From an optimization exercise on the open Yosys and OpenROAD flow, aimed at small area; shortcuts taken in it are not production practice.
Where RTL was checked, it was by simulation tests only, not by an equivalence proof against the original.
The series may have gaps, and a smaller design here may also do less where the tests do not look.
For runs 3 and 4, only the layout was checked, not whether the RTL still works.
The flow treats the clock pin as an ideal source, which a real chip does not have.

==> run_1/route_heat.png <==
Scale: 4 px per µm. The die is cut into 17 by 17 equal tiles; black is low, pale yellow is high, scaled to the fullest tile. Values are wire area over tile area, all layers added.
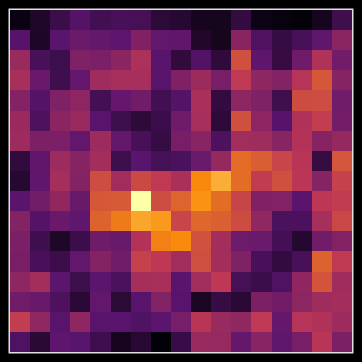
==> run_1/ff_map.png <==
Scale: 6 px per µm. Other sequential cells in the stronger gray, the rest of the logic in the fainter gray.
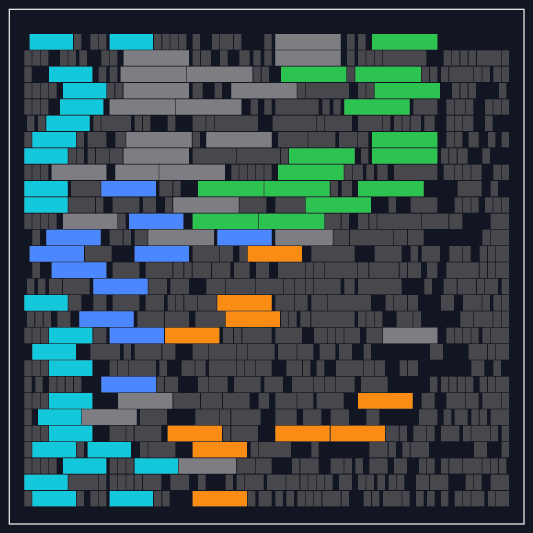
==> run_1/congestion_map.png <==
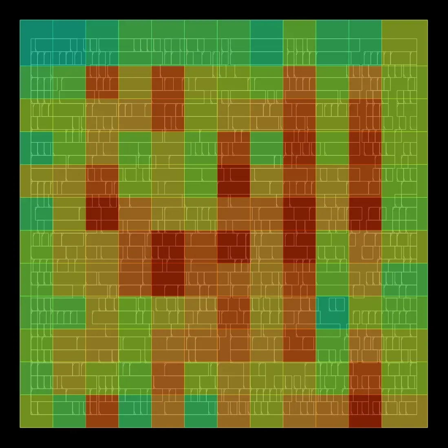
==> run_1/floorplan.png <==
Scale: 6 px per µm. Pins as bars on the die edge.
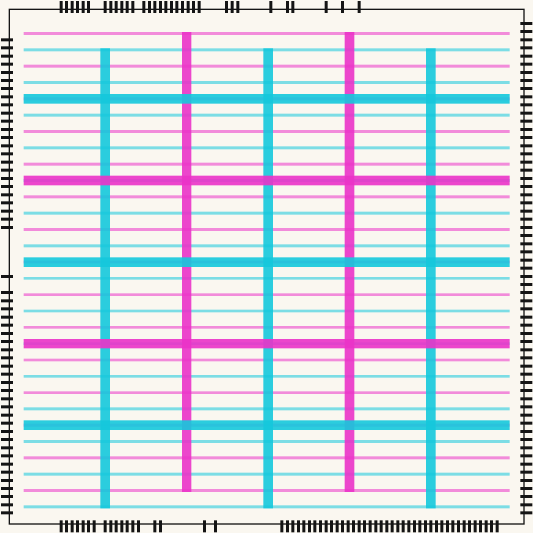
==> design.v <==
module OnePixel(
	input             rst,
	input             clk,
	input             draw_en,
	input      [9:0]  startx,
	input      [9:0]  starty,
	output reg        finished,
	output     [14:0] write_mem_address
);
localparam START = 2'd0, BOUNDRY_CHECK = 2'd1, DRAW = 2'd2, DONE = 2'd3;
reg [1:0] S;
reg [7:0] bx;    
reg [6:0] by;    
always @(posedge clk or negedge rst)
	if (!rst)
		S <= START;
	else
		case (S)
			START:         S <= BOUNDRY_CHECK;
			BOUNDRY_CHECK: S <= !draw_en ? START :
			                    (startx <= 10'd640 && starty <= 10'd480) ? DRAW : DONE;
			DRAW:          S <= DONE;
			default:       S <= draw_en ? DONE : START;
		endcase
always @(posedge clk)
	if (S == START)
		finished <= 1'b0;
	else if (S == DRAW)
		finished <= 1'b1;
always @(posedge clk)
	if (S == START) begin
		bx <= startx[9:2];
		by <= starty[8:2];
	end
block_address write_addr (.bx(bx), .by(by), .address(write_mem_address));
endmodule
module block_address(
	input      [7:0]  bx,
	input      [6:0]  by,
	output reg [14:0] address
);
wire [11:0] a = {bx, by[6:3]};
wire [11:0] b = {4'd0, bx};
reg         borrow;
integer     i;
always @(*) begin
	borrow = 1'b0;
	for (i = 0; i < 12; i = i + 1) begin
		address[i+3] = a[i] ^ b[i] ^ borrow;
		borrow = (~a[i] & (b[i] | borrow)) | (b[i] & borrow);
	end
	address[2:0] = by[2:0];
end
endmodule
module vga_driver(
	input             clk,
	input             rst,
	output            vga_clk,
	output            hsync,
	output            vsync,
	output            VGA_BLANK_N,
	output            VGA_SYNC_N,
	output            line_start,    
	output reg [10:0] pos,
	output reg [9:0]  line
);
assign line_start = pos[10] & pos[9] & (&pos[5:0]);
wire   last_line  = line[9] & line[3] & line[2];             
assign vga_clk     = pos[0];
assign hsync       = ~(pos >= 11'd1309 && pos < 11'd1501);   
assign vsync       = line_start ? ~(line == 10'd488 || line == 10'd489)
                                : ~(line == 10'd489 || line == 10'd490);
assign VGA_BLANK_N = line_start ? (line <= 10'd478 || last_line)
                                : (pos <= 11'd1278 && line <= 10'd479);
assign VGA_SYNC_N  = 1'b1;
reg [10:0] pos_inc;
reg [9:0]  line_inc;
reg        c;
integer    i;
always @(*) begin
	c = 1'b1;
	for (i = 0; i < 11; i = i + 1) begin
		pos_inc[i] = pos[i] ^ c;
		c = c & pos[i];
	end
	c = 1'b1;
	for (i = 0; i < 10; i = i + 1) begin
		line_inc[i] = line[i] ^ c;
		c = c & line[i];
	end
end
always @(posedge clk or negedge rst)
	if (!rst) begin
		pos  <= 11'd0;
		line <= 10'd0;
	end else if (line_start) begin
		pos  <= 11'd0;
		line <= last_line ? 10'd0 : line_inc;
	end else
		pos <= pos_inc;
endmodule
module vga_driver_memory_double_buf(
	input             CLOCK_50,
	input             rst_n,
	input      [14:0] external_address,
	input      [23:0] external_data,
	input             external_start,
	output            VGA_CLK,
	output            VGA_HS,
	output            VGA_VS,
	output            VGA_BLANK_N,
	output            VGA_SYNC_N,
	output     [7:0]  VGA_R,
	output     [7:0]  VGA_G,
	output     [7:0]  VGA_B,
	output     [14:0] frame_buf_mem_address0,
	output     [23:0] frame_buf_mem_data0,
	output            frame_buf_mem_wren0,
	input      [23:0] frame_buf_mem_q0,
	output     [14:0] frame_buf_mem_address1,
	output     [23:0] frame_buf_mem_data1,
	output            frame_buf_mem_wren1,
	input      [23:0] frame_buf_mem_q1
);
wire clk = CLOCK_50;
wire rst = rst_n;
wire        line_start;
wire [10:0] pos;
wire [9:0]  line;
vga_driver the_vga(
	.clk(clk), .rst(rst), .vga_clk(VGA_CLK), .hsync(VGA_HS), .vsync(VGA_VS),
	.VGA_BLANK_N(VGA_BLANK_N), .VGA_SYNC_N(VGA_SYNC_N),
	.line_start(line_start), .pos(pos), .line(line));
localparam W2M_DONE = 2'd0, RFM_INIT_START = 2'd1, RFM_INIT_WAIT = 2'd2, RFM_DRAWING = 2'd3;
wire frame_end   = line_start && line == 10'd478;
wire frame_begin = line_start && line[9] && line[3] && line[2];
reg [1:0]  S;
reg        sel;
reg        first;    
reg [14:0] write_buf_mem_address;
reg [23:0] write_buf_mem_data;
reg        write_buf_mem_wren;
always @(posedge clk or negedge rst)
	if (!rst)
		S <= W2M_DONE;
	else
		case (S)
			W2M_DONE:       S <= frame_end ? RFM_INIT_START : W2M_DONE;
			RFM_INIT_START: S <= RFM_INIT_WAIT;
			RFM_INIT_WAIT:  S <= frame_begin ? RFM_DRAWING : RFM_INIT_WAIT;
			default:        S <= frame_end ? RFM_INIT_START : RFM_DRAWING;
		endcase
always @(posedge clk or negedge rst)
	if (!rst)
		sel <= 1'b0;
	else if (S == RFM_INIT_START)
		sel <= ~sel;
always @(posedge clk or negedge rst)
	if (!rst)
		first <= 1'b1;
	else if (S == RFM_DRAWING)
		first <= 1'b0;
wire       clip_y = line >= 10'd479;
wire       clip_x = clip_y || pos[10:3] >= 8'd160;
wire [7:0] rx = first ? 8'd0 : clip_x ? 8'd159 : pos[10:3];
wire [6:0] ry = first ? 7'd0 : clip_y ? 7'd119 : line[8:2];
wire [14:0] read_buf_mem_address;
block_address read_addr (.bx(rx), .by(ry), .address(read_buf_mem_address));
wire write_now = (S == RFM_DRAWING) && external_start;
always @(posedge clk or negedge rst)
	if (!rst)
		write_buf_mem_wren <= 1'b0;
	else
		write_buf_mem_wren <= write_now;
always @(posedge clk)
	if (write_now)
		write_buf_mem_address <= external_address;
always @(posedge clk)
	write_buf_mem_data <= external_data;
assign {VGA_R, VGA_G, VGA_B} = (S == W2M_DONE) ? 24'hFFFFFF :
                               sel ? frame_buf_mem_q0 : frame_buf_mem_q1;
assign frame_buf_mem_address0 = (sel | first) ? read_buf_mem_address : write_buf_mem_address;
assign frame_buf_mem_address1 = (sel & ~first) ? write_buf_mem_address : read_buf_mem_address;
assign frame_buf_mem_data0    = write_buf_mem_data;
assign frame_buf_mem_data1    = write_buf_mem_data;
assign frame_buf_mem_wren0    = write_buf_mem_wren & ~sel;
assign frame_buf_mem_wren1    = write_buf_mem_wren & sel;
endmodule
module MASTER_TEST(
	input         CLOCK_50,     
	input         rst_n,        
	input         draw_en,
	input  [9:0]  startx,
	input  [9:0]  starty,
	input  [23:0] color,
	output        VGA_CLK,
	output        VGA_HS,
	output        VGA_VS,
	output        VGA_BLANK_N,
	output        VGA_SYNC_N,
	output [7:0]  VGA_R,
	output [7:0]  VGA_G,
	output [7:0]  VGA_B,
	output [14:0] mem0_addr,
	output [23:0] mem0_wdata,
	output        mem0_wren,
	input  [23:0] mem0_q,
	output [14:0] mem1_addr,
	output [23:0] mem1_wdata,
	output        mem1_wren,
	input  [23:0] mem1_q
);
wire        finished;
wire [14:0] pixel_address;
OnePixel pixel (
	.rst(rst_n), .clk(CLOCK_50), .draw_en(draw_en), .startx(startx), .starty(starty),
	.finished(finished), .write_mem_address(pixel_address));
vga_driver_memory_double_buf VGA_MODULE (
	.CLOCK_50(CLOCK_50), .rst_n(rst_n),
	.external_address(pixel_address), .external_data(color), .external_start(finished),
	.VGA_CLK(VGA_CLK), .VGA_HS(VGA_HS), .VGA_VS(VGA_VS), .VGA_BLANK_N(VGA_BLANK_N), .VGA_SYNC_N(VGA_SYNC_N),
	.VGA_R(VGA_R), .VGA_G(VGA_G), .VGA_B(VGA_B),
	.frame_buf_mem_address0(mem0_addr), .frame_buf_mem_data0(mem0_wdata), .frame_buf_mem_wren0(mem0_wren), .frame_buf_mem_q0(mem0_q),
	.frame_buf_mem_address1(mem1_addr), .frame_buf_mem_data1(mem1_wdata), .frame_buf_mem_wren1(mem1_wren), .frame_buf_mem_q1(mem1_q));
endmodule
==> flow/run.sh <==
#!/bin/bash
# Standard ORFS layout (standard.sh) with two changes: the port buffers use
# the smallest buffer cell, and clock tree synthesis uses the options below.
set -euo pipefail
export BUFFER_PORTS_ARGS="-buffer_cell sky130_fd_sc_hd__buf_1"
export CTS_ARGS="-sink_clustering_enable -repair_clock_nets -dont_use_dummy_load -buf_list sky130_fd_sc_hd__clkbuf_8"
bash standard.sh finish > standard.log 2>&1
==> standard.sh <==
#!/bin/bash
# synth_recipe.tcl (not shown) runs the flow's synth.tcl, then flattens the netlist and writes it again
# the make line also repeats each setting of config.mk as NAME=value (left out here)
make -C /OpenROAD-flow-scripts/flow DESIGN_CONFIG=/design/flow/config.mk WORK_HOME=/design/flow/orfs CLKGATE_MAP_FILE= SYNTH_SCRIPT=/design/flow/synth_recipe.tcl "${@:-finish}"
==> config.mk <==
export PLATFORM = sky130hd
export DESIGN_NAME = MASTER_TEST
export DESIGN_NICKNAME = MASTER_TEST
export VERILOG_FILES = /design/flow/design.v
export SDC_FILE = /design/flow/constraint.sdc
export NUM_CORES = 4
export LEC_CHECK = 0
export CAP_MARGIN = 20
export CORE_MARGIN = 2
export CORE_UTILIZATION = 70
export SLEW_MARGIN = 20
==> constraint.sdc <==
create_clock -name core_clock -period 10.0 [get_ports {CLOCK_50}]
set_input_delay 2.0000 -clock core_clock [delete_from_list [all_inputs] [get_ports {CLOCK_50}]]
set_output_delay 2.0000 -clock core_clock [all_outputs]
set_load 0.01 [all_outputs]
==> results.txt, run 1 <==
Setup CP Type: reg2out
Hold Path Sink: VGA_MODULE.write_buf_mem_address[2]
Post-synth ARST share: 0.337
Slew @ Worst Pin: 0.872 ns
CP Capture Point: mem1_addr[14]
layout cells sized above 1: 0.0532
Critical Path Stages: 22
Initial Utilization: 0.729
Hold WS: 0.431 ns
largest net degree at the start of global routing: 56
fmax: 130 MHz
DR pass1 iterations: 7
worst slack at placement: 2.70 ns
reg-to-reg slack, setup: 5.25 ns
unrepaired setup endpoints after global routing: false
Congestion Overflow GR: 0
final setup fails: 0
num ports: 204
number of synthesis warnings: 4
Worst Path Arrival: 5.69 ns
nets: 746
vias in the first global route: 3,581
fin cells: 678
GPL Wtd Cong: 0.956
setup bufs post-CTS: 0
CP Capture Type: output pin
first-pass GRT wire length: 16,700 µm
Sink Count: 83
syn avg cell area: 10.7 µm²
mapped cell area: 4650 µm²
Placed Cells: 669
Synth Instances: 434
number of flops mapped to enable cells by yosys: 30
area grow syn2layout: 15.1%
r2r startpoint: pixel.bx[0]
placed instance area: 5230 µm²
Final Hold Viols: 0
Crit path top cell by count: fa_1
Post-Route WL: 10,800 µm
post_cts resized: 0
Fin Clk Skew: 0.0248 ns
Critical Path, Cell by Cell: and4b_4, a21o_1, a21o_4, o21a_1, ha_1, fa_1, inv_1, fa_1, fa_1, fa_1, inv_1, fa_1, inv_1, fa_1, fa_1, inv_1, ha_1, ha_1, ha_1, nor4_1, a311oi_2, buf_1
Max Slew Vio Count: 0
final instance area: 5350 µm²
CTS Buf Count: 9
status: timing/DRC/antenna clean
Diodes inserted: 0
CP delay by family, top: adder cells
max_cap viols: 0
sequential area share after synthesis: 0.452
worst min path class: reg2reg
Clock Latency Late Sink: 0.34 ns
Rel. slew slack: 0.419
Post-CTS Hold Buffers: 0
min cycle time layout: 7.69 ns
Req. time, crit path: 8.00 ns
Worst-path clk slew: 0.07 ns
Routed Antenna Nets: 0
Std-Cell Rows: 29
DR vias: 3,860
part of the cycle the worst path needs: 0.769
buffers from clock root to sink, at most: 2
initial antenna violation count: 0
reg2reg end: VGA_MODULE.write_buf_mem_address[14]
maximum fanout along the worst path: 10
total negative setup slack: 0 ns
syn_nets: 577
H-tree depth: 3
Post-synth top flop: edfxtp_1
Vias/cell: 5.69
r2r worst-path depth: 14
hold_sp: pixel.by[2]
Hold Crit Depth: 0
crit path from: VGA_MODULE.the_vga.line[9]
CTS tree: built
Synth cell types: 56
die area: 7320 µm²
DRC violations left: 0
Critical Path Source Type: flip-flop
Worst Slack Setup Final: 2.31 ns
placed wire-length estimate: 8330 µm
IO Port Bufs: 202
number of synthesized register bits: 83
clock root buffer: clkbuf_8
Critical path buffers and inverters: 5
critical path's slowest cell: dfrtp_1
slowest stage delay, CP: 0.47 ns
initial DRC count: 287
About route_heat.png:
nearly empty tiles = 0.70%
tiles over half the peak = 17%
densest ninth of the die = middle

About ff_map.png:
green -> VGA_MODULE.write_buf_mem_address  # sequential cells 15
cyan -> VGA_MODULE.write_buf_mem_data  # sequential cells 24
orange -> VGA_MODULE.the_vga.line  # sequential cells 10, where bottom middle
blue -> VGA_MODULE.the_vga.pos  # sequential cells 11, where left middle
not colored = 23
Core Util, Final: 0.838
fraction of area in registers: 0.393

About congestion_map.png:
global routing usage on met3: 0.0520
gr busiest metal: met2
routed len/inst: 16.0 µm
global routing met1 resource utilization: 0.376
GRT Util Overall: 0.293

About floorplan.png:
magenta -> VDD
cyan -> VSS
met5 straps = 5
met4 straps = 5
rows = 29
Die Span Y: 85.5 µm
CORE AREA: 6390 µm²
Die Wd: 85.5 µm

==> run 1: logic make-up after synthesis <==
| group | synth area share |
|---|---|
| compound gates | 0.134 |
| xor+xnor | 0.00377 |
| fa+ha+maj | 0.152 |
| buf+inv | 0.0911 |
| flops | 0.452 |
| mux | 0.0177 |
| other cells | 0.000806 |
| simple gates | 0.149 |
==> run 1: placed cells by master, fill, tap and decap left out, types with 6 or more instances in the layout <==
master      n
a211o_1    25
a21oi_1    17
a22o_1      8
and2_1     10
buf_1     202
clkbuf_8    9
dfrtp_1    26
dfxtp_1    25
edfxtp_1   30
fa_1       14
ha_1       34
inv_1      34
mux2_2      6
nand2_1    26
nor2_1     30
nor2b_1    28
nor3_1      9
o21ai_0     9
==> run 1: layout make-up <==
| type | count | area [µm²] |
|---|---|---|
| Inverter | 34 | 128 |
| Multi-Input combinational cell | 271 | 2130 |
| Tap cell | 77 | 96.3 |
| Timing Repair Buffer | 204 | 773 |
| Clock buffer | 9 | 124 |
| Sequential cell | 83 | 2100 |
| Fill cell | 369 | 1030 |
==> run 1: routing by layer <==
metal,routed length [µm],vias to the layer above,track usage
met4,222,0,0.121
met3,905,28,0.0520
met1,4280,1816,0.376
met5,0,-,0
li1,-,1809,-
met2,5430,207,0.497
==> run 1: cell usage after synthesis, types with 4 or more instances <==
library cell  count  area (µm²)
ha_1             34         425
inv_1            34         128
nor2_1           31         116
edfxtp_1         30         901
nor2b_1          28         175
dfrtp_1          27         676
nand2_1          26        97.6
a211o_1          25         219
buf_4            25         188
dfxtp_1          25         500
a21oi_1          17        85.1
clkbuf_1         14        52.6
fa_1             14         280
and2_1           10        62.6
nor3_1            9        45.0
o21ai_0           9        45.0
a22o_1            8        70.1
mux2_2            6        67.6
a211oi_1          5        37.5
nand3_1           4        20.0
o21a_1            4        30.0
==> run 1: sequential cells by signal, indices dropped and copies added, names as in the netlist, 2 cells and up, named ones only <==
register,count
VGA_MODULE.the_vga.pos,11
VGA_MODULE.write_buf_mem_address,15
VGA_MODULE.the_vga.line,10
pixel.bx,8
pixel.by,7
VGA_MODULE.write_buf_mem_data,24
VGA_MODULE.S,2
==> run_1/sizing.png <==
Scale: 8 px per µm.
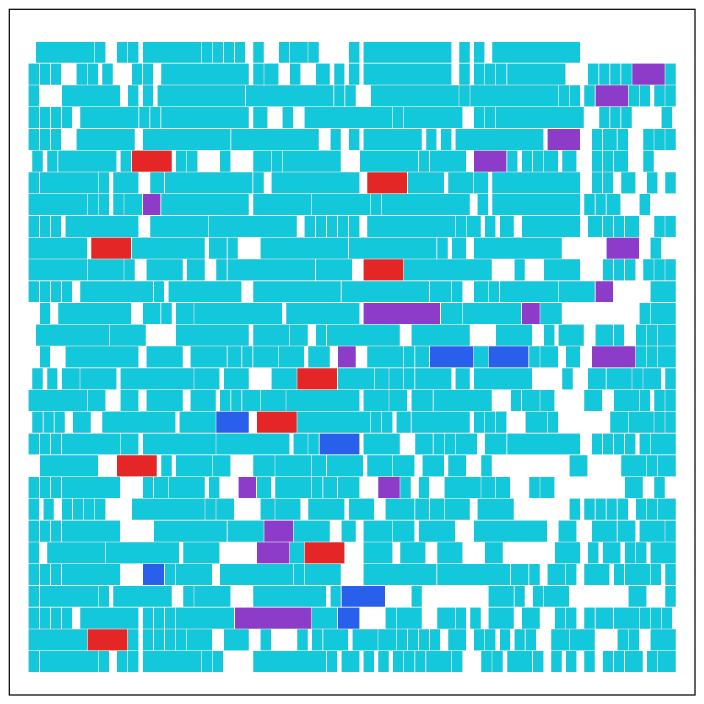

--- run 2 (diff from run 1) ---
--- a/config.mk
+++ b/config.mk
@@ -5,7 +5,7 @@
 export SDC_FILE = /design/flow/constraint.sdc
 export NUM_CORES = 4
 export LEC_CHECK = 0
-export CAP_MARGIN = 20
+export CAP_MARGIN = 0
 export CORE_MARGIN = 2
 export CORE_UTILIZATION = 70
-export SLEW_MARGIN = 20
+export SLEW_MARGIN = 0
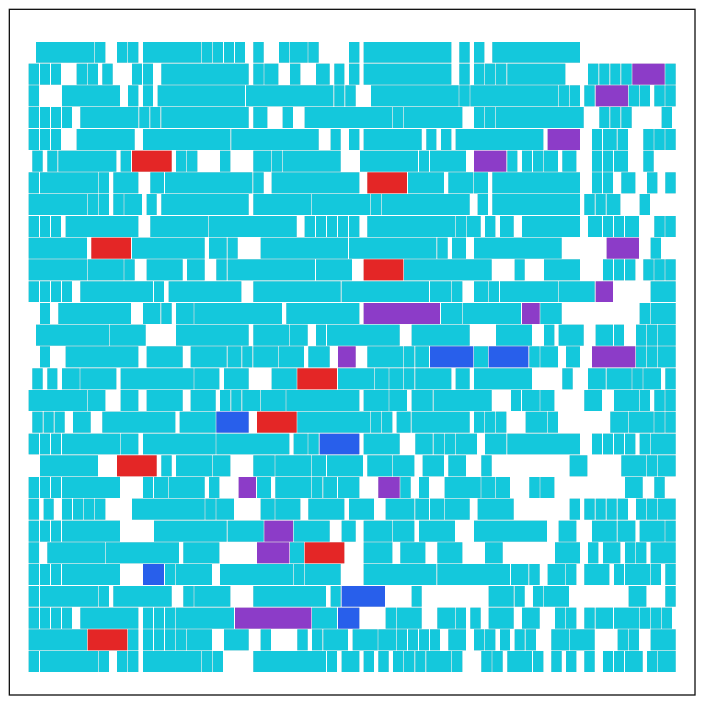
(run_2/sizing.png)
Scale: 8 px per µm.
cyan -> x1 and smaller  # cells 570
purple -> x2  # cells 15
red -> x6 and larger  # cells 9
blue -> x3 and x4  # cells 7

==> results.txt, run 2 <==
status: timing/DRC/antenna clean (unchanged)
number of synthesized register bits: 83 (unchanged)
mapped cell area: 4650 µm² (unchanged)
Post-synth top flop: edfxtp_1 (unchanged)
Congestion Overflow GR: 0 (unchanged)
CTS Buf Count: 9 (unchanged)
num ports: 204 (unchanged)
fmax: 130 MHz (about the same)
maximum fanout along the worst path: 10 (unchanged)
Final Hold Viols: 0 (unchanged)
commonest non-fill, non-tap cell in the layout: buf_1 (unchanged)
die area: 7320 µm² (unchanged)
Placed Cells: 669 (unchanged)
Post-CTS Hold Buffers: 0 (unchanged)
buffers from clock root to sink, at most: 2 (unchanged)
placed wire-length estimate: 8330 µm (unchanged)
initial antenna violation count: 0 (unchanged)
Slew @ Worst Pin: 1.14 ns (was 0.872 ns)
Post-synth top cells: ha_1 (34), inv_1 (34), nor2_1 (31) (unchanged)
most flop-heavy register: VGA_MODULE.write_buf_mem_data (unchanged)
DR pass1 iterations: 6 (was 7)
Critical path buffers and inverters: 5 (unchanged)
CTS tree: built (unchanged)
routed len/inst: 16.0 µm (about the same)
Critical Path, Cell by Cell: and4b_4, a21o_1, a21o_4, o21a_1, ha_1, fa_1, inv_1, fa_1, fa_1, fa_1, inv_1, fa_1, inv_1, fa_1, fa_1, inv_1, ha_1, ha_1, ha_1, nor4_1, a311oi_2, buf_1 (unchanged)
Max Slew Vio Count: 0 (unchanged)
initial DRC count: 287 (unchanged)
Routed Antenna Nets: 0 (unchanged)
post_cts resized: 0 (unchanged)
number of synthesis warnings: 4 (unchanged)
GRT Util Overall: 0.293 (unchanged)
part of the cycle the worst path needs: 0.769 (about the same)
Synth area leader: edfxtp_1 (unchanged)
IO Port Bufs: 202 (unchanged)
Std-Cell Rows: 29 (unchanged)
Rel. slew slack: 0.240 (was 0.419)
Post-Route WL: 10,800 µm (about the same)
CP Capture Type: output pin (unchanged)
final setup fails: 0 (unchanged)
placed instance area: 5230 µm² (unchanged)
CP delay by family, top: adder cells (unchanged)
share of the synthesized area in the top cell type: 0.194 (unchanged)
Setup CP Type: reg2out (unchanged)
critical path's slowest cell: dfrtp_1 (unchanged)
syn avg cell area: 10.7 µm² (unchanged)
min cycle time layout: 7.69 ns (about the same)
Worst Path Arrival: 5.69 ns (about the same)
Worst-path clk slew: 0.07 ns (about the same)
Sink Count: 83 (unchanged)
most frequent cells in the layout: buf_1 (202), inv_1 (34), ha_1 (34) (unchanged)
max reg flops: 24 (unchanged)
Critical Path Source Type: flip-flop (unchanged)
layout cells sized above 1: 0.0516 (was 0.0532)
Crit path top cell by count: fa_1 (unchanged)
Initial Utilization: 0.729 (unchanged)
Clock Latency Late Sink: 0.35 ns (was 0.34 ns)
Core Util, Final: 0.838 (about the same)
final instance area: 5350 µm² (about the same)
biggest regs: VGA_MODULE.write_buf_mem_data: 24 flops, VGA_MODULE.write_buf_mem_address: 15 flops, VGA_MODULE.the_vga.pos: 11 flops (unchanged)
Fin Clk Skew: 0.0248 ns (about the same)
Worst Slack Setup Final: 2.31 ns (about the same)
H-tree depth: 3 (unchanged)
Post-synth ARST share: 0.337 (unchanged)
Diodes inserted: 0 (unchanged)
Die Wd: 85.5 µm (unchanged)
slowest stage delay, CP: 0.47 ns (about the same)
vias in the first global route: 3,581 (unchanged)
number of flops mapped to enable cells by yosys: 30 (unchanged)
GPL Wtd Cong: 0.956 (unchanged)
filler instances: 371 (was 369)
DRC violations left: 0 (unchanged)
area grow syn2layout: 15.0% (was 15.1%)
CORE AREA: 6390 µm² (unchanged)
worst min path class: reg2reg (unchanged)
sequential area share after synthesis: 0.452 (unchanged)
Vias/cell: 5.68 (was 5.69)
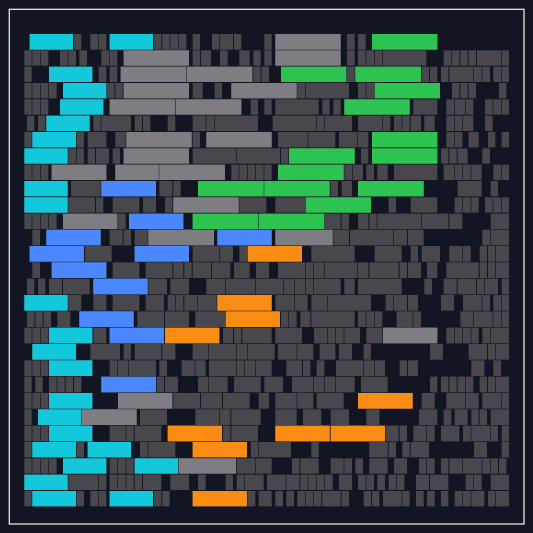
(run_2/ff_map.png)
Scale: 6 px per µm. Other sequential cells in the stronger gray, the rest of the logic in the fainter gray.
blue -> VGA_MODULE.the_vga.pos  # sequential cells 11, where left middle
orange -> VGA_MODULE.the_vga.line  # sequential cells 10, where bottom middle
green -> VGA_MODULE.write_buf_mem_address  # sequential cells 15
cyan -> VGA_MODULE.write_buf_mem_data  # sequential cells 24
not colored = 23

run 2: cell counts after synthesis:
No cell type changed its count.
run 2: layout make-up:
class | count | area, µm² | area share
Clock buffer | 9 | 124 | 0.0231
Inverter | 34 | 128 | 0.0238
Multi-Input combinational cell | 271 | 2130 | 0.397
Sequential cell | 83 | 2100 | 0.393
Tap cell | 77 | 96.3 | 0.0180
Timing Repair Buffer | 204 | 773 | 0.144
run 2: final timing paths:
kind                                                   endpoint  depth (start not counted)                  startpoint  slack, ns
hold reg to reg             VGA_MODULE.write_buf_mem_address[2]                          0                 pixel.by[2]       0.43
hold / removal              VGA_MODULE.write_buf_mem_address[2]                          0                 pixel.by[2]       0.43
min in group asynchronous             VGA_MODULE.the_vga.pos[7]                          2                       rst_n       1.67
max in group asynchronous                      VGA_MODULE.first                          2                       rst_n       8.00
setup / recovery                                  mem1_addr[14]                         22  VGA_MODULE.the_vga.line[9]       2.31
setup reg to reg           VGA_MODULE.write_buf_mem_address[14]                         14                 pixel.bx[0]       5.25
run 2: logic make-up (layout without fill, tap and decap cells):
group,count (synthesis),count (layout),share of synthesized area
XOR/XNOR,2,2,0.00377
other,1,1,0.000806
adder cells (fa/ha/maj),48,48,0.152
flip-flops,83,83,0.452
AND/OR/NAND/NOR,130,130,0.149
AO/OA/AOI/OAI,83,83,0.134
multiplexers,7,7,0.0177
buffers and inverters,80,247,0.0911
run 2: metrics by stage:
step                hold slack [ns]
global placement              0.411
global route                  0.450
detailed placement            0.409
floorplan                     0.400
finish                        0.434
CTS                           0.438
run 2: per-layer routing:
| layer | track usage | vias to the layer above | part of all wire |
|---|---|---|---|
| met5 | 0 | - | 0 |
| met4 | 0.121 | 0 | 0.021 |
| met3 | 0.0520 | 29 | 0.086 |
| met2 | 0.497 | 203 | 0.50 |
| met1 | 0.376 | 1808 | 0.40 |
| li1 | - | 1808 | - |
==> run_2/congestion_map.png <==
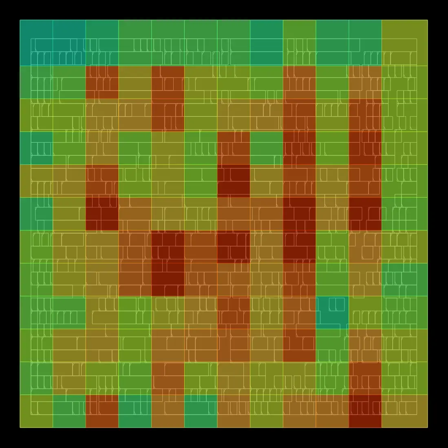

--- run 3 (diff from run 2) ---
--- a/design.v
+++ b/design.v
@@ -22,8 +22,10 @@
 			DRAW:          S <= DONE;
 			default:       S <= draw_en ? DONE : START;
 		endcase
-always @(posedge clk)
-	if (S == START)
+always @(posedge clk or negedge rst)
+	if (!rst)
+		finished <= 1'b0;
+	else if (S == START)
 		finished <= 1'b0;
 	else if (S == DRAW)
 		finished <= 1'b1;
@@ -32,25 +34,8 @@
 		bx <= startx[9:2];
 		by <= starty[8:2];
 	end
-block_address write_addr (.bx(bx), .by(by), .address(write_mem_address));
-endmodule
-module block_address(
-	input      [7:0]  bx,
-	input      [6:0]  by,
-	output reg [14:0] address
-);
-wire [11:0] a = {bx, by[6:3]};
-wire [11:0] b = {4'd0, bx};
-reg         borrow;
-integer     i;
-always @(*) begin
-	borrow = 1'b0;
-	for (i = 0; i < 12; i = i + 1) begin
-		address[i+3] = a[i] ^ b[i] ^ borrow;
-		borrow = (~a[i] & (b[i] | borrow)) | (b[i] & borrow);
-	end
-	address[2:0] = by[2:0];
-end
+wire [11:0] hi = {bx, by[6:3]} - {4'd0, bx};
+assign write_mem_address = {hi, by[2:0]};
 endmodule
 module vga_driver(
 	input             clk,
@@ -73,31 +58,15 @@
 assign VGA_BLANK_N = line_start ? (line <= 10'd478 || last_line)
                                 : (pos <= 11'd1278 && line <= 10'd479);
 assign VGA_SYNC_N  = 1'b1;
-reg [10:0] pos_inc;
-reg [9:0]  line_inc;
-reg        c;
-integer    i;
-always @(*) begin
-	c = 1'b1;
-	for (i = 0; i < 11; i = i + 1) begin
-		pos_inc[i] = pos[i] ^ c;
-		c = c & pos[i];
-	end
-	c = 1'b1;
-	for (i = 0; i < 10; i = i + 1) begin
-		line_inc[i] = line[i] ^ c;
-		c = c & line[i];
-	end
-end
 always @(posedge clk or negedge rst)
 	if (!rst) begin
 		pos  <= 11'd0;
 		line <= 10'd0;
 	end else if (line_start) begin
 		pos  <= 11'd0;
-		line <= last_line ? 10'd0 : line_inc;
+		line <= last_line ? 10'd0 : line + 10'd1;
 	end else
-		pos <= pos_inc;
+		pos <= pos + 11'd1;
 endmodule
 module vga_driver_memory_double_buf(
 	input             CLOCK_50,
@@ -164,23 +133,24 @@
 wire       clip_x = clip_y || pos[10:3] >= 8'd160;
 wire [7:0] rx = first ? 8'd0 : clip_x ? 8'd159 : pos[10:3];
 wire [6:0] ry = first ? 7'd0 : clip_y ? 7'd119 : line[8:2];
-wire [14:0] read_buf_mem_address;
-block_address read_addr (.bx(rx), .by(ry), .address(read_buf_mem_address));
+wire [11:0] read_hi = {rx, ry[6:3]} - {4'd0, rx};
+wire [14:0] read_buf_mem_address = {read_hi, ry[2:0]};
 wire write_now = (S == RFM_DRAWING) && external_start;
 always @(posedge clk or negedge rst)
-	if (!rst)
-		write_buf_mem_wren <= 1'b0;
-	else
+	if (!rst) begin
+		write_buf_mem_address <= 15'd0;
+		write_buf_mem_wren    <= 1'b0;
+	end else begin
 		write_buf_mem_wren <= write_now;
-always @(posedge clk)
-	if (write_now)
-		write_buf_mem_address <= external_address;
+		if (write_now)
+			write_buf_mem_address <= external_address;
+	end
 always @(posedge clk)
 	write_buf_mem_data <= external_data;
 assign {VGA_R, VGA_G, VGA_B} = (S == W2M_DONE) ? 24'hFFFFFF :
                                sel ? frame_buf_mem_q0 : frame_buf_mem_q1;
-assign frame_buf_mem_address0 = (sel | first) ? read_buf_mem_address : write_buf_mem_address;
-assign frame_buf_mem_address1 = (sel & ~first) ? write_buf_mem_address : read_buf_mem_address;
+assign frame_buf_mem_address0 = sel ? read_buf_mem_address : write_buf_mem_address;
+assign frame_buf_mem_address1 = sel ? write_buf_mem_address : read_buf_mem_address;
 assign frame_buf_mem_data0    = write_buf_mem_data;
 assign frame_buf_mem_data1    = write_buf_mem_data;
 assign frame_buf_mem_wren0    = write_buf_mem_wren & ~sel;
--- a/config.mk
+++ b/config.mk
@@ -5,7 +5,7 @@
 export SDC_FILE = /design/flow/constraint.sdc
 export NUM_CORES = 4
 export LEC_CHECK = 0
-export CAP_MARGIN = 0
+export CAP_MARGIN = 20
 export CORE_MARGIN = 2
 export CORE_UTILIZATION = 70
-export SLEW_MARGIN = 0
+export SLEW_MARGIN = 20
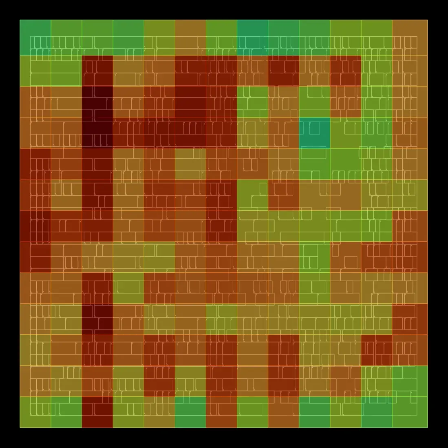
(run_3/congestion_map.png)
GRT Util Overall: 0.386
global routing met1 resource utilization: 0.457
Core Util, Final: 0.821

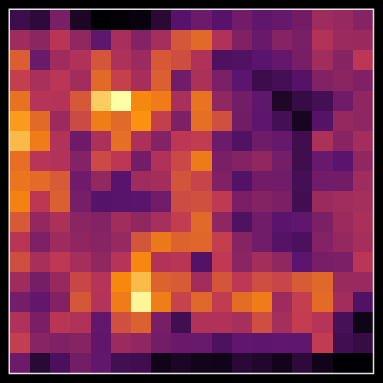
(run_3/route_heat.png)
Scale: 4 px per µm. The die is cut into 18 by 18 equal tiles; black is low, pale yellow is high, scaled to the fullest tile. Values are wire area over tile area, all layers added.
mean over tiles = 0.33
nearly empty tiles = 1.2%
fullest tile = 0.82
tiles over half the peak = 26%
routed len/inst: 19.0 µm
Post-Route WL: 16,000 µm
DR vias: 5,296

==> results.txt, run 3 <==
biggest regs: VGA_MODULE.write_buf_mem_data: 24 flops, VGA_MODULE.write_buf_mem_address: 15 flops, VGA_MODULE.the_vga.pos: 11 flops (unchanged)
XOR/XNOR Fraction of Synth Area: 0.0266 (was 0.00376)
Die Wd: 90.7 µm (was 85.5 µm)
part of the cycle the worst path needs: 0.599 (was 0.769)
syn_nets: 714 (was 577)
final instance area: 5960 µm² (was 5350 µm²)
Post-synth ARST share: 0.530 (was 0.337)
Initial Utilization: 0.725 (was 0.729)
compound-cell area share of the yosys netlist: 0.215 (was 0.134)
status: timing/DRC/antenna clean (unchanged)
initial antenna violation count: 0 (unchanged)
DRC violations left: 0 (unchanged)
simple-gate share of the synthesized area: 0.191 (was 0.149)
Vias/cell: 6.27 (was 5.68)
Clock Latency Late Sink: 0.35 ns (about the same)
Critical Path Source Type: flip-flop (unchanged)
global routing usage on met3: 0.0609 (was 0.0520)
max reg flops: 24 (unchanged)
syn avg cell area: 8.90 µm² (was 10.7 µm²)
Synth cell types: 68 (was 56)
fmax: 167 MHz (was 130 MHz)
number of synthesized register bits: 83 (unchanged)
adder-cell share of the synthesized area: 0.0695 (was 0.152)
Setup CP Type: reg2out (unchanged)
first-pass GRT wire length: 25,200 µm (was 16,700 µm)
min cycle time layout: 5.99 ns (was 7.69 ns)
clock root buffer: clkbuf_8 (unchanged)
Fin Clk Skew: 0.0288 ns (was 0.0248 ns)
Post-synth top cells: nor2_1 (56), nand2_1 (50), dfrtp_1 (43), o21ai_0 (43), inv_1 (30) (was ha_1 (34), inv_1 (34), nor2_1 (31))
Worst-path clk slew: 0.09 ns (was 0.07 ns)
number of flops mapped to enable cells by yosys: 15 (was 30)
Die Span Y: 90.7 µm (was 85.5 µm)
nets: 871 (was 746)
most frequent cells in the layout: buf_1 (201), nor2_1 (55), nand2_1 (50) (was buf_1 (202), inv_1 (34), ha_1 (34))
initial DRC count: 441 (was 287)
placed instance area: 5830 µm² (was 5230 µm²)
IO Port Bufs: 202 (unchanged)
final setup fails: 0 (unchanged)
H-tree depth: 3 (unchanged)
max_cap viols: 0 (unchanged)
buffers from clock root to sink, at most: 2 (unchanged)
Synth area leaders: dfrtp_1 (20%), dfxtp_1 (9.1%), edfxtp_1 (8.6%) (was edfxtp_1 (19%), dfrtp_1 (15%), dfxtp_1 (11%))
total negative setup slack: 0 ns (unchanged)
commonest non-fill, non-tap cell in the layout: buf_1 (unchanged)
most frequent cell after synthesis: nor2_1
area grow syn2layout: 13.3% (was 15.0%)
Std-Cell Rows: 31 (was 29)
mapped cell area: 5260 µm² (was 4650 µm²)
sequential area share after synthesis: 0.387 (was 0.452)
fin cells: 845 (was 678)
GPL Wtd Cong: 0.929 (was 0.956)
largest net degree at the start of global routing: 82 (was 56)
Placed Cells: 836 (was 669)
Worst Slack Setup Final: 4.01 ns (was 2.31 ns)
share of the synthesized area in the top cell type: 0.205 (was 0.194)
Worst Path Arrival: 3.99 ns (was 5.69 ns)
CORE AREA: 7250 µm² (was 6390 µm²)
worst min path class: reg2reg (unchanged)
die area: 8220 µm² (was 7320 µm²)
unrepaired setup endpoints after global routing: false (unchanged)
Final Hold Viols: 0 (unchanged)
met2 usage: 0.680 (was 0.497)
largest family of logic cells by synthesized area: compound AO/OA/AOI/OAI gates (was adder cells)
maximum fanout along the worst path: 9 (was 10)
multiplexer area fraction after synthesis: 0.0257 (was 0.0177)
Post-synth top flop: dfrtp_1 (was edfxtp_1)
gr busiest metal: met2 (unchanged)
worst slack at placement: 4.49 ns (was 2.70 ns)
post_cts resized: 0 (unchanged)
Synth Instances: 591 (was 434)
placed wire-length estimate: 11,400 µm (was 8330 µm)
CTS Buf Count: 9 (unchanged)
number of synthesis warnings: 3 (was 4)
Req. time, crit path: 8.00 ns (about the same)
Max Slew Vio Count: 0 (unchanged)
most flop-heavy register: VGA_MODULE.write_buf_mem_data (unchanged)
CP Capture Type: output pin (unchanged)
layout cells sized above 1: 0.0603 (was 0.0516)
filler instances: 404 (was 371)
Rel. slew slack: 0.357 (was 0.240)
Routed Antenna Nets: 0 (unchanged)
Congestion Overflow GR: 0 (unchanged)
vias in the first global route: 5,034 (was 3,581)
num ports: 204 (unchanged)
Diodes inserted: 0 (unchanged)
Slew @ Worst Pin: 0.964 ns (was 1.14 ns)
Post-CTS Hold Buffers: 0 (unchanged)
CTS tree: built (unchanged)
Synth area leader: dfrtp_1 (was edfxtp_1)
DR pass1 iterations: 5 (was 6)
setup bufs post-CTS: 0 (unchanged)
Sink Count: 83 (unchanged)
==> run 3: cell types whose count changed in the layout (fill, tap and decap cells not counted), moves of 15 or more <==
cell / previous run / this run
edfxtp_1: 30 / 15
nand2_1: 26 / 50
dfrtp_1: 26 / 42
o21ai_0: 9 / 43
nor2_1: 31 / 55
==> run 3: critical path, stage by stage (launching register included) <==
cell and delay [ns]:
dfrtp_1 0.49, ha_1 0.30, nand4_2 0.23, o2bb2ai_4 0.24, nand2_1 0.14, nor2_1 0.05, or2_2 0.30, ha_1 0.42
nand4b_1 0.16, o31ai_1 0.36, nand4bb_1 0.22, nand3_1 0.09, a211oi_1 0.37, a21oi_1 0.12, buf_1 0.16
==> run 3: final timing paths <==
path | startpoint | endpoint | slack [ns] | depth (start not counted)
min | pixel.by[1] | VGA_MODULE.write_buf_mem_address[1] | 0.50 | 1
min reg2reg | pixel.by[1] | VGA_MODULE.write_buf_mem_address[1] | 0.50 | 1
min in group asynchronous | rst_n | VGA_MODULE.the_vga.line[4] | 1.72 | 2
max | VGA_MODULE.the_vga.line[0] | mem0_addr[13] | 4.01 | 14
max in group asynchronous | rst_n | VGA_MODULE.write_buf_mem_address[5] | 7.84 | 2
max reg2reg | pixel.bx[1] | VGA_MODULE.write_buf_mem_address[14] | 7.18 | 9
==> run 3: metrics by stage <==
step | hold slack (ns) | util
after global placement | 0.464 | 0.804
after global routing | 0.504 | 0.821
after detailed placement | 0.478 | 0.804
after CTS | 0.495 | 0.821
final | 0.496 | 0.821
after floorplan | 0.449 | -
==> run 3: final cells by class <==
type | instances | area, µm² | area share
Timing Repair Buffer | 205 | 782 | 0.131
Tap cell | 99 | 124 | 0.0208
Sequential cell | 83 | 2030 | 0.341
Clock buffer | 9 | 124 | 0.0208
Multi-Input combinational cell | 419 | 2780 | 0.467
Inverter | 30 | 113 | 0.0189
==> run 3: routing by layer <==
layer | wire length [µm] | vias up
li1 | - | 2365
met1 | 5940 | 2481
met2 | 8000 | 381
met3 | 1380 | 69
met4 | 729 | 0
met5 | 0 | -
==> run_3/sizing.png <==
Scale: 8 px per µm.
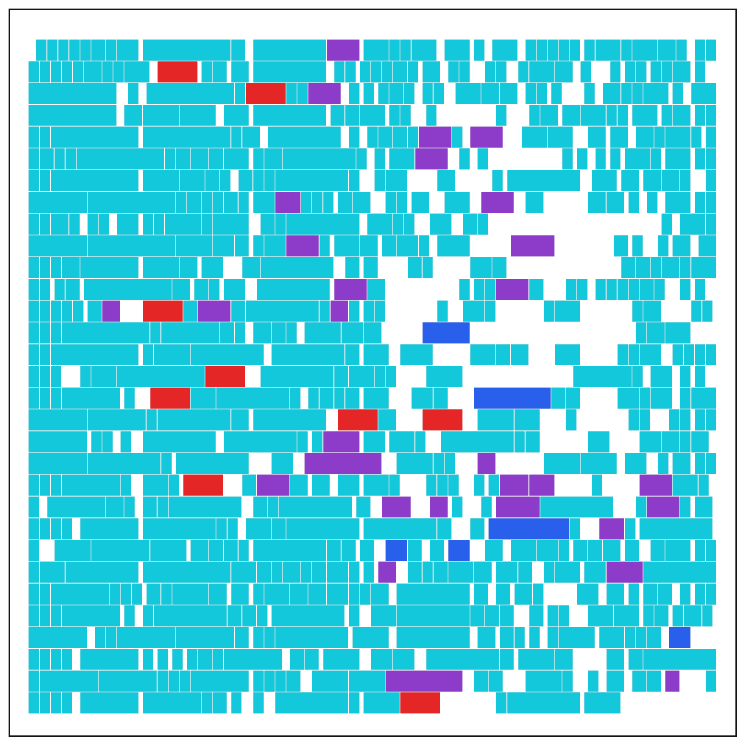

--- run 4 (diff from run 3) ---
--- a/design.v
+++ b/design.v
@@ -22,10 +22,8 @@
 			DRAW:          S <= DONE;
 			default:       S <= draw_en ? DONE : START;
 		endcase
-always @(posedge clk or negedge rst)
-	if (!rst)
-		finished <= 1'b0;
-	else if (S == START)
+always @(posedge clk)
+	if (S == START)
 		finished <= 1'b0;
 	else if (S == DRAW)
 		finished <= 1'b1;
@@ -34,8 +32,25 @@
 		bx <= startx[9:2];
 		by <= starty[8:2];
 	end
-wire [11:0] hi = {bx, by[6:3]} - {4'd0, bx};
-assign write_mem_address = {hi, by[2:0]};
+block_address write_addr (.bx(bx), .by(by), .address(write_mem_address));
+endmodule
+module block_address(
+	input      [7:0]  bx,
+	input      [6:0]  by,
+	output reg [14:0] address
+);
+wire [11:0] a = {bx, by[6:3]};
+wire [11:0] b = {4'd0, bx};
+reg         borrow;
+integer     i;
+always @(*) begin
+	borrow = 1'b0;
+	for (i = 0; i < 12; i = i + 1) begin
+		address[i+3] = a[i] ^ b[i] ^ borrow;
+		borrow = (~a[i] & (b[i] | borrow)) | (b[i] & borrow);
+	end
+	address[2:0] = by[2:0];
+end
 endmodule
 module vga_driver(
 	input             clk,
@@ -58,15 +73,31 @@
 assign VGA_BLANK_N = line_start ? (line <= 10'd478 || last_line)
                                 : (pos <= 11'd1278 && line <= 10'd479);
 assign VGA_SYNC_N  = 1'b1;
+reg [10:0] pos_inc;
+reg [9:0]  line_inc;
+reg        c;
+integer    i;
+always @(*) begin
+	c = 1'b1;
+	for (i = 0; i < 11; i = i + 1) begin
+		pos_inc[i] = pos[i] ^ c;
+		c = c & pos[i];
+	end
+	c = 1'b1;
+	for (i = 0; i < 10; i = i + 1) begin
+		line_inc[i] = line[i] ^ c;
+		c = c & line[i];
+	end
+end
 always @(posedge clk or negedge rst)
 	if (!rst) begin
 		pos  <= 11'd0;
 		line <= 10'd0;
 	end else if (line_start) begin
 		pos  <= 11'd0;
-		line <= last_line ? 10'd0 : line + 10'd1;
+		line <= last_line ? 10'd0 : line_inc;
 	end else
-		pos <= pos + 11'd1;
+		pos <= pos_inc;
 endmodule
 module vga_driver_memory_double_buf(
 	input             CLOCK_50,
@@ -106,7 +137,7 @@
 reg [1:0]  S;
 reg        sel;
 reg        first;    
-reg [14:0] write_buf_mem_address;
+reg [14:0] write_buf_mem_address_n;
 reg [23:0] write_buf_mem_data;
 reg        write_buf_mem_wren;
 always @(posedge clk or negedge rst)
@@ -133,24 +164,27 @@
 wire       clip_x = clip_y || pos[10:3] >= 8'd160;
 wire [7:0] rx = first ? 8'd0 : clip_x ? 8'd159 : pos[10:3];
 wire [6:0] ry = first ? 7'd0 : clip_y ? 7'd119 : line[8:2];
-wire [11:0] read_hi = {rx, ry[6:3]} - {4'd0, rx};
-wire [14:0] read_buf_mem_address = {read_hi, ry[2:0]};
+wire [14:0] read_buf_mem_address;
+block_address read_addr (.bx(rx), .by(ry), .address(read_buf_mem_address));
 wire write_now = (S == RFM_DRAWING) && external_start;
 always @(posedge clk or negedge rst)
-	if (!rst) begin
-		write_buf_mem_address <= 15'd0;
-		write_buf_mem_wren    <= 1'b0;
-	end else begin
+	if (!rst)
+		write_buf_mem_wren <= 1'b0;
+	else
 		write_buf_mem_wren <= write_now;
-		if (write_now)
-			write_buf_mem_address <= external_address;
-	end
+always @(posedge clk)
+	if (write_now)
+		write_buf_mem_address_n <= ~external_address;    
 always @(posedge clk)
 	write_buf_mem_data <= external_data;
-assign {VGA_R, VGA_G, VGA_B} = (S == W2M_DONE) ? 24'hFFFFFF :
-                               sel ? frame_buf_mem_q0 : frame_buf_mem_q1;
-assign frame_buf_mem_address0 = sel ? read_buf_mem_address : write_buf_mem_address;
-assign frame_buf_mem_address1 = sel ? write_buf_mem_address : read_buf_mem_address;
+wire white = (S == W2M_DONE);
+wire hide0 = white | ~sel;
+wire hide1 = white | sel;
+assign {VGA_R, VGA_G, VGA_B} = ({24{hide0}} | frame_buf_mem_q0) & ({24{hide1}} | frame_buf_mem_q1);
+wire read0 = sel | first;     
+wire read1 = ~sel | first;    
+assign frame_buf_mem_address0 = ~(({15{~read0}} | ~read_buf_mem_address) & ({15{read0}} | write_buf_mem_address_n));
+assign frame_buf_mem_address1 = ~(({15{~read1}} | ~read_buf_mem_address) & ({15{read1}} | write_buf_mem_address_n));
 assign frame_buf_mem_data0    = write_buf_mem_data;
 assign frame_buf_mem_data1    = write_buf_mem_data;
 assign frame_buf_mem_wren0    = write_buf_mem_wren & ~sel;
==> flow/run.sh (replaced) <==
#!/bin/bash
# The standard layout (standard.sh) with these changes:
# - synthesis maps the logic for area (flow/synth.tcl, flow/abc_area.script)
#   and leaves adders to ABC instead of mapping them to full-adder cells;
# - the port buffers use the smallest buffer cell;
# - clock tree synthesis uses the options in CTS_ARGS.
# ORFS's logs are in orfs/logs; make's output goes to standard.log.
set -euo pipefail
F=$(pwd)/flow
export FLOW_ABC_SCRIPT=$F/abc_area.script
export BUFFER_PORTS_ARGS="-buffer_cell sky130_fd_sc_hd__buf_1"
export CTS_ARGS="-sink_clustering_enable -repair_clock_nets -dont_use_dummy_load -buf_list {sky130_fd_sc_hd__clkbuf_4 sky130_fd_sc_hd__clkbuf_8}"
bash standard.sh finish SYNTH_SCRIPT=$F/synth.tcl ADDER_MAP_FILE= > standard.log 2>&1
==> flow/abc_area.script (new file) <==
strash
fraig
balance -l; resub -K 6 -l; rewrite -l; resub -K 6 -N 2 -l; refactor -l; resub -K 8 -l; balance -l; resub -K 8 -N 2 -l; rewrite -l; resub -K 10 -l; rewrite -z -l; resub -K 10 -N 2 -l; balance -l; resub -K 12 -l; refactor -z -l; resub -K 12 -N 2 -l; rewrite -z -l; balance -l
dch -f
amap -m
topo
==> flow/synth.tcl (new file) <==
# The standard flow's synthesis script (synth_recipe.tcl) with one change: ABC maps the
# logic with flow/abc_area.script instead of ORFS's script.
proc synth {args} { yosys synth -nofsm -noshare {*}$args }
proc abc {args} {
  set i [lsearch $args -script]
  if { $i >= 0 } {
    set args [lreplace $args [expr {$i + 1}] [expr {$i + 1}] $::env(FLOW_ABC_SCRIPT)]
  }
  yosys abc {*}$args
}
source $::env(SCRIPTS_DIR)/synth.tcl
# left out here: clear keep_hierarchy, flatten, clean up, hide names made inside functions, write 1_2_yosys.v
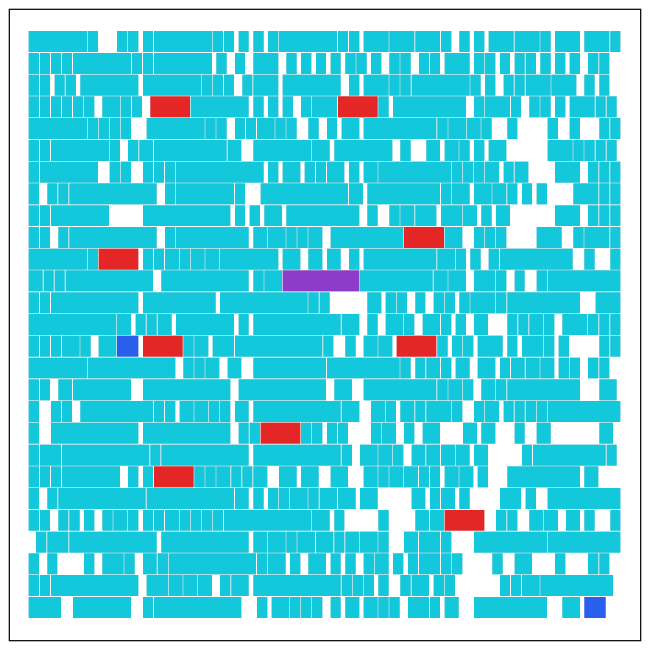
(run_4/sizing.png)
Scale: 8 px per µm.
cyan -> x1 and smaller  # cells 604
red -> x6 and larger  # cells 9
blue -> x3 and x4  # cells 2
purple -> x2  # cells 1

==> results.txt, run 4 <==
status: timing/DRC/antenna clean (unchanged)
num ports: 204 (unchanged)
most frequent cells in the layout: buf_1 (202), nor2_1 (57), o21ai_0 (51) (was buf_1 (201), nor2_1 (55), nand2_1 (50))
sequential area share after synthesis: 0.538 (was 0.387)
Core Util, Final: 0.866 (was 0.821)
GPL Wtd Cong: 0.919 (was 0.929)
Slew @ Worst Pin: 0.891 ns (was 0.964 ns)
largest net degree at the start of global routing: 29 (was 82)
worst min path class: reg2reg (unchanged)
Post-CTS Hold Buffers: 0 (unchanged)
Worst Path Arrival: 6.68 ns (was 3.99 ns)
clock root buffer: clkbuf_8 (unchanged)
Die Span Y: 78.8 µm (was 90.7 µm)
hold_sp: VGA_MODULE.the_vga.pos[0] (was pixel.by[1])
number of flops mapped to enable cells by yosys: 30 (was 15)
share of the synthesized area in the top cell type: 0.230 (was 0.205)
Max Slew Vio Count: 0 (unchanged)
slowest stage delay, CP: 0.72 ns (was 0.49 ns)
Post-synth ARST share: 0.337 (was 0.530)
Post-synth top flop: edfxtp_1 (was dfrtp_1)
fin cells: 688 (was 845)
Routed Antenna Nets: 0 (unchanged)
CORE AREA: 5440 µm² (was 7250 µm²)
Hold Crit Depth: 1 (unchanged)
reg-to-reg slack, setup: 5.24 ns (was 7.18 ns)
final setup fails: 0 (unchanged)
CTS tree: built (unchanged)
Setup CP Type: reg2out (unchanged)
placed instance area: 4590 µm² (was 5830 µm²)
worst slack at placement: 1.88 ns (was 4.49 ns)
number of synthesized register bits: 83 (unchanged)
post_cts resized: 0 (unchanged)
first-pass GRT wire length: 19,100 µm (was 25,200 µm)
r2r worst-path depth: 28 (was 9)
part of the cycle the worst path needs: 0.868 (was 0.599)
adder-cell share of the synthesized area: 0 (was 0.0695)
number of synthesis warnings: 4 (was 3)
Synth cell types: 33 (was 68)
final instance area: 4710 µm² (was 5960 µm²)
max_cap viols: 0 (unchanged)
XOR/XNOR Fraction of Synth Area: 0 (was 0.0266)
Final Hold Viols: 0 (unchanged)
most frequent cell after synthesis: nor2_1 (unchanged)
CP Capture Type: output pin (unchanged)
DR pass1 iterations: 5 (unchanged)
simple-gate share of the synthesized area: 0.139 (was 0.191)
buffers from clock root to sink, at most: 2 (unchanged)
total negative setup slack: 0 ns (unchanged)
H-tree depth: 3 (unchanged)
Hold Path Sink: VGA_MODULE.the_vga.pos[0] (was VGA_MODULE.write_buf_mem_address[1])
Worst Slack Setup Final: 1.32 ns (was 4.01 ns)
mapped cell area: 3910 µm² (was 5260 µm²)
initial DRC count: 401 (was 441)
syn_nets: 523 (was 714)
multiplexer area fraction after synthesis: 0 (was 0.0257)
r2r startpoint: pixel.bx[1] (unchanged)
unrepaired setup endpoints after global routing: false (unchanged)
Rel. slew slack: 0.401 (was 0.357)
Congestion Overflow GR: 0 (unchanged)
Initial Utilization: 0.719 (was 0.725)
Placed Cells: 679 (was 836)
Fin Clk Skew: 0.0206 ns (was 0.0288 ns)
Crit path top cell by count: o21ai_0 (was ha_1)
Synth area leaders: edfxtp_1 (23%), dfrtp_1 (17%), dfxtp_1 (13%) (was dfrtp_1 (20%), dfxtp_1 (9.1%), edfxtp_1 (8.6%))
Worst-path clk slew: 0.07 ns (was 0.09 ns)
Vias/cell: 6.12 (was 6.27)
Req. time, crit path: 8.00 ns (about the same)
fmax: 115 MHz (was 167 MHz)
die area: 6200 µm² (was 8220 µm²)
layout cells sized above 1: 0.0195 (was 0.0603)
IO Port Bufs: 202 (unchanged)
Hold WS: 0.495 ns (was 0.496 ns)
placed wire-length estimate: 9560 µm (was 11,400 µm)
Std-Cell Rows: 27 (was 31)
Synth Instances: 428 (was 591)
critical path's slowest cell: o31ai_1 (was dfrtp_1)
max reg flops: 24 (unchanged)
commonest non-fill, non-tap cell in the layout: buf_1 (unchanged)
Die Wd: 78.8 µm (was 90.7 µm)
biggest regs: VGA_MODULE.write_buf_mem_data: 24 flops, VGA_MODULE.write_buf_mem_address_n: 15 flops, VGA_MODULE.the_vga.pos: 11 flops (was VGA_MODULE.write_buf_mem_data: 24 flops, VGA_MODULE.write_buf_mem_address: 15 flops, VGA_MODULE.the_vga.pos: 11 flops)
setup bufs post-CTS: 0 (unchanged)
Post-synth top cells: nor2_1 (57), o21ai_0 (51), clkinv_1 (46) (was nor2_1 (56), nand2_1 (50), dfrtp_1 (43), o21ai_0 (43), inv_1 (30))
area grow syn2layout: 20.4% (was 13.3%)
initial antenna violation count: 0 (unchanged)
Sink Count: 83 (unchanged)
min cycle time layout: 8.68 ns (was 5.99 ns)
Synth area leader: edfxtp_1 (was dfrtp_1)
compound-cell area share of the yosys netlist: 0.230 (was 0.215)
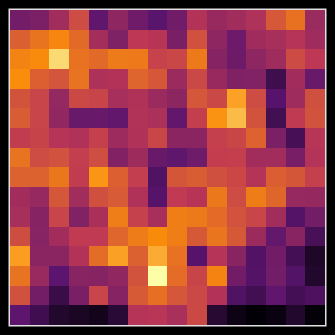
(run_4/route_heat.png)
Scale: 4 px per µm. The die is cut into 16 by 16 equal tiles; black is low, pale yellow is high, scaled to the fullest tile. Values are wire area over tile area, all layers added.
emptiest ninth of the die = bottom right
mean over tiles = 0.35
tiles over half the peak = 45%
nearly empty tiles = 0.80%
DR vias: 4,210
Post-Route WL: 12,700 µm
routed len/inst: 18.4 µm
GRT Util Overall: 0.405

## run 4: final cells by class
type | instances | area [µm²]
Sequential cell | 83 | 2100
Clock buffer | 9 | 124
Fill cell | 309 | 728
Timing Repair Buffer | 204 | 773
Tap cell | 72 | 90.1
Inverter | 46 | 173
Multi-Input combinational cell | 274 | 1450
## run 4: worst max-delay path, delay by kind of cell (launching register included)
kind | cells | cell delay [ns]
buffers and inverters | 2 | 0.29
flip-flops | 1 | 0.45
AO/OA/AOI/OAI | 17 | 3.56
AND/OR/NAND/NOR | 15 | 2.01
## run 4: how the worst max path moves through the flow
| stage | startpoint | end | cells past startpoint |
|---|---|---|---|
| floorplan | VGA_MODULE.the_vga.line[2] | mem1_addr[13] | 33 |
| global placement | VGA_MODULE.the_vga.line[2] | mem1_addr[13] | 34 |
| detailed placement | VGA_MODULE.the_vga.line[3] | mem1_addr[13] | 34 |
| CTS | VGA_MODULE.the_vga.line[3] | mem1_addr[13] | 34 |
| global route | VGA_MODULE.the_vga.line[1] | mem1_addr[13] | 36 |
| finish | VGA_MODULE.the_vga.line[3] | mem1_addr[13] | 34 |
## run 4: cells by family after synthesis
| group | Yosys count |
|---|---|
| buffers and inverters | 71 |
| other | 1 |
| flip-flops | 83 |
| AND/OR/NAND/NOR | 129 |
| AO/OA/AOI/OAI | 144 |
## run 4: routing by layer
layer,GRT usage,share of wire
met2,0.728,0.51
met1,0.453,0.35
met3,0.0932,0.088
met4,0.193,0.047
met5,0,0
==> run_4/floorplan.png <==
Scale: 6 px per µm. Pins as bars on the die edge.
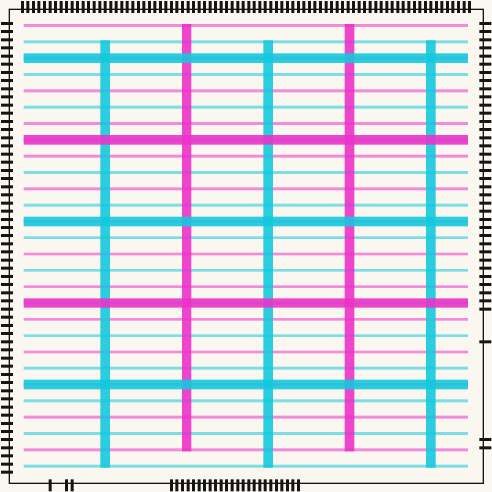

--- run 5 (diff from run 4) ---
--- a/design.v
+++ b/design.v
@@ -8,20 +8,22 @@
 	output     [14:0] write_mem_address
 );
 localparam START = 2'd0, BOUNDRY_CHECK = 2'd1, DRAW = 2'd2, DONE = 2'd3;
-reg [1:0] S;
+reg       s0, s1;    
+wire [1:0] S = {s1, s0};
 reg [7:0] bx;    
 reg [6:0] by;    
-always @(posedge clk or negedge rst)
-	if (!rst)
-		S <= START;
+wire in_range = startx <= 10'd640 && starty <= 10'd480;
+always @(posedge clk or negedge rst)
+	if (!rst)
+		s0 <= 1'b0;
 	else
-		case (S)
-			START:         S <= BOUNDRY_CHECK;
-			BOUNDRY_CHECK: S <= !draw_en ? START :
-			                    (startx <= 10'd640 && starty <= 10'd480) ? DRAW : DONE;
-			DRAW:          S <= DONE;
-			default:       S <= draw_en ? DONE : START;
-		endcase
+		s0 <= (S == START) || S == DRAW || (S == BOUNDRY_CHECK && draw_en && !in_range) ||
+		        (S == DONE && draw_en);
+always @(posedge clk or negedge rst)
+	if (!rst)
+		s1 <= 1'b0;
+	else if (s0)    
+		s1 <= draw_en;
 always @(posedge clk)
 	if (S == START)
 		finished <= 1'b0;
--- a/flow/run.sh
+++ b/flow/run.sh
@@ -9,5 +9,5 @@
 F=$(pwd)/flow
 export FLOW_ABC_SCRIPT=$F/abc_area.script
 export BUFFER_PORTS_ARGS="-buffer_cell sky130_fd_sc_hd__buf_1"
-export CTS_ARGS="-sink_clustering_enable -repair_clock_nets -dont_use_dummy_load -buf_list {sky130_fd_sc_hd__clkbuf_4 sky130_fd_sc_hd__clkbuf_8}"
+export CTS_ARGS="-sink_clustering_enable -repair_clock_nets -dont_use_dummy_load -buf_list sky130_fd_sc_hd__clkbuf_8"
 bash standard.sh finish SYNTH_SCRIPT=$F/synth.tcl ADDER_MAP_FILE= > standard.log 2>&1
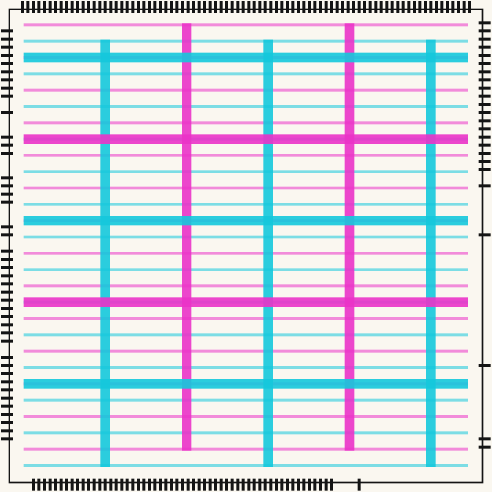
(run_5/floorplan.png)
Scale: 6 px per µm. Pins as bars on the die edge.
cyan -> VSS
magenta -> VDD
met4 straps = 5
met5 straps = 5
rows = 27
Die Span Y: 78.6 µm
CORE AREA: 5440 µm²

==> results.txt, run 5 <==
status: timing/DRC/antenna clean (unchanged)
Worst-path clk slew: 0.08 ns (was 0.07 ns)
r2r worst-path depth: 28 (unchanged)
IO Port Bufs: 202 (unchanged)
area grow syn2layout: 20.4% (about the same)
placed wire-length estimate: 8880 µm (was 9560 µm)
most frequent cell after synthesis: o21ai_0 (was nor2_1)
Std-Cell Rows: 27 (unchanged)
Hold WS: 0.473 ns (was 0.495 ns)
reg-to-reg slack, setup: 5.40 ns (was 5.24 ns)
biggest regs: VGA_MODULE.write_buf_mem_data: 24 flops, VGA_MODULE.write_buf_mem_address_n: 15 flops, VGA_MODULE.the_vga.pos: 11 flops (unchanged)
hold_sp: pixel.finished (was VGA_MODULE.the_vga.pos[0])
Hold Path Sink: pixel.finished (was VGA_MODULE.the_vga.pos[0])
nets: 709 (was 713)
setup bufs post-CTS: 0 (unchanged)
part of the cycle the worst path needs: 0.875 (was 0.868)
total negative setup slack: 0 ns (unchanged)
GPL Wtd Cong: 0.875 (was 0.919)
met2 usage: 0.650 (was 0.728)
Sink Count: 83 (unchanged)
most flop-heavy register: VGA_MODULE.write_buf_mem_data (unchanged)
Slew @ Worst Pin: 0.884 ns (was 0.891 ns)
syn avg cell area: 9.17 µm² (was 9.14 µm²)
Req. time, crit path: 8.00 ns (about the same)
Initial Utilization: 0.717 (was 0.719)
Synth cell types: 32 (was 33)
fmax: 114 MHz (was 115 MHz)
first-pass GRT wire length: 17,600 µm (was 19,100 µm)
Post-synth top cells: o21ai_0 (57), nor2_1 (52), nand2_1 (47) (was nor2_1 (57), o21ai_0 (51), clkinv_1 (46))
Setup CP Type: reg2out (unchanged)
number of synthesized register bits: 83 (unchanged)
gr busiest metal: met2 (unchanged)
Die Wd: 78.6 µm (was 78.8 µm)
Critical Path Source Type: flip-flop (unchanged)
syn_nets: 520 (was 523)
vias in the first global route: 3,682 (was 3,988)
post_cts resized: 0 (unchanged)
max reg flops: 24 (unchanged)
Fin Clk Skew: 0.0215 ns (was 0.0206 ns)
slowest stage delay, CP: 0.63 ns (was 0.72 ns)
CTS Buf Count: 9 (unchanged)
H-tree depth: 3 (unchanged)
r2r startpoint: pixel.bx[1] (unchanged)
maximum fanout along the worst path: 9 (unchanged)
share of the synthesized area in the top cell type: 0.231 (was 0.230)
sequential area share after synthesis: 0.539 (was 0.538)
final instance area: 4690 µm² (was 4710 µm²)
DR pass1 iterations: 6 (was 5)
most frequent cells in the layout: buf_1 (202), o21ai_0 (57), nor2_1 (51) (was buf_1 (202), nor2_1 (57), o21ai_0 (51))
DRC violations left: 0 (unchanged)
Rel. slew slack: 0.408 (was 0.401)
reg2reg end: VGA_MODULE.write_buf_mem_address_n[13] (unchanged)
mapped cell area: 3900 µm² (was 3910 µm²)
Worst Path Arrival: 6.75 ns (was 6.68 ns)
Post-synth ARST share: 0.337 (unchanged)
Clock Latency Late Sink: 0.35 ns (was 0.36 ns)
Core Util, Final: 0.863 (was 0.866)
unrepaired setup endpoints after global routing: false (unchanged)
layout cells sized above 1: 0.0196 (was 0.0195)
clock root buffer: clkbuf_8 (unchanged)
Post-CTS Hold Buffers: 0 (unchanged)
commonest non-fill, non-tap cell in the layout: buf_1 (unchanged)
Vias/cell: 6.17 (was 6.12)
Synth Instances: 425 (was 428)
min cycle time layout: 8.75 ns (was 8.68 ns)
Routed Antenna Nets: 0 (unchanged)
Crit path top cell by count: o21ai_0 (unchanged)
number of synthesis warnings: 4 (unchanged)
CTS tree: built (unchanged)
num ports: 204 (unchanged)
Synth area leaders: edfxtp_1 (23%), dfrtp_1 (17%), dfxtp_1 (13%) (unchanged)
Synth area leader: edfxtp_1 (unchanged)
Diodes inserted: 0 (unchanged)
initial DRC count: 449 (was 401)
Max Slew Vio Count: 0 (unchanged)
CP Capture Type: output pin (unchanged)
placed instance area: 4570 µm² (was 4590 µm²)
die area: 6180 µm² (was 6200 µm²)
critical path's slowest cell: o21ai_0 (was o31ai_1)
Hold Crit Depth: 2 (was 1)
buffers from clock root to sink, at most: 2 (unchanged)
final setup fails: 0 (unchanged)
global routing met1 resource utilization: 0.455 (was 0.453)
number of flops mapped to enable cells by yosys: 30 (unchanged)
initial antenna violation count: 0 (unchanged)
Congestion Overflow GR: 0 (unchanged)
Post-synth top flop: edfxtp_1 (unchanged)
worst min path class: reg2reg (unchanged)
Final Hold Viols: 0 (unchanged)
max_cap viols: 0 (unchanged)
global routing usage on met3: 0.0793 (was 0.0932)
largest net degree at the start of global routing: 29 (unchanged)
filler instances: 302 (was 309)
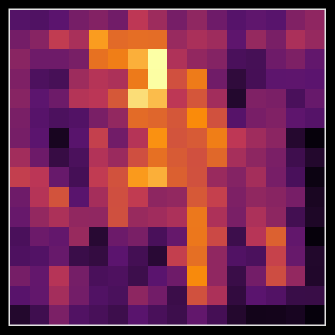
(run_5/route_heat.png)
Scale: 4 px per µm. The die is cut into 16 by 16 equal tiles; black is low, pale yellow is high, scaled to the fullest tile. Values are wire area over tile area, all layers added.
nearly empty tiles = 1.2%
mean over tiles = 0.33
fullest tile = 0.90
routed len/inst: 17.3 µm
GRT Util Overall: 0.372
DR vias: 4,222
Post-Route WL: 11,900 µm

-- run 5: changes by cell type in the layout (fill, tap and decap cells not counted), sizes merged, moves of 2 or more --
| cell | delta |
|---|---|
| a21oi | -4 |
| clkinv | -5 |
| nand2 | +6 |
| nand3 | +2 |
| nor2 | -5 |
| nor2b | -2 |
| o21a | +2 |
| o21ai | +6 |
| o22ai | -2 |
-- run 5: how the worst max path moves through the flow --
stage	depth (start not counted)	to	slack, ns	from
3_5_place_dp	34	mem1_addr[13]	1.92	VGA_MODULE.the_vga.line[2]
4_1_cts	34	mem1_addr[13]	1.51	VGA_MODULE.the_vga.line[2]
6_report	34	mem1_addr[13]	1.25	VGA_MODULE.the_vga.line[2]
5_1_grt	36	mem1_addr[13]	0.43	VGA_MODULE.the_vga.line[2]
3_3_place_gp	36	mem1_addr[13]	2.44	VGA_MODULE.the_vga.line[2]
2_1_floorplan	33	mem1_addr[13]	2.98	VGA_MODULE.the_vga.line[2]
-- run 5: cell families after synthesis --
group / share of synthesized area
simple gates: 0.142
buf+inv: 0.0876
compound gates: 0.230
other cells: 0.000962
flops: 0.539
-- run 5: area by class of cell --
class	count	area [µm²]	area share
Clock buffer	9	124	0.0264
Inverter	41	154	0.0328
Multi-Input combinational cell	276	1460	0.310
Sequential cell	83	2100	0.448
Tap cell	72	90.1	0.0192
Timing Repair Buffer	203	766	0.163
-- run 5: through the flow --
step           setup WS, ns  std cells
6_report               1.25        684
5_1_grt               0.434        684
4_1_cts                1.51        684
3_5_place_dp           1.92        675
3_3_place_gp           2.44        675
2_1_floorplan          2.98        425
-- run 5: critical path, delay by kind of cell (launching register included) --
| family | cells | cell delay, ns |
|---|---|---|
| buffers and inverters | 2 | 0.31 |
| DFF | 1 | 0.47 |
| and+or+nand+nor | 15 | 2.05 |
| AOI/OAI and AO/OA | 17 | 3.55 |
-- run 5: layer usage --
| metal | vias up | routed length (µm) |
|---|---|---|
| met4 | 0 | 501 |
| li1 | 1879 | - |
| met1 | 1937 | 4240 |
| met3 | 67 | 1120 |
| met5 | - | 0 |
| met2 | 339 | 6000 |
==> run_5/congestion_map.png <==
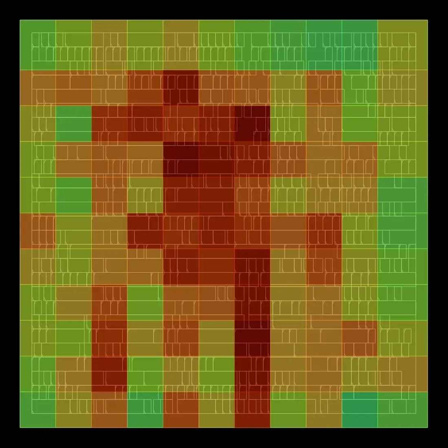

--- run 6 (diff from run 5) ---
--- a/design.v
+++ b/design.v
@@ -95,11 +95,11 @@
 	if (!rst) begin
 		pos  <= 11'd0;
 		line <= 10'd0;
-	end else if (line_start) begin
-		pos  <= 11'd0;
-		line <= last_line ? 10'd0 : line_inc;
-	end else
-		pos <= pos_inc;
+	end else begin
+		pos <= pos_inc & ~({11{line_start}} & 11'b110_0100_0000);
+		if (line_start)
+			line <= line_inc & ~({10{last_line}} & 10'b10_0000_1101);
+	end
 endmodule
 module vga_driver_memory_double_buf(
 	input             CLOCK_50,
==> flow/run.sh (replaced) <==
#!/bin/bash
# The standard layout (standard.sh) with these changes:
# - synthesis maps the logic for area (flow/synth.tcl, flow/abc_area.script)
#   and leaves adders to ABC instead of mapping them to full-adder cells;
# - the port buffers use the smallest buffer cell;
# - clock tree synthesis uses the options in CTS_ARGS, and then
#   flow/post_cts.tcl sizes each clock buffer down as far as the clock
#   pins slews allow.
# ORFS's logs are in orfs/logs; make's output goes to standard.log.
set -euo pipefail
F=$(pwd)/flow
export FLOW_ABC_SCRIPT=$F/abc_area.script
export BUFFER_PORTS_ARGS="-buffer_cell sky130_fd_sc_hd__buf_1"
export CTS_ARGS="-sink_clustering_enable -repair_clock_nets -dont_use_dummy_load -buf_list sky130_fd_sc_hd__clkbuf_8"
export POST_CTS_TCL=$F/post_cts.tcl
bash standard.sh finish SYNTH_SCRIPT=$F/synth.tcl ADDER_MAP_FILE= > standard.log 2>&1
==> flow/post_cts.tcl (new file) <==
estimate_parasitics -placement
proc my_clk_maxslew {} {
  set m 0
  foreach p [get_pins -hierarchical */CLK] {
    set s [get_property $p slew_max]
    if { $s > $m } { set m $s }
  }
  return $m
}
set my_slew_limit 0.105
set my_sizes {sky130_fd_sc_hd__clkbuf_2 sky130_fd_sc_hd__clkbuf_4 sky130_fd_sc_hd__clkbuf_8 sky130_fd_sc_hd__clkbuf_16}
puts "post_cts: clock pin slew before resizing [my_clk_maxslew]"
foreach c [get_cells -filter "ref_name =~ sky130_fd_sc_hd__clkbuf_*"] {
  set orig [get_property $c ref_name]
  set i [lsearch $my_sizes $orig]
  if { $i <= 0 } { continue }
  # a buffer that drives flip-flops directly keeps at least clkbuf_4: the
  # placement estimate underrates the routed slew of a clkbuf_2
  set out [get_pins -of_objects $c -filter "direction == output"]
  set j0 0
  foreach p [get_pins -of_objects [get_nets -of_objects $out] -filter "direction == input"] {
    if { [get_property $p name] == "CLK" } { set j0 1 }
  }
  for { set j $j0 } { $j < $i } { incr j } {
    replace_cell $c [lindex $my_sizes $j]
    estimate_parasitics -placement
    if { [my_clk_maxslew] <= $my_slew_limit } { break }
    replace_cell $c $orig
    estimate_parasitics -placement
  }
  puts "post_cts: [get_full_name $c] $orig -> [get_property $c ref_name]"
}
puts "post_cts: clock pin slew after resizing [my_clk_maxslew]"
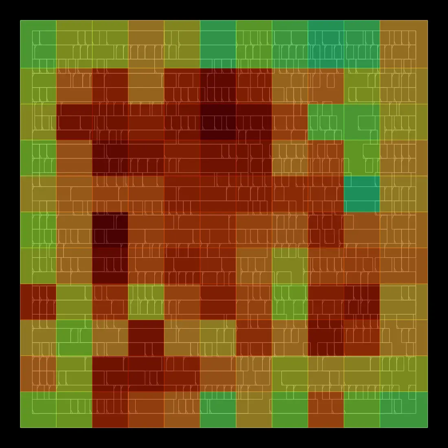
(run_6/congestion_map.png)
met2 usage: 0.710
global routing usage on met3: 0.113

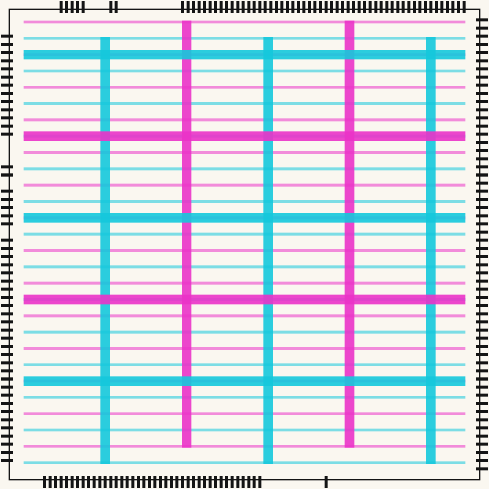
(run_6/floorplan.png)
Scale: 6 px per µm. Pins as bars on the die edge.
magenta -> VDD
cyan -> VSS
met5 straps = 5
rows = 27
CORE AREA: 5410 µm²

==> results.txt, run 6 <==
Post-Route WL: 12,700 µm (was 11,900 µm)
buffering overhead: 0.168 (was 0.163)
Congestion Overflow GR: 0 (unchanged)
Synth Instances: 413 (was 425)
critical path's slowest cell: dfrtp_1 (was o21ai_0)
Synth area leader: edfxtp_1 (unchanged)
Crit path top cell by count: o21ai_0 (unchanged)
maximum fanout along the worst path: 8 (was 9)
biggest regs: VGA_MODULE.write_buf_mem_data: 24 flops, VGA_MODULE.write_buf_mem_address_n: 15 flops, VGA_MODULE.the_vga.pos: 11 flops (unchanged)
syn avg cell area: 9.32 µm² (was 9.17 µm²)
multi-input gate share of total cell area: 0.310 (about the same)
Post-synth ARST share: 0.337 (unchanged)
most frequent cells in the layout: buf_1 (202), nor2_1 (51), o21ai_0 (48) (was buf_1 (202), o21ai_0 (57), nor2_1 (51))
Sink Count: 83 (unchanged)
Die Span Y: 78.2 µm (was 78.6 µm)
nets: 698 (was 709)
total negative setup slack: 0 ns (unchanged)
number of flops mapped to enable cells by yosys: 30 (unchanged)
largest net degree at the start of global routing: 29 (unchanged)
worst min path class: reg2reg (unchanged)
mapped cell area: 3850 µm² (was 3900 µm²)
Diodes inserted: 0 (unchanged)
Synth area leaders: edfxtp_1 (23%), dfrtp_1 (18%), dfxtp_1 (13%) (was edfxtp_1 (23%), dfrtp_1 (17%), dfxtp_1 (13%))
GPL Wtd Cong: 0.990 (was 0.875)
non-clock buffer count: 204 (was 203)
area grow syn2layout: 19.9% (was 20.4%)
placed instance area: 4530 µm² (was 4570 µm²)
final instance area: 4610 µm² (was 4690 µm²)
CTS tree: built (unchanged)
max_cap viols: 0 (unchanged)
Slew @ Worst Pin: 0.988 ns (was 0.884 ns)
most frequent cell after synthesis: nor2_1 (was o21ai_0)
fmax: 117 MHz (was 114 MHz)
number of synthesized register bits: 83 (unchanged)
Post-synth top cells: nor2_1 (53), o21ai_0 (48), nand2_1 (46) (was o21ai_0 (57), nor2_1 (52), nand2_1 (47))
initial DRC count: 531 (was 449)
Req. time, crit path: 8.00 ns (about the same)
DR pass1 iterations: 5 (was 6)
Max Slew Vio Count: 0 (unchanged)
unrepaired setup endpoints after global routing: false (unchanged)
share of the synthesized area in the top cell type: 0.234 (was 0.231)
Clock Latency Late Sink: 0.55 ns (was 0.35 ns)
sequential cell count: 83 (unchanged)
comb_multi_in: 269 (was 276)
first-pass GRT wire length: 19,000 µm (was 17,600 µm)
commonest non-fill, non-tap cell in the layout: buf_1 (unchanged)
part of the cycle the worst path needs: 0.855 (was 0.875)
CP Capture Type: output pin (unchanged)
DRC violations left: 0 (unchanged)
Worst-path clk slew: 0.11 ns (was 0.08 ns)
Routed Antenna Nets: 0 (unchanged)
Die Wd: 78.2 µm (was 78.6 µm)
footprint of the multi-input gates: 1430 µm² (was 1460 µm²)
clk_buf instances: 9 (unchanged)
slowest stage delay, CP: 0.44 ns (was 0.63 ns)
IO Port Bufs: 202 (unchanged)
Worst Path Arrival: 6.55 ns (was 6.75 ns)
sequential area share after synthesis: 0.546 (was 0.539)
Rel. slew slack: 0.339 (was 0.408)
number of tapcells: 72 (unchanged)
min cycle time layout: 8.55 ns (was 8.75 ns)
Post-synth top flop: edfxtp_1 (unchanged)
num ports: 204 (unchanged)
most flop-heavy register: VGA_MODULE.write_buf_mem_data (unchanged)
number of synthesis warnings: 4 (unchanged)
fraction of area in registers: 0.456 (was 0.448)
layout cells sized above 1: 0.0233 (was 0.0196)
final setup fails: 0 (unchanged)
Setup CP Type: reg2out (unchanged)
GRT Util Overall: 0.408 (was 0.372)
filler instances: 282 (was 302)
Final Hold Viols: 0 (unchanged)
initial antenna violation count: 0 (unchanged)
Vias/cell: 6.25 (was 6.17)
DR vias: 4,205 (was 4,222)
Critical Path Source Type: flip-flop (unchanged)
vias in the first global route: 3,929 (was 3,682)
routed len/inst: 18.8 µm (was 17.3 µm)
Clock-cell share: 0.0182 (was 0.0264)
Initial Utilization: 0.712 (was 0.717)
Std-Cell Rows: 27 (unchanged)
placed wire-length estimate: 8520 µm (was 8880 µm)
Register Area: 2100 µm² (unchanged)
Biggest Area Class: flip-flops and latches (unchanged)
Synth cell types: 32 (unchanged)
invs w/o clock: 36 (was 41)
die area: 6110 µm² (was 6180 µm²)
Fin Clk Skew: 0.0389 ns (was 0.0215 ns)
max reg flops: 24 (unchanged)
syn_nets: 508 (was 520)
status: timing/DRC/antenna clean (unchanged)
==> run 6: cell count changes in the layout (fill, tap and decap cells not counted), moves of 2 or more <==
cell | before | now
clkbuf_4 | 0 | 5
nand3_1 | 6 | 3
clkinv_1 | 41 | 36
o21ai_0 | 57 | 48
a22oi_1 | 2 | 0
o21a_1 | 7 | 10
clkbuf_8 | 9 | 3
a21oi_1 | 16 | 21
nand4_1 | 4 | 1
==> run 6: final timing paths <==
| path | from | end | slack [ns] | cells past startpoint |
|---|---|---|---|---|
| worst max-delay path | VGA_MODULE.the_vga.line[6] | mem1_addr[13] | 1.45 | 35 |
| worst min-delay path | pixel.finished | pixel.finished | 0.48 | 2 |
| worst max register to register | pixel.bx[1] | VGA_MODULE.write_buf_mem_address_n[14] | 4.56 | 27 |
| worst min register to register | pixel.finished | pixel.finished | 0.48 | 2 |
| max in group asynchronous | rst_n | pixel.s0 | 8.23 | 2 |
| min in group asynchronous | rst_n | VGA_MODULE.the_vga.line[1] | 1.44 | 2 |
==> run 6: logic make-up (layout without fill, tap and decap cells) <==
kind of cell / Yosys count / after routing / share of synthesized area
AOI/OAI and AO/OA: 141 / 141 / 0.230
buffers and inverters: 61 / 249 / 0.0838
DFF: 83 / 83 / 0.546
other: 1 / 1 / 0.000974
and+or+nand+nor: 127 / 127 / 0.139
==> run 6: critical path: cells and delay by family (launching register included) <==
kind | cells | cell delay, ns
AOI/OAI and AO/OA | 17 | 3.13
buffers and inverters | 3 | 0.46
DFF | 1 | 0.44
and+or+nand+nor | 15 | 1.98
==> run 6: metrics by stage <==
step                hold WS, ns  cells  worst slack [ns]   util
detailed placement        0.445    664              2.26  0.837
finish                    0.477    673              1.45  0.854
global placement          0.428    664              2.67  0.837
global route              0.495    673             0.587  0.854
floorplan                 0.421    413              2.93      -
==> run 6: per-layer routing <==
metal / GRT usage / wire [µm]
met4: 0.267 / 843
met1: 0.434 / 4120
met2: 0.710 / 6250
met3: 0.113 / 1450
met5: 0 / 0
==> run_6/sizing.png <==
Scale: 8 px per µm.
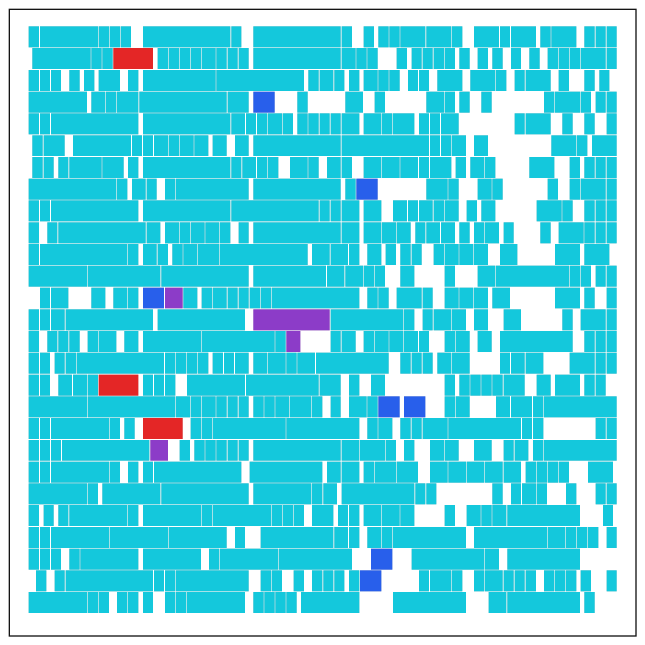

--- run 7 (diff from run 6) ---
--- a/flow/post_cts.tcl
+++ b/flow/post_cts.tcl
@@ -7,7 +7,7 @@
   }
   return $m
 }
-set my_slew_limit 0.105
+set my_slew_limit 0.100
 set my_sizes {sky130_fd_sc_hd__clkbuf_2 sky130_fd_sc_hd__clkbuf_4 sky130_fd_sc_hd__clkbuf_8 sky130_fd_sc_hd__clkbuf_16}
 puts "post_cts: clock pin slew before resizing [my_clk_maxslew]"
 foreach c [get_cells -filter "ref_name =~ sky130_fd_sc_hd__clkbuf_*"] {
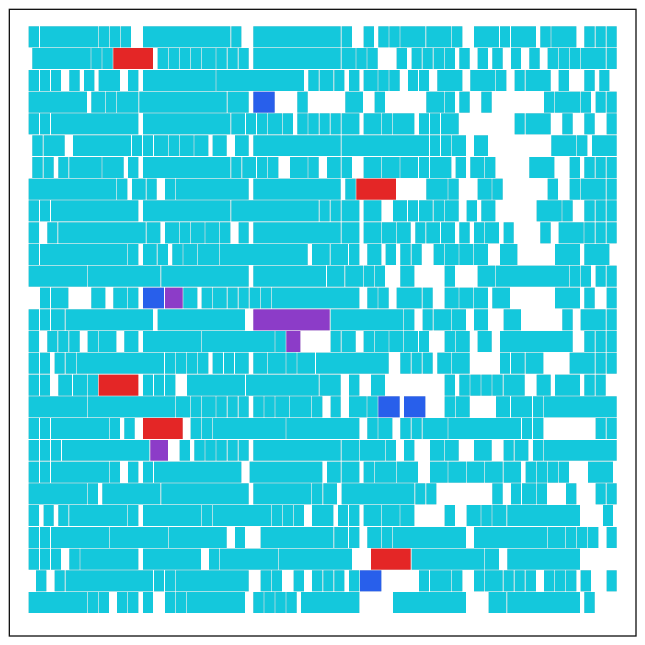
(run_7/sizing.png)
Scale: 8 px per µm.
red -> x6 and larger  # cells 5
cyan -> x1 and smaller  # cells 587
blue -> x3 and x4  # cells 5
purple -> x2  # cells 4

==> results.txt, run 7 <==
status: timing/DRC/antenna clean (unchanged)
syn_nets: 508 (unchanged)
filler instances: 278 (was 282)
CP Capture Type: output pin (unchanged)
Post-synth top flop: edfxtp_1 (unchanged)
IO Port Bufs: 202 (unchanged)
Max Slew Vio Count: 0 (unchanged)
commonest non-fill, non-tap cell in the layout: buf_1 (unchanged)
DRC violations left: 0 (unchanged)
CTS tree: built (unchanged)
min cycle time layout: 8.58 ns (was 8.55 ns)
Routed Antenna Nets: 0 (unchanged)
placed wire-length estimate: 8520 µm (unchanged)
most frequent cells in the layout: buf_1 (202), nor2_1 (51), o21ai_0 (48) (unchanged)
Rel. slew slack: 0.318 (was 0.339)
max reg flops: 24 (unchanged)
Synth cell types: 32 (unchanged)
Die Wd: 78.2 µm (unchanged)
vias in the first global route: 3,923 (was 3,929)
Synth area leaders: edfxtp_1 (23%), dfrtp_1 (18%), dfxtp_1 (13%) (unchanged)
die area: 6110 µm² (unchanged)
compound-cell area share of the yosys netlist: 0.230 (unchanged)
simple-gate share of the synthesized area: 0.139 (unchanged)
GPL Wtd Cong: 0.990 (unchanged)
fin cells: 673 (unchanged)
Slew @ Worst Pin: 1.02 ns (was 0.988 ns)
syn avg cell area: 9.32 µm² (unchanged)
Post-synth ARST share: 0.337 (unchanged)
Synth area leader: edfxtp_1 (unchanged)
mapped cell area: 3850 µm² (unchanged)
CORE AREA: 5410 µm² (unchanged)
Post-Route WL: 12,500 µm (was 12,700 µm)
Clock Latency Late Sink: 0.55 ns (about the same)
slowest stage delay, CP: 0.45 ns (was 0.44 ns)
Synth Instances: 413 (unchanged)
total negative setup slack: 0 ns (unchanged)
number of flops mapped to enable cells by yosys: 30 (unchanged)
num ports: 204 (unchanged)
r2r worst-path depth: 26 (was 27)
Fin Clk Skew: 0.0415 ns (was 0.0389 ns)
number of synthesis warnings: 4 (unchanged)
DR vias: 4,164 (was 4,205)
max_cap viols: 0 (unchanged)
unrepaired setup endpoints after global routing: false (unchanged)
sequential area share after synthesis: 0.546 (unchanged)
Post-synth top cells: nor2_1 (53), o21ai_0 (48), nand2_1 (46) (unchanged)
Critical Path Stages: 33 (was 35)
biggest regs: VGA_MODULE.write_buf_mem_data: 24 flops, VGA_MODULE.write_buf_mem_address_n: 15 flops, VGA_MODULE.the_vga.pos: 11 flops (unchanged)
layout cells sized above 1: 0.0233 (unchanged)
Vias/cell: 6.19 (was 6.25)
nets: 698 (unchanged)
most flop-heavy register: VGA_MODULE.write_buf_mem_data (unchanged)
CP delay by family, top: compound AO/OA/AOI/OAI gates (unchanged)
adder-cell share of the synthesized area: 0 (unchanged)
Crit path top cell by count: o21ai_0 (unchanged)
part of the cycle the worst path needs: 0.858 (was 0.855)
largest net degree at the start of global routing: 29 (unchanged)
initial antenna violation count: 0 (unchanged)
largest family of logic cells by synthesized area: compound AO/OA/AOI/OAI gates (unchanged)
share of the synthesized area in the top cell type: 0.234 (unchanged)
worst min path class: reg2reg (unchanged)
Req. time, crit path: 8.00 ns (about the same)
Critical path buffers and inverters: 3 (unchanged)
Setup CP Type: reg2out (unchanged)
most frequent cell after synthesis: nor2_1 (unchanged)
Std-Cell Rows: 27 (unchanged)
area grow syn2layout: 20.2% (was 19.9%)
number of synthesized register bits: 83 (unchanged)
Critical Path Source Type: flip-flop (unchanged)
Placed Cells: 664 (unchanged)
final setup fails: 0 (unchanged)
critical path's slowest cell: o21ai_0 (was dfrtp_1)
multiplexer area fraction after synthesis: 0 (unchanged)
Initial Utilization: 0.712 (unchanged)
DR pass1 iterations: 6 (was 5)
initial DRC count: 562 (was 531)
XOR/XNOR Fraction of Synth Area: 0 (unchanged)
Worst Path Arrival: 6.58 ns (was 6.55 ns)
fmax: 117 MHz (about the same)
Hold Crit Depth: 2 (unchanged)
Sink Count: 83 (unchanged)
Final Hold Viols: 0 (unchanged)
Worst-path clk slew: 0.11 ns (about the same)
Congestion Overflow GR: 0 (unchanged)
Diodes inserted: 0 (unchanged)
maximum fanout along the worst path: 8 (unchanged)
routed len/inst: 18.6 µm (was 18.8 µm)
Die Span Y: 78.2 µm (unchanged)
first-pass GRT wire length: 19,100 µm (was 19,000 µm)
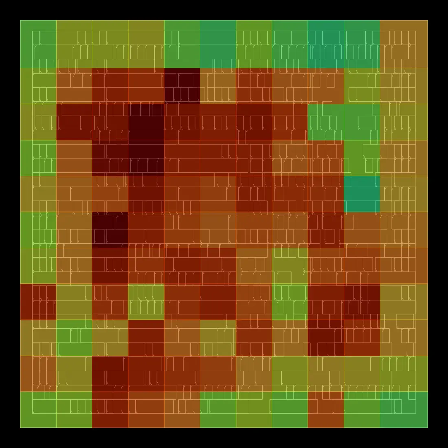
(run_7/congestion_map.png)
GRT Util Overall: 0.410
Core Util, Final: 0.856
global routing usage on met3: 0.111

[run 7: cell counts after synthesis]
No cell type changed its count.
[run 7: cells by family (layout without fill, tap and decap cells)]
group,count (synthesis),after routing
AOI/OAI and AO/OA,141,141
buffers and inverters,61,249
and+or+nand+nor,127,127
DFF,83,83
other,1,1
[run 7: per-layer routing]
metal,share of wire,track usage
met5,0,0
met2,0.50,0.715
met4,0.060,0.258
met1,0.33,0.439
met3,0.12,0.111
[run 7: cell type report]
cell class	instances	area (µm²)	share of cell area
clock buffers	9	96.3	0.0208
flip-flops and latches	83	2100	0.455
well taps	72	90.1	0.0195
multi-input cells	269	1430	0.309
inverters	36	135	0.0292
repair buffers	204	773	0.167
[run 7: path summary, 6_finish.rpt]
| check | to | from | slack (ns) |
|---|---|---|---|
| min in group asynchronous | VGA_MODULE.the_vga.line[2] | rst_n | 1.44 |
| max in group asynchronous | VGA_MODULE.first | rst_n | 8.20 |
| hold / removal | pixel.finished | pixel.finished | 0.48 |
| hold reg to reg | pixel.finished | pixel.finished | 0.48 |
| setup / recovery | mem1_addr[13] | VGA_MODULE.the_vga.line[6] | 1.42 |
| setup reg to reg | VGA_MODULE.write_buf_mem_address_n[14] | pixel.bx[1] | 4.54 |
[run 7: tightest hold or removal path: cells and delay by family, from the launching register on]
family	cells	cell delay (ns)
flip-flops	1	0.32
AO/OA/AOI/OAI	1	0.06
buffers and inverters	1	0.06
[run 7: stage by stage]
step | hold slack [ns] | worst slack [ns] | instance area, µm²
floorplan | 0.421 | 2.93 | 3850
global placement | 0.428 | 2.67 | 4530
detailed placement | 0.445 | 2.26 | 4530
global route | 0.496 | 0.575 | 4630
finish | 0.477 | 1.42 | 4630
--- run 8 (diff from run 7) ---
--- a/config.mk
+++ b/config.mk
@@ -7,5 +7,5 @@
 export LEC_CHECK = 0
 export CAP_MARGIN = 20
 export CORE_MARGIN = 2
-export CORE_UTILIZATION = 70
+export CORE_UTILIZATION = 85
 export SLEW_MARGIN = 20
==> results.txt, run 8 <==
sequential area share after synthesis: 0.546 (unchanged)
Synth area leader: edfxtp_1 (unchanged)
number of synthesized register bits: 83 (unchanged)
Post-synth ARST share: 0.337 (unchanged)
Initial Utilization: 0.884 (was 0.712)
num ports: 204 (unchanged)
Die Wd: 71.3 µm (was 78.2 µm)
share of the synthesized area in the top cell type: 0.234 (unchanged)
most frequent cell after synthesis: nor2_1 (unchanged)
Synth cell types: 32 (unchanged)
Post-synth top cells: nor2_1 (53), o21ai_0 (48), nand2_1 (46) (unchanged)
Std-Cell Rows: 24 (was 27)
first error: [ERROR GPL-0301] Utilization 112.023 % exceeds 100%.
syn avg cell area: 9.32 µm² (unchanged)
IO Port Bufs: 202 (unchanged)
Post-synth top flop: edfxtp_1 (unchanged)
number of flops mapped to enable cells by yosys: 30 (unchanged)
status: did not finish (was timing/DRC/antenna clean)
Synth area leaders: edfxtp_1 (23%), dfrtp_1 (18%), dfxtp_1 (13%) (unchanged)
number of synthesis warnings: 4 (unchanged)
syn_nets: 508 (unchanged)
Synth Instances: 413 (unchanged)
Stop stage: global placement
Die Span Y: 71.3 µm (was 78.2 µm)
mapped cell area: 3850 µm² (unchanged)
run 8: cell counts after synthesis:
Identical to the previous run, type by type.
run 8: logic make-up after synthesis:
kind of cell           synth area share
AO/OA/AOI/OAI                     0.230
AND/OR/NAND/NOR                   0.139
flip-flops                        0.546
buffers and inverters            0.0838
other                          0.000974
--- run 9 (diff from run 8) ---
--- a/design.v
+++ b/design.v
@@ -174,12 +174,12 @@
 		write_buf_mem_wren <= 1'b0;
 	else
 		write_buf_mem_wren <= write_now;
-always @(posedge clk)
-	if (write_now)
-		write_buf_mem_address_n <= ~external_address;    
+wire white = (S == W2M_DONE);
+always @(posedge clk)
+	if (write_now || white)
+		write_buf_mem_address_n <= ~external_address | {15{white}};
 always @(posedge clk)
 	write_buf_mem_data <= external_data;
-wire white = (S == W2M_DONE);
 wire hide0 = white | ~sel;
 wire hide1 = white | sel;
 assign {VGA_R, VGA_G, VGA_B} = ({24{hide0}} | frame_buf_mem_q0) & ({24{hide1}} | frame_buf_mem_q1);
--- a/config.mk
+++ b/config.mk
@@ -7,5 +7,5 @@
 export LEC_CHECK = 0
 export CAP_MARGIN = 20
 export CORE_MARGIN = 2
-export CORE_UTILIZATION = 85
+export CORE_UTILIZATION = 60
 export SLEW_MARGIN = 20
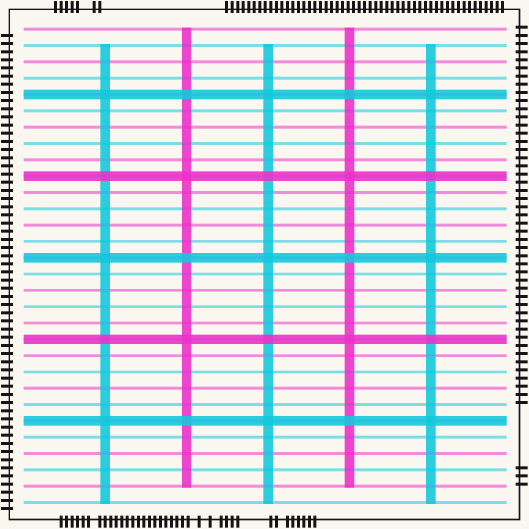
(run_9/floorplan.png)
Scale: 6 px per µm. Pins as bars on the die edge.
magenta -> VDD
cyan -> VSS
met4 straps = 5
met5 straps = 5
rows = 29

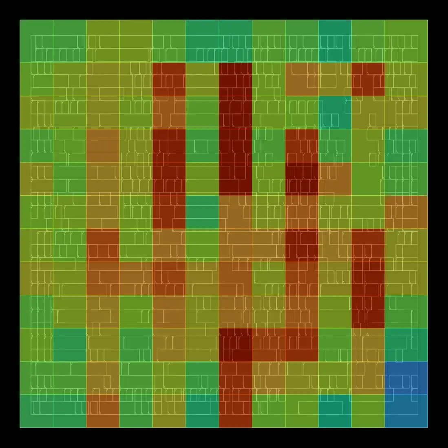
(run_9/congestion_map.png)
met2 usage: 0.450
GRT Util Overall: 0.255

==> results.txt, run 9 <==
status: timing/DRC/antenna clean (was did not finish)
reg-to-reg slack, setup: 5.20 ns
critical path's slowest cell: dfrtp_1
Post-synth top flop: edfxtp_1 (unchanged)
max reg flops: 24
r2r startpoint: pixel.bx[0]
most flop-heavy register: VGA_MODULE.write_buf_mem_data
Post-synth ARST share: 0.337 (unchanged)
vias in the first global route: 3,343
CTS tree: built
part of the cycle the worst path needs: 0.839
maximum fanout along the worst path: 8
number of synthesis warnings: 4 (unchanged)
commonest non-fill, non-tap cell in the layout: buf_1
Die Span Y: 84.8 µm (was 71.3 µm)
largest net degree at the start of global routing: 29
final setup fails: 0
crit path from: VGA_MODULE.the_vga.line[1]
Synth cell types: 36 (was 32)
filler instances: 505
unrepaired setup endpoints after global routing: false
Die Wd: 84.8 µm (was 71.3 µm)
initial DRC count: 209
Critical Path Stages: 35
slowest stage delay, CP: 0.40 ns
Clock Latency Late Sink: 0.40 ns
Vias/cell: 5.52
IO Port Bufs: 202 (unchanged)
CP Capture Point: mem0_addr[13]
DR pass1 iterations: 5
Worst Slack Setup Final: 1.61 ns
Worst Path Arrival: 6.39 ns
biggest regs: VGA_MODULE.write_buf_mem_data: 24 flops, VGA_MODULE.write_buf_mem_address_n: 15 flops, VGA_MODULE.the_vga.pos: 11 flops
most frequent cells in the layout: buf_1 (202), nor2_1 (66), o21ai_0 (47)
Synth area leader: edfxtp_1 (unchanged)
routed len/inst: 13.7 µm
initial antenna violation count: 0
Core Util, Final: 0.739
worst slack at placement: 2.25 ns
Routed Antenna Nets: 0
Critical Path Source Type: flip-flop
Synth area leaders: edfxtp_1 (23%), dfrtp_1 (17%), dfxtp_1 (13%) (was edfxtp_1 (23%), dfrtp_1 (18%), dfxtp_1 (13%))
Final Hold Viols: 0
hold_sp: VGA_MODULE.S[1]
Hold WS: 0.472 ns
Synth Instances: 427 (was 413)
Worst-path clk slew: 0.10 ns
most frequent cell after synthesis: nor2_1 (unchanged)
GPL Wtd Cong: 0.964
Sink Count: 83
fmax: 119 MHz
worst min path class: reg2reg
syn_nets: 522 (was 508)
Crit path top cell by count: o21ai_0
Diodes inserted: 0
layout cells sized above 1: 0.0212
Post-synth top cells: nor2_1 (67), o21ai_0 (48), nand2_1 (38) (was nor2_1 (53), o21ai_0 (48), nand2_1 (46))
reg2reg end: VGA_MODULE.write_buf_mem_address_n[13]
Max Slew Vio Count: 0
max_cap viols: 0
mapped cell area: 3920 µm² (was 3850 µm²)
area grow syn2layout: 19.7%
Slew @ Worst Pin: 0.847 ns
Fin Clk Skew: 0.0240 ns
num ports: 204 (unchanged)
number of synthesized register bits: 83 (unchanged)
Initial Utilization: 0.617 (was 0.884)
Setup CP Type: reg2out
syn avg cell area: 9.17 µm² (was 9.32 µm²)
placed wire-length estimate: 7490 µm
Req. time, crit path: 8.00 ns
Critical path buffers and inverters: 3
DR vias: 3,816
Rel. slew slack: 0.433
r2r worst-path depth: 32
CP delay by family, top: compound AO/OA/AOI/OAI gates
Post-Route WL: 9460 µm
min cycle time layout: 8.39 ns
nets: 711
Std-Cell Rows: 29 (was 24)
CP Capture Type: output pin
first-pass GRT wire length: 14,400 µm
sequential area share after synthesis: 0.537 (was 0.546)
die area: 7190 µm²
share of the synthesized area in the top cell type: 0.230 (was 0.234)
DRC violations left: 0
CORE AREA: 6350 µm²
Congestion Overflow GR: 0
total negative setup slack: 0 ns
number of flops mapped to enable cells by yosys: 30 (unchanged)
==> run 9: cell count changes after synthesis, sizes merged, moves of 2 or more <==
cell,change
o21a,-4
or4,-2
o211ai,+2
nor2,+14
or3,-2
nand3b,+2
nand3,+2
nand2,-8
or2,+3
a31oi,-2
nor2b,+4
a21oi,+5
==> run 9: worst reg2reg max path, delay by kind of cell, from the launching register on <==
family / cells / cell delay (ns)
compound gates: 10 / 1.41
flops: 1 / 0.35
simple gates: 20 / 2.59
buf+inv: 2 / 0.21
==> run 9: kinds of logic after synthesis <==
family	after synthesis	share of synthesized area
AOI/OAI and AO/OA	143	0.227
buffers and inverters	60	0.0814
and+or+nand+nor	140	0.153
other	1	0.000957
DFF	83	0.537
==> run 9: how the worst min path moves through the flow <==
stage	slack [ns]	to	cells after the start
finish	0.47	VGA_MODULE.first	1
detailed placement	0.46	VGA_MODULE.first	1
floorplan	0.41	VGA_MODULE.write_buf_mem_wren	2
global placement	0.43	VGA_MODULE.write_buf_mem_wren	2
global route	0.51	VGA_MODULE.first	1
==> run 9: layer usage <==
metal	GRT usage	share of wire
met1	0.296	0.39
met2	0.450	0.51
met3	0.0541	0.075
met4	0.118	0.028
met5	0	0
==> run 9: final cells by class <==
cell class	count	area (µm²)	area share
flip-flops and latches	83	2100	0.448
multi-input cells	284	1500	0.320
repair buffers	203	766	0.163
inverters	35	131	0.0280
well taps	77	96.3	0.0205
clock buffers	9	92.6	0.0197
==> run 9: per-stage QoR <==
step                      instances  area (µm²)
final                           691        4690
after global routing            691        4690
after detailed placement        682        4600
after global placement          682        4590
after floorplan                 427        3920
==> run_9/ff_map.png <==
Scale: 6 px per µm. Other sequential cells in the stronger gray, the rest of the logic in the fainter gray.
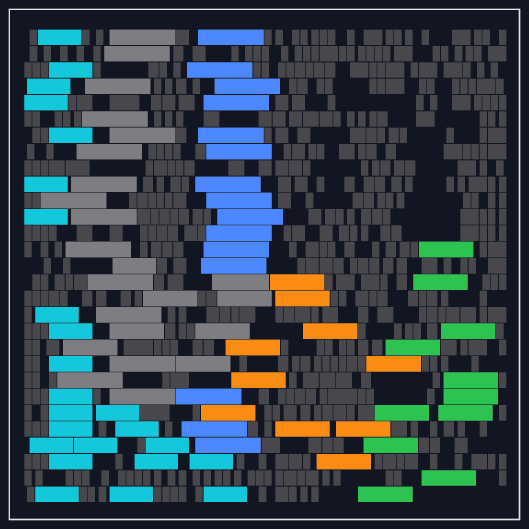

--- run 10 (diff from run 9) ---
--- a/config.mk
+++ b/config.mk
@@ -7,5 +7,5 @@
 export LEC_CHECK = 0
 export CAP_MARGIN = 20
 export CORE_MARGIN = 2
-export CORE_UTILIZATION = 60
+export CORE_UTILIZATION = 70
 export SLEW_MARGIN = 20
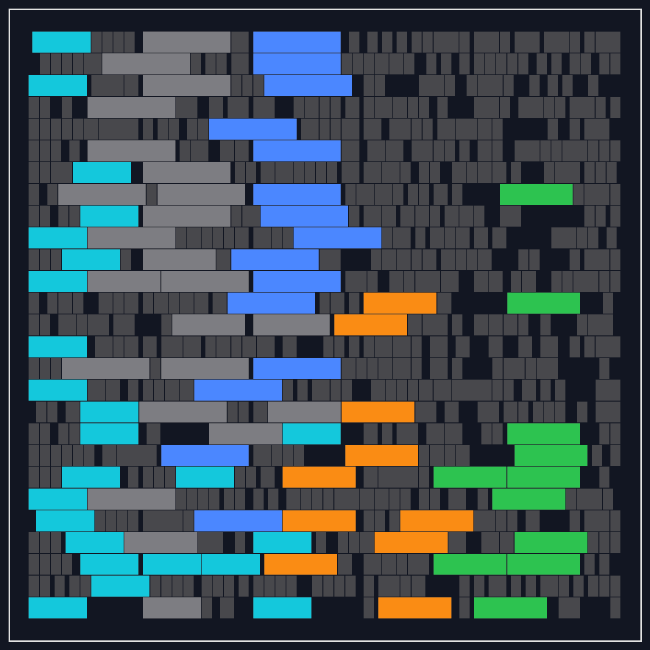
(run_10/ff_map.png)
Scale: 8 px per µm. Other sequential cells in the stronger gray, the rest of the logic in the fainter gray.
cyan -> VGA_MODULE.write_buf_mem_data  # sequential cells 24
green -> VGA_MODULE.the_vga.pos  # sequential cells 11
orange -> VGA_MODULE.the_vga.line  # sequential cells 10
blue -> VGA_MODULE.write_buf_mem_address_n  # sequential cells 15
fraction of area in registers: 0.448
Core Util, Final: 0.863

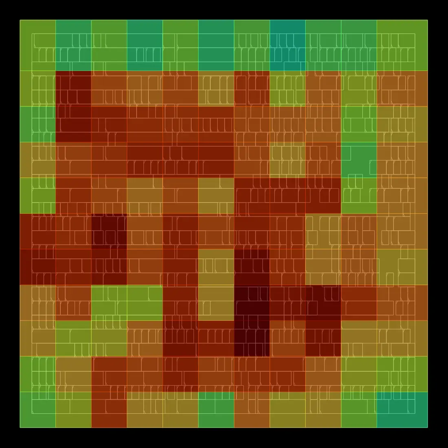
(run_10/congestion_map.png)
met2 usage: 0.750
global routing met1 resource utilization: 0.431
GRT Util Overall: 0.424
global routing usage on met3: 0.139

==> results.txt, run 10 <==
max_cap viols: 0 (unchanged)
area grow syn2layout: 19.8% (was 19.7%)
part of the cycle the worst path needs: 0.870 (was 0.839)
min cycle time layout: 8.70 ns (was 8.39 ns)
sequential area share after synthesis: 0.537 (unchanged)
fmax: 115 MHz (was 119 MHz)
Worst-path clk slew: 0.09 ns (was 0.10 ns)
unrepaired setup endpoints after global routing: false (unchanged)
largest net degree at the start of global routing: 29 (unchanged)
hold_sp: pixel.finished (was VGA_MODULE.S[1])
number of flops mapped to enable cells by yosys: 30 (unchanged)
most flop-heavy register: VGA_MODULE.write_buf_mem_data (unchanged)
routed len/inst: 19.6 µm (was 13.7 µm)
Initial Utilization: 0.720 (was 0.617)
total negative setup slack: 0 ns (unchanged)
Rel. slew slack: 0.345 (was 0.433)
r2r worst-path depth: 32 (unchanged)
Die Span Y: 78.8 µm (was 84.8 µm)
DR vias: 4,394 (was 3,816)
CP Capture Type: output pin (unchanged)
CORE AREA: 5440 µm² (was 6350 µm²)
Vias/cell: 6.40 (was 5.52)
slowest stage delay, CP: 0.40 ns (about the same)
Hold WS: 0.493 ns (was 0.472 ns)
first-pass GRT wire length: 20,000 µm (was 14,400 µm)
Synth cell types: 36 (unchanged)
maximum fanout along the worst path: 8 (unchanged)
max reg flops: 24 (unchanged)
Hold Crit Depth: 2 (was 1)
syn avg cell area: 9.17 µm² (unchanged)
r2r startpoint: pixel.bx[0] (unchanged)
Std-Cell Rows: 27 (was 29)
Synth area leader: edfxtp_1 (unchanged)
number of synthesized register bits: 83 (unchanged)
share of the synthesized area in the top cell type: 0.230 (unchanged)
commonest non-fill, non-tap cell in the layout: buf_1 (unchanged)
Post-synth top flop: edfxtp_1 (unchanged)
Post-synth top cells: nor2_1 (67), o21ai_0 (48), nand2_1 (38) (unchanged)
Setup CP Type: reg2out (unchanged)
Synth Instances: 427 (unchanged)
mapped cell area: 3920 µm² (unchanged)
Req. time, crit path: 8.00 ns (about the same)
reg2reg end: VGA_MODULE.write_buf_mem_address_n[13] (unchanged)
status: timing/DRC/antenna clean (unchanged)
DRC violations left: 0 (unchanged)
Synth area leaders: edfxtp_1 (23%), dfrtp_1 (17%), dfxtp_1 (13%) (unchanged)
final setup fails: 0 (unchanged)
Diodes inserted: 0 (unchanged)
Max Slew Vio Count: 0 (unchanged)
Congestion Overflow GR: 0 (unchanged)
Clock Latency Late Sink: 0.55 ns (was 0.40 ns)
Die Wd: 78.8 µm (was 84.8 µm)
most frequent cells in the layout: buf_1 (202), nor2_1 (67), o21ai_0 (47) (was buf_1 (202), nor2_1 (66), o21ai_0 (47))
GPL Wtd Cong: 0.936 (was 0.964)
biggest regs: VGA_MODULE.write_buf_mem_data: 24 flops, VGA_MODULE.write_buf_mem_address_n: 15 flops, VGA_MODULE.the_vga.pos: 11 flops (unchanged)
initial DRC count: 643 (was 209)
most frequent cell after synthesis: nor2_1 (unchanged)
Final Hold Viols: 0 (unchanged)
Hold Path Sink: VGA_MODULE.write_buf_mem_wren (was VGA_MODULE.first)
vias in the first global route: 4,162 (was 3,343)
Critical Path Source Type: flip-flop (unchanged)
initial antenna violation count: 0 (unchanged)
Post-Route WL: 13,500 µm (was 9460 µm)
nets: 712 (was 711)
Sink Count: 83 (unchanged)
die area: 6210 µm² (was 7190 µm²)
num ports: 204 (unchanged)
layout cells sized above 1: 0.0211 (was 0.0212)
placed wire-length estimate: 9090 µm (was 7490 µm)
Routed Antenna Nets: 0 (unchanged)
critical path's slowest cell: dfrtp_1 (unchanged)
Slew @ Worst Pin: 0.979 ns (was 0.847 ns)
IO Port Bufs: 202 (unchanged)
Crit path top cell by count: o21ai_0 (unchanged)
Post-synth ARST share: 0.337 (unchanged)
CTS tree: built (unchanged)
syn_nets: 522 (unchanged)
DR pass1 iterations: 6 (was 5)
worst min path class: reg2reg (unchanged)
Worst Path Arrival: 6.70 ns (was 6.39 ns)
reg-to-reg slack, setup: 3.41 ns (was 5.20 ns)
Fin Clk Skew: 0.0313 ns (was 0.0240 ns)
number of synthesis warnings: 4 (unchanged)
[run 10: cells by family (layout without fill, tap and decap cells)]
group,after synthesis,count (layout),synth area share
AO/OA/AOI/OAI,143,143,0.227
buffers and inverters,60,248,0.0814
flip-flops,83,83,0.537
other,1,1,0.000957
AND/OR/NAND/NOR,140,140,0.153
[run 10: routing by layer]
layer	track usage	routed length (µm)	part of all wire	vias up
li1	-	-	-	1886
met1	0.431	4120	0.31	1929
met2	0.750	6730	0.50	465
met3	0.139	1740	0.13	114
met4	0.264	867	0.064	0
met5	0	0	0	-
[run 10: area by class of cell]
cell class                      instances  area [µm²]
Sequential cell                        83        2100
Multi-Input combinational cell        284        1500
Timing Repair Buffer                  204         773
Fill cell                             291         746
Inverter                               35         131
Clock buffer                            9        96.3
Tap cell                               72        90.1
[run 10: worst max-delay path by stage]
stage                               start            end  slack (ns)  cells after the start
6_report       VGA_MODULE.the_vga.line[1]  mem1_addr[13]        1.30                     33
5_1_grt        VGA_MODULE.the_vga.line[1]  mem1_addr[13]        0.66                     35
3_5_place_dp   VGA_MODULE.the_vga.line[1]  mem1_addr[13]        2.24                     35
3_3_place_gp   VGA_MODULE.the_vga.line[1]  mem1_addr[13]        2.69                     37
2_1_floorplan  VGA_MODULE.the_vga.line[1]  mem1_addr[13]        3.13                     34
[run 10: critical path: cells and delay by family, from the launching register on]
kind	cells	cell delay (ns)
AOI/OAI and AO/OA	17	3.42
buffers and inverters	3	0.42
DFF	1	0.40
and+or+nand+nor	13	1.91
[run 10: per-stage QoR]
| stage | std cells | instance area, µm² | setup slack [ns] |
|---|---|---|---|
| finish | 687 | 4690 | 1.30 |
| detailed placement | 678 | 4590 | 2.24 |
| global route | 687 | 4690 | 0.659 |
| floorplan | 427 | 3920 | 3.13 |
| global placement | 677 | 4590 | 2.69 |
==> run_10/sizing.png <==
Scale: 8 px per µm.
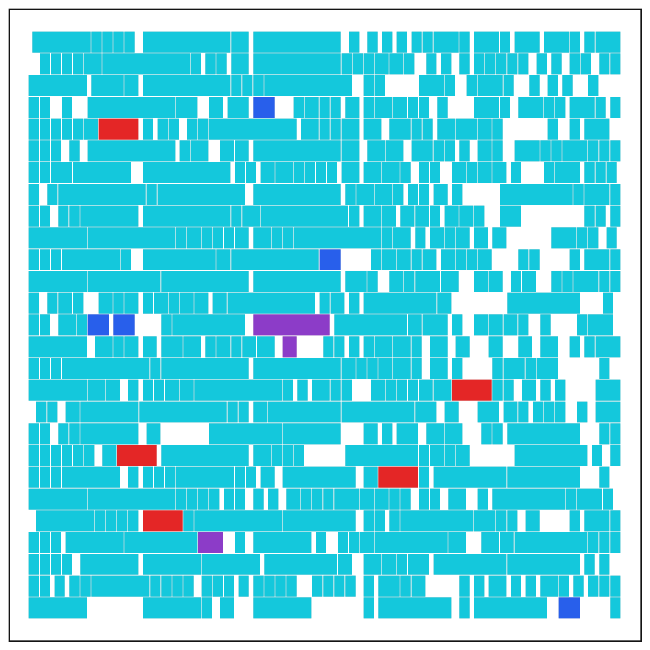

--- run 11 (diff from run 10) ---
==> flow/abc_area.script (replaced) <==
strash
fraig
balance -l; resub -K 6 -l; rewrite -l; resub -K 6 -N 2 -l; refactor -l; resub -K 8 -l; balance -l; resub -K 8 -N 2 -l; rewrite -l; resub -K 10 -l; rewrite -z -l; resub -K 10 -N 2 -l; balance -l; resub -K 12 -l; refactor -z -l; resub -K 12 -N 2 -l; rewrite -z -l; balance -l
dc2
balance -l; resub -K 6 -l; rewrite -l; resub -K 6 -N 2 -l; refactor -l; resub -K 8 -l; balance -l; resub -K 8 -N 2 -l; rewrite -l; resub -K 10 -l; rewrite -z -l; resub -K 10 -N 2 -l; balance -l; resub -K 12 -l; refactor -z -l; resub -K 12 -N 2 -l; rewrite -z -l; balance -l
dch -f
amap -m -F 2 -A 8
topo
--- a/flow/post_cts.tcl
+++ b/flow/post_cts.tcl
@@ -7,7 +7,7 @@
   }
   return $m
 }
-set my_slew_limit 0.100
+set my_slew_limit 0.105
 set my_sizes {sky130_fd_sc_hd__clkbuf_2 sky130_fd_sc_hd__clkbuf_4 sky130_fd_sc_hd__clkbuf_8 sky130_fd_sc_hd__clkbuf_16}
 puts "post_cts: clock pin slew before resizing [my_clk_maxslew]"
 foreach c [get_cells -filter "ref_name =~ sky130_fd_sc_hd__clkbuf_*"] {
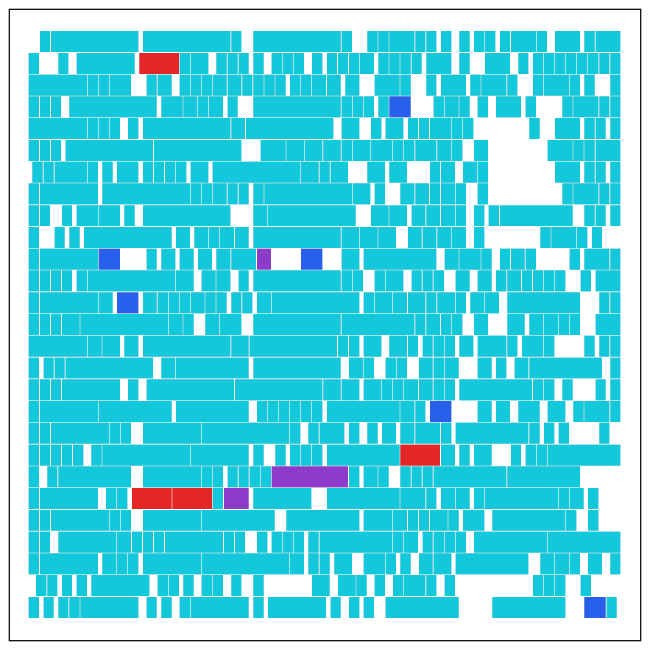
(run_11/sizing.png)
Scale: 8 px per µm.
cyan -> x1 and smaller  # cells 603
purple -> x2  # cells 3
red -> x6 and larger  # cells 4
blue -> x3 and x4  # cells 6
final instance area: 4680 µm²
area grow syn2layout: 19.7%

==> results.txt, run 11 <==
Slew @ Worst Pin: 0.926 ns (was 0.979 ns)
Std-Cell Rows: 27 (unchanged)
largest net degree at the start of global routing: 29 (unchanged)
max_cap viols: 0 (unchanged)
min cycle time layout: 8.61 ns (was 8.70 ns)
number of synthesized register bits: 83 (unchanged)
r2r worst-path depth: 25 (was 32)
Sink Count: 83 (unchanged)
Post-synth top cells: nor2_1 (57), clkinv_1 (52), o21ai_0 (42) (was nor2_1 (67), o21ai_0 (48), nand2_1 (38))
Rel. slew slack: 0.378 (was 0.345)
Vias/cell: 6.07 (was 6.40)
Setup CP Type: reg2out (unchanged)
part of the cycle the worst path needs: 0.861 (was 0.870)
number of synthesis warnings: 4 (unchanged)
nets: 713 (was 712)
mapped cell area: 3910 µm² (was 3920 µm²)
initial antenna violation count: 0 (unchanged)
Diodes inserted: 0 (unchanged)
Post-synth ARST share: 0.337 (unchanged)
most flop-heavy register: VGA_MODULE.write_buf_mem_data (unchanged)
IO Port Bufs: 202 (unchanged)
placed wire-length estimate: 8650 µm (was 9090 µm)
layout cells sized above 1: 0.0211 (about the same)
max reg flops: 24 (unchanged)
GRT Util Overall: 0.371 (was 0.424)
number of flops mapped to enable cells by yosys: 30 (unchanged)
share of the synthesized area in the top cell type: 0.230 (about the same)
hold_sp: pixel.finished (unchanged)
slowest stage delay, CP: 0.37 ns (was 0.40 ns)
Post-Route WL: 11,800 µm (was 13,500 µm)
Clock Latency Late Sink: 0.54 ns (was 0.55 ns)
num ports: 204 (unchanged)
Synth area leaders: edfxtp_1 (23%), dfrtp_1 (17%), dfxtp_1 (13%) (unchanged)
Worst Path Arrival: 6.61 ns (was 6.70 ns)
vias in the first global route: 3,933 (was 4,162)
routed len/inst: 17.1 µm (was 19.6 µm)
DRC violations left: 0 (unchanged)
Initial Utilization: 0.719 (was 0.720)
Die Wd: 78.8 µm (about the same)
fmax: 116 MHz (was 115 MHz)
Synth area leader: edfxtp_1 (unchanged)
commonest non-fill, non-tap cell in the layout: buf_1 (unchanged)
CTS tree: built (unchanged)
r2r startpoint: pixel.bx[0] (unchanged)
Congestion Overflow GR: 0 (unchanged)
Hold Path Sink: VGA_MODULE.write_buf_mem_wren (unchanged)
initial DRC count: 480 (was 643)
Synth Instances: 428 (was 427)
Worst-path clk slew: 0.09 ns (about the same)
biggest regs: VGA_MODULE.write_buf_mem_data: 24 flops, VGA_MODULE.write_buf_mem_address_n: 15 flops, VGA_MODULE.the_vga.pos: 11 flops (unchanged)
Critical Path Source Type: flip-flop (unchanged)
DR pass1 iterations: 6 (unchanged)
DR vias: 4,175 (was 4,394)
worst min path class: reg2reg (unchanged)
maximum fanout along the worst path: 8 (unchanged)
CP Capture Type: output pin (unchanged)
unrepaired setup endpoints after global routing: false (unchanged)
status: timing/DRC/antenna clean (unchanged)
reg-to-reg slack, setup: 5.28 ns (was 3.41 ns)
Final Hold Viols: 0 (unchanged)
Hold Crit Depth: 2 (unchanged)
reg2reg end: VGA_MODULE.write_buf_mem_address_n[14] (was VGA_MODULE.write_buf_mem_address_n[13])
Die Span Y: 78.8 µm (about the same)
Req. time, crit path: 8.00 ns (about the same)
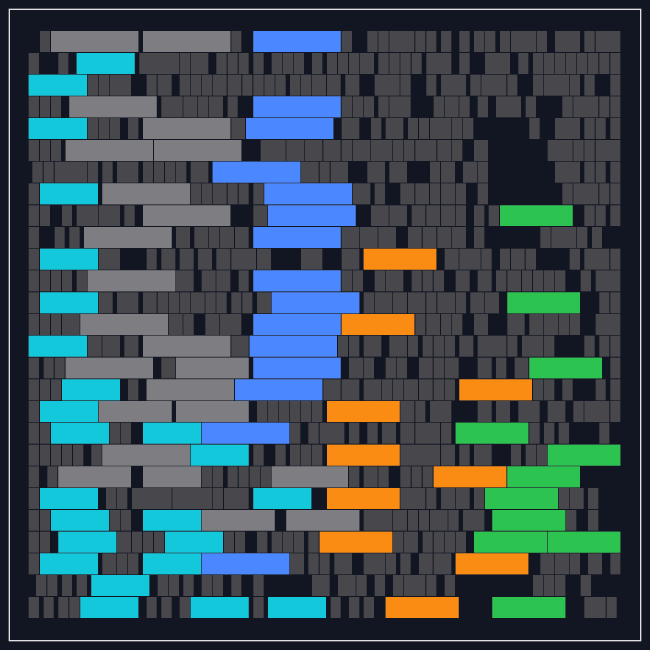
(run_11/ff_map.png)
Scale: 8 px per µm. Other sequential cells in the stronger gray, the rest of the logic in the fainter gray.
orange -> VGA_MODULE.the_vga.line  # sequential cells 10
green -> VGA_MODULE.the_vga.pos  # sequential cells 11
blue -> VGA_MODULE.write_buf_mem_address_n  # sequential cells 15
cyan -> VGA_MODULE.write_buf_mem_data  # sequential cells 24
not colored = 23
Core Util, Final: 0.861
fraction of area in registers: 0.449
Register Area: 2100 µm²

-- run 11: how the worst max path moves through the flow --
| stage | end | cells past startpoint | startpoint | slack, ns |
|---|---|---|---|---|
| 2_1_floorplan | mem1_addr[13] | 38 | VGA_MODULE.the_vga.line[6] | 3.15 |
| 3_3_place_gp | mem1_addr[13] | 39 | VGA_MODULE.the_vga.line[6] | 2.70 |
| 3_5_place_dp | mem0_addr[13] | 39 | VGA_MODULE.the_vga.line[6] | 2.20 |
| 5_1_grt | mem1_addr[13] | 39 | VGA_MODULE.the_vga.line[6] | 0.50 |
| 6_report | mem0_addr[13] | 39 | VGA_MODULE.the_vga.line[6] | 1.39 |
-- run 11: worst max-delay path, delay by kind of cell, from the launching register on --
kind,cells,cell delay [ns]
buffers and inverters,4,0.53
AOI/OAI and AO/OA,16,2.80
DFF,1,0.37
and+or+nand+nor,19,2.36
-- run 11: cell families after synthesis --
| family | share of synthesized area |
|---|---|
| AO/OA/AOI/OAI | 0.238 |
| buffers and inverters | 0.0979 |
| flip-flops | 0.538 |
| other | 0.000959 |
| AND/OR/NAND/NOR | 0.125 |
-- run 11: per-layer routing --
layer / GRT usage / routed length [µm] / up-vias / share of wire
met5: 0 / 0 / - / 0
li1: - / - / 1886 / -
met1: 0.395 / 3810 / 1868 / 0.32
met4: 0.230 / 614 / 0 / 0.052
met2: 0.669 / 6040 / 352 / 0.51
met3: 0.0784 / 1280 / 69 / 0.11
-- run 11: layout make-up --
type                    instances  area, µm²
fillers                       303        758
flip-flops and latches         83       2100
multi-input cells             268       1430
inverters                      52        195
well taps                      72       90.1
repair buffers                204        773
clock buffers                   9       90.1
-- run 11: metrics by stage --
step / hold slack (ns) / util / instances / area, µm² / setup slack [ns]
detailed placement: 0.427 / 0.843 / 679 / 4590 / 2.20
floorplan: 0.408 / - / 428 / 3910 / 3.15
global placement: 0.428 / 0.842 / 678 / 4580 / 2.70
global route: 0.486 / 0.861 / 688 / 4680 / 0.497
finish: 0.464 / 0.861 / 688 / 4680 / 1.39
==> run_11/route_heat.png <==
Scale: 4 px per µm. The die is cut into 16 by 16 equal tiles; black is low, pale yellow is high, scaled to the fullest tile. Values are wire area over tile area, all layers added.
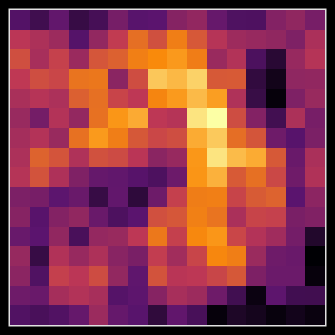

--- run 12 (diff from run 11) ---
--- a/design.v
+++ b/design.v
@@ -85,7 +85,7 @@
 		pos_inc[i] = pos[i] ^ c;
 		c = c & pos[i];
 	end
-	c = 1'b1;
+	c = line_start;
 	for (i = 0; i < 10; i = i + 1) begin
 		line_inc[i] = line[i] ^ c;
 		c = c & line[i];
@@ -96,9 +96,8 @@
 		pos  <= 11'd0;
 		line <= 10'd0;
 	end else begin
-		pos <= pos_inc & ~({11{line_start}} & 11'b110_0100_0000);
-		if (line_start)
-			line <= line_inc & ~({10{last_line}} & 10'b10_0000_1101);
+		pos  <= pos_inc & ~({11{line_start}} & 11'b110_0100_0000);
+		line <= line_inc & ~({10{line_start & last_line}} & 10'b10_0000_1101);
 	end
 endmodule
 module vga_driver_memory_double_buf(
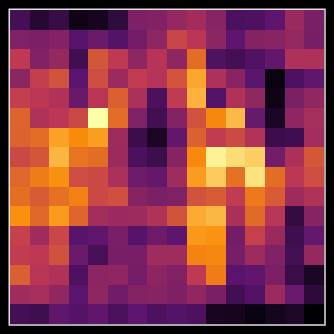
(run_12/route_heat.png)
Scale: 4 px per µm. The die is cut into 16 by 16 equal tiles; black is low, pale yellow is high, scaled to the fullest tile. Values are wire area over tile area, all layers added.
emptiest ninth of the die = bottom right
fullest tile = 0.80
densest ninth of the die = left middle
tiles over half the peak = 32%
nearly empty tiles = 0.40%
mean over tiles = 0.34
GRT Util Overall: 0.392
DR vias: 4,117

==> results.txt, run 12 <==
Max Slew Vio Count: 0 (unchanged)
Die Wd: 78.5 µm (was 78.8 µm)
most frequent cells in the layout: buf_1 (202), nor2_1 (53), o21ai_0 (44) (was buf_1 (202), nor2_1 (57), clkinv_1 (52))
unrepaired setup endpoints after global routing: false (unchanged)
initial DRC count: 394 (was 480)
Fin Clk Skew: 0.0342 ns (was 0.0301 ns)
maximum fanout along the worst path: 10 (was 8)
slowest stage delay, CP: 0.56 ns (was 0.37 ns)
area grow syn2layout: 19.7% (about the same)
CTS tree: built (unchanged)
max reg flops: 24 (unchanged)
IO Port Bufs: 202 (unchanged)
fmax: 111 MHz (was 116 MHz)
sequential area share after synthesis: 0.541 (was 0.538)
total negative setup slack: 0 ns (unchanged)
DR pass1 iterations: 6 (unchanged)
first-pass GRT wire length: 18,200 µm (was 17,700 µm)
commonest non-fill, non-tap cell in the layout: buf_1 (unchanged)
critical path's slowest cell: or4b_1 (was dfrtp_1)
die area: 6170 µm² (was 6200 µm²)
Synth Instances: 418 (was 428)
max_cap viols: 0 (unchanged)
Post-synth top cells: nor2_1 (54), o21ai_0 (46), clkinv_1 (40) (was nor2_1 (57), clkinv_1 (52), o21ai_0 (42))
Synth cell types: 35 (was 32)
placed wire-length estimate: 8870 µm (was 8650 µm)
layout cells sized above 1: 0.0215 (was 0.0211)
syn_nets: 513 (was 523)
Final Hold Viols: 0 (unchanged)
number of synthesized register bits: 83 (unchanged)
nets: 702 (was 713)
reg-to-reg slack, setup: 5.16 ns (was 5.28 ns)
syn avg cell area: 9.30 µm² (was 9.14 µm²)
status: timing/DRC/antenna clean (unchanged)
CP Capture Type: output pin (unchanged)
GPL Wtd Cong: 0.902 (was 0.867)
Critical path buffers and inverters: 4 (unchanged)
most frequent cell after synthesis: nor2_1 (unchanged)
Slew @ Worst Pin: 0.945 ns (was 0.926 ns)
Diodes inserted: 0 (unchanged)
Vias/cell: 6.08 (was 6.07)
Post-Route WL: 12,100 µm (was 11,800 µm)
Post-synth top flop: edfxtp_1 (unchanged)
mapped cell area: 3890 µm² (was 3910 µm²)
num ports: 204 (unchanged)
worst min path class: reg2reg (unchanged)
CP delay by family, top: compound AO/OA/AOI/OAI gates (unchanged)
final setup fails: 0 (unchanged)
min cycle time layout: 9.02 ns (was 8.61 ns)
share of the synthesized area in the top cell type: 0.232 (was 0.230)
Critical Path Source Type: flip-flop (unchanged)
Worst Path Arrival: 7.02 ns (was 6.61 ns)
Sink Count: 83 (unchanged)
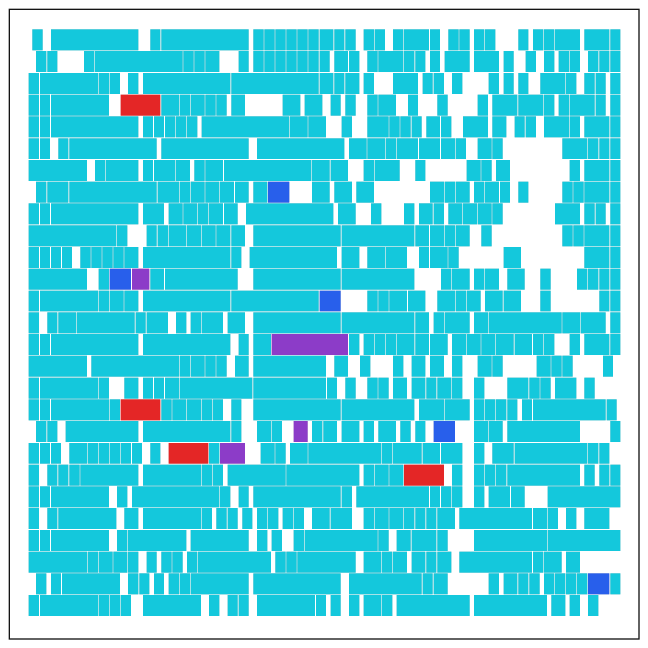
(run_12/sizing.png)
Scale: 8 px per µm.
blue -> x3 and x4  # cells 5
purple -> x2  # cells 4
red -> x6 and larger  # cells 4
cyan -> x1 and smaller  # cells 592

## run 12: layer usage
metal / up-vias / part of all wire / wire [µm] / track usage
met4: 0 / 0.059 / 714 / 0.242
met3: 86 / 0.086 / 1040 / 0.100
li1: 1865 / - / - / -
met1: 1850 / 0.33 / 3970 / 0.391
met2: 316 / 0.53 / 6400 / 0.721
met5: - / 0 / 0 / 0
## run 12: final timing paths
path                                             from                                      to  depth (start not counted)
max                        VGA_MODULE.the_vga.line[9]                           mem1_addr[13]                         34
min                                    pixel.finished           VGA_MODULE.write_buf_mem_wren                          2
max reg2reg                               pixel.bx[0]  VGA_MODULE.write_buf_mem_address_n[14]                         27
min reg2reg                            pixel.finished           VGA_MODULE.write_buf_mem_wren                          2
max in group asynchronous                       rst_n                        VGA_MODULE.first                          2
min in group asynchronous                       rst_n               VGA_MODULE.the_vga.pos[2]                          2
## run 12: worst min-delay path: stages (launching register included)
cell and delay [ns]:
dfxtp_1 0.31, clkinv_1 0.08, nor2_1 0.06
## run 12: stage by stage
stage / instances / hold slack, ns / setup WS (ns) / util / cell area (µm²)
detailed placement: 668 / 0.442 / 1.63 / 0.838 / 4560
global route: 677 / 0.481 / 0.213 / 0.856 / 4650
floorplan: 418 / 0.409 / 2.61 / - / 3890
finish: 677 / 0.474 / 0.980 / 0.856 / 4650
global placement: 668 / 0.425 / 2.10 / 0.838 / 4560
## run 12: cell families (layout without fill, tap and decap cells)
kind of cell,after synthesis,count (layout),synth area share
AO/OA/AOI/OAI,151,151,0.242
AND/OR/NAND/NOR,117,117,0.127
flip-flops,83,83,0.541
buffers and inverters,65,252,0.0869
other,1,1,0.000964
XOR/XNOR,1,1,0.00225
## run 12: area by class of cell
cell class / instances / area, µm²
multi-input combinational: 270 / 1450
tap: 72 / 90.1
fill: 296 / 786
inverter: 40 / 150
clock buffer: 9 / 90.1
timing repair buffer: 203 / 766
sequential: 83 / 2100

[static timing again, ports no longer ideal]
The flow's constraints put no driver on any port. The routed layouts listed below were extracted and timed again, unchanged, in two steps.
Step 1 sets driving cells, clkbuf_16 on the clock port and buf_2 on the other inputs (assumed; they add their load-dependent delay and slew).
Step 2 times the ports against the registers' clock, not the clock port: input delays grow and output delays shrink by t, the midpoint of the rising clock arrivals with the driver on.
a / b / c = ideal / step 1 / step 2; a / b = the first two.
run	shift t [ns]	setup slack, ns	worst setup path at the end	latest minus earliest clock arrival (ns)	pins driven straight from the clock port
run 1	0.358	2.310 / 2.284 / 2.643	register to output	0.025 / 0.025	1
run 2	0.360	2.311 / 2.285 / 2.645	register to output	0.025 / 0.025	1
run 3	0.373	4.007 / 3.973 / 4.346	register to output	0.036 / 0.036	1
run 4	0.377	1.324 / 1.298 / 1.675	register to output	0.028 / 0.028	1
run 5	0.372	1.248 / 1.217 / 1.589	register to output	0.023 / 0.024	1
run 6	0.555	1.448 / 1.419 / 1.975	register to output	0.039 / 0.039	1
run 7	0.553	1.419 / 1.391 / 1.944	register to output	0.041 / 0.042	1
run 9	0.420	1.611 / 1.582 / 2.002	register to output	0.024 / 0.024	1
run 10	0.569	1.296 / 1.266 / 1.835	register to output	0.032 / 0.031	1
run 11	0.555	1.395 / 1.368 / 1.923	register to output	0.030 / 0.030	1
run 12	0.538	0.980 / 0.948 / 1.486	register to output	0.035 / 0.035	1
After both steps every run listed still meets setup and hold.
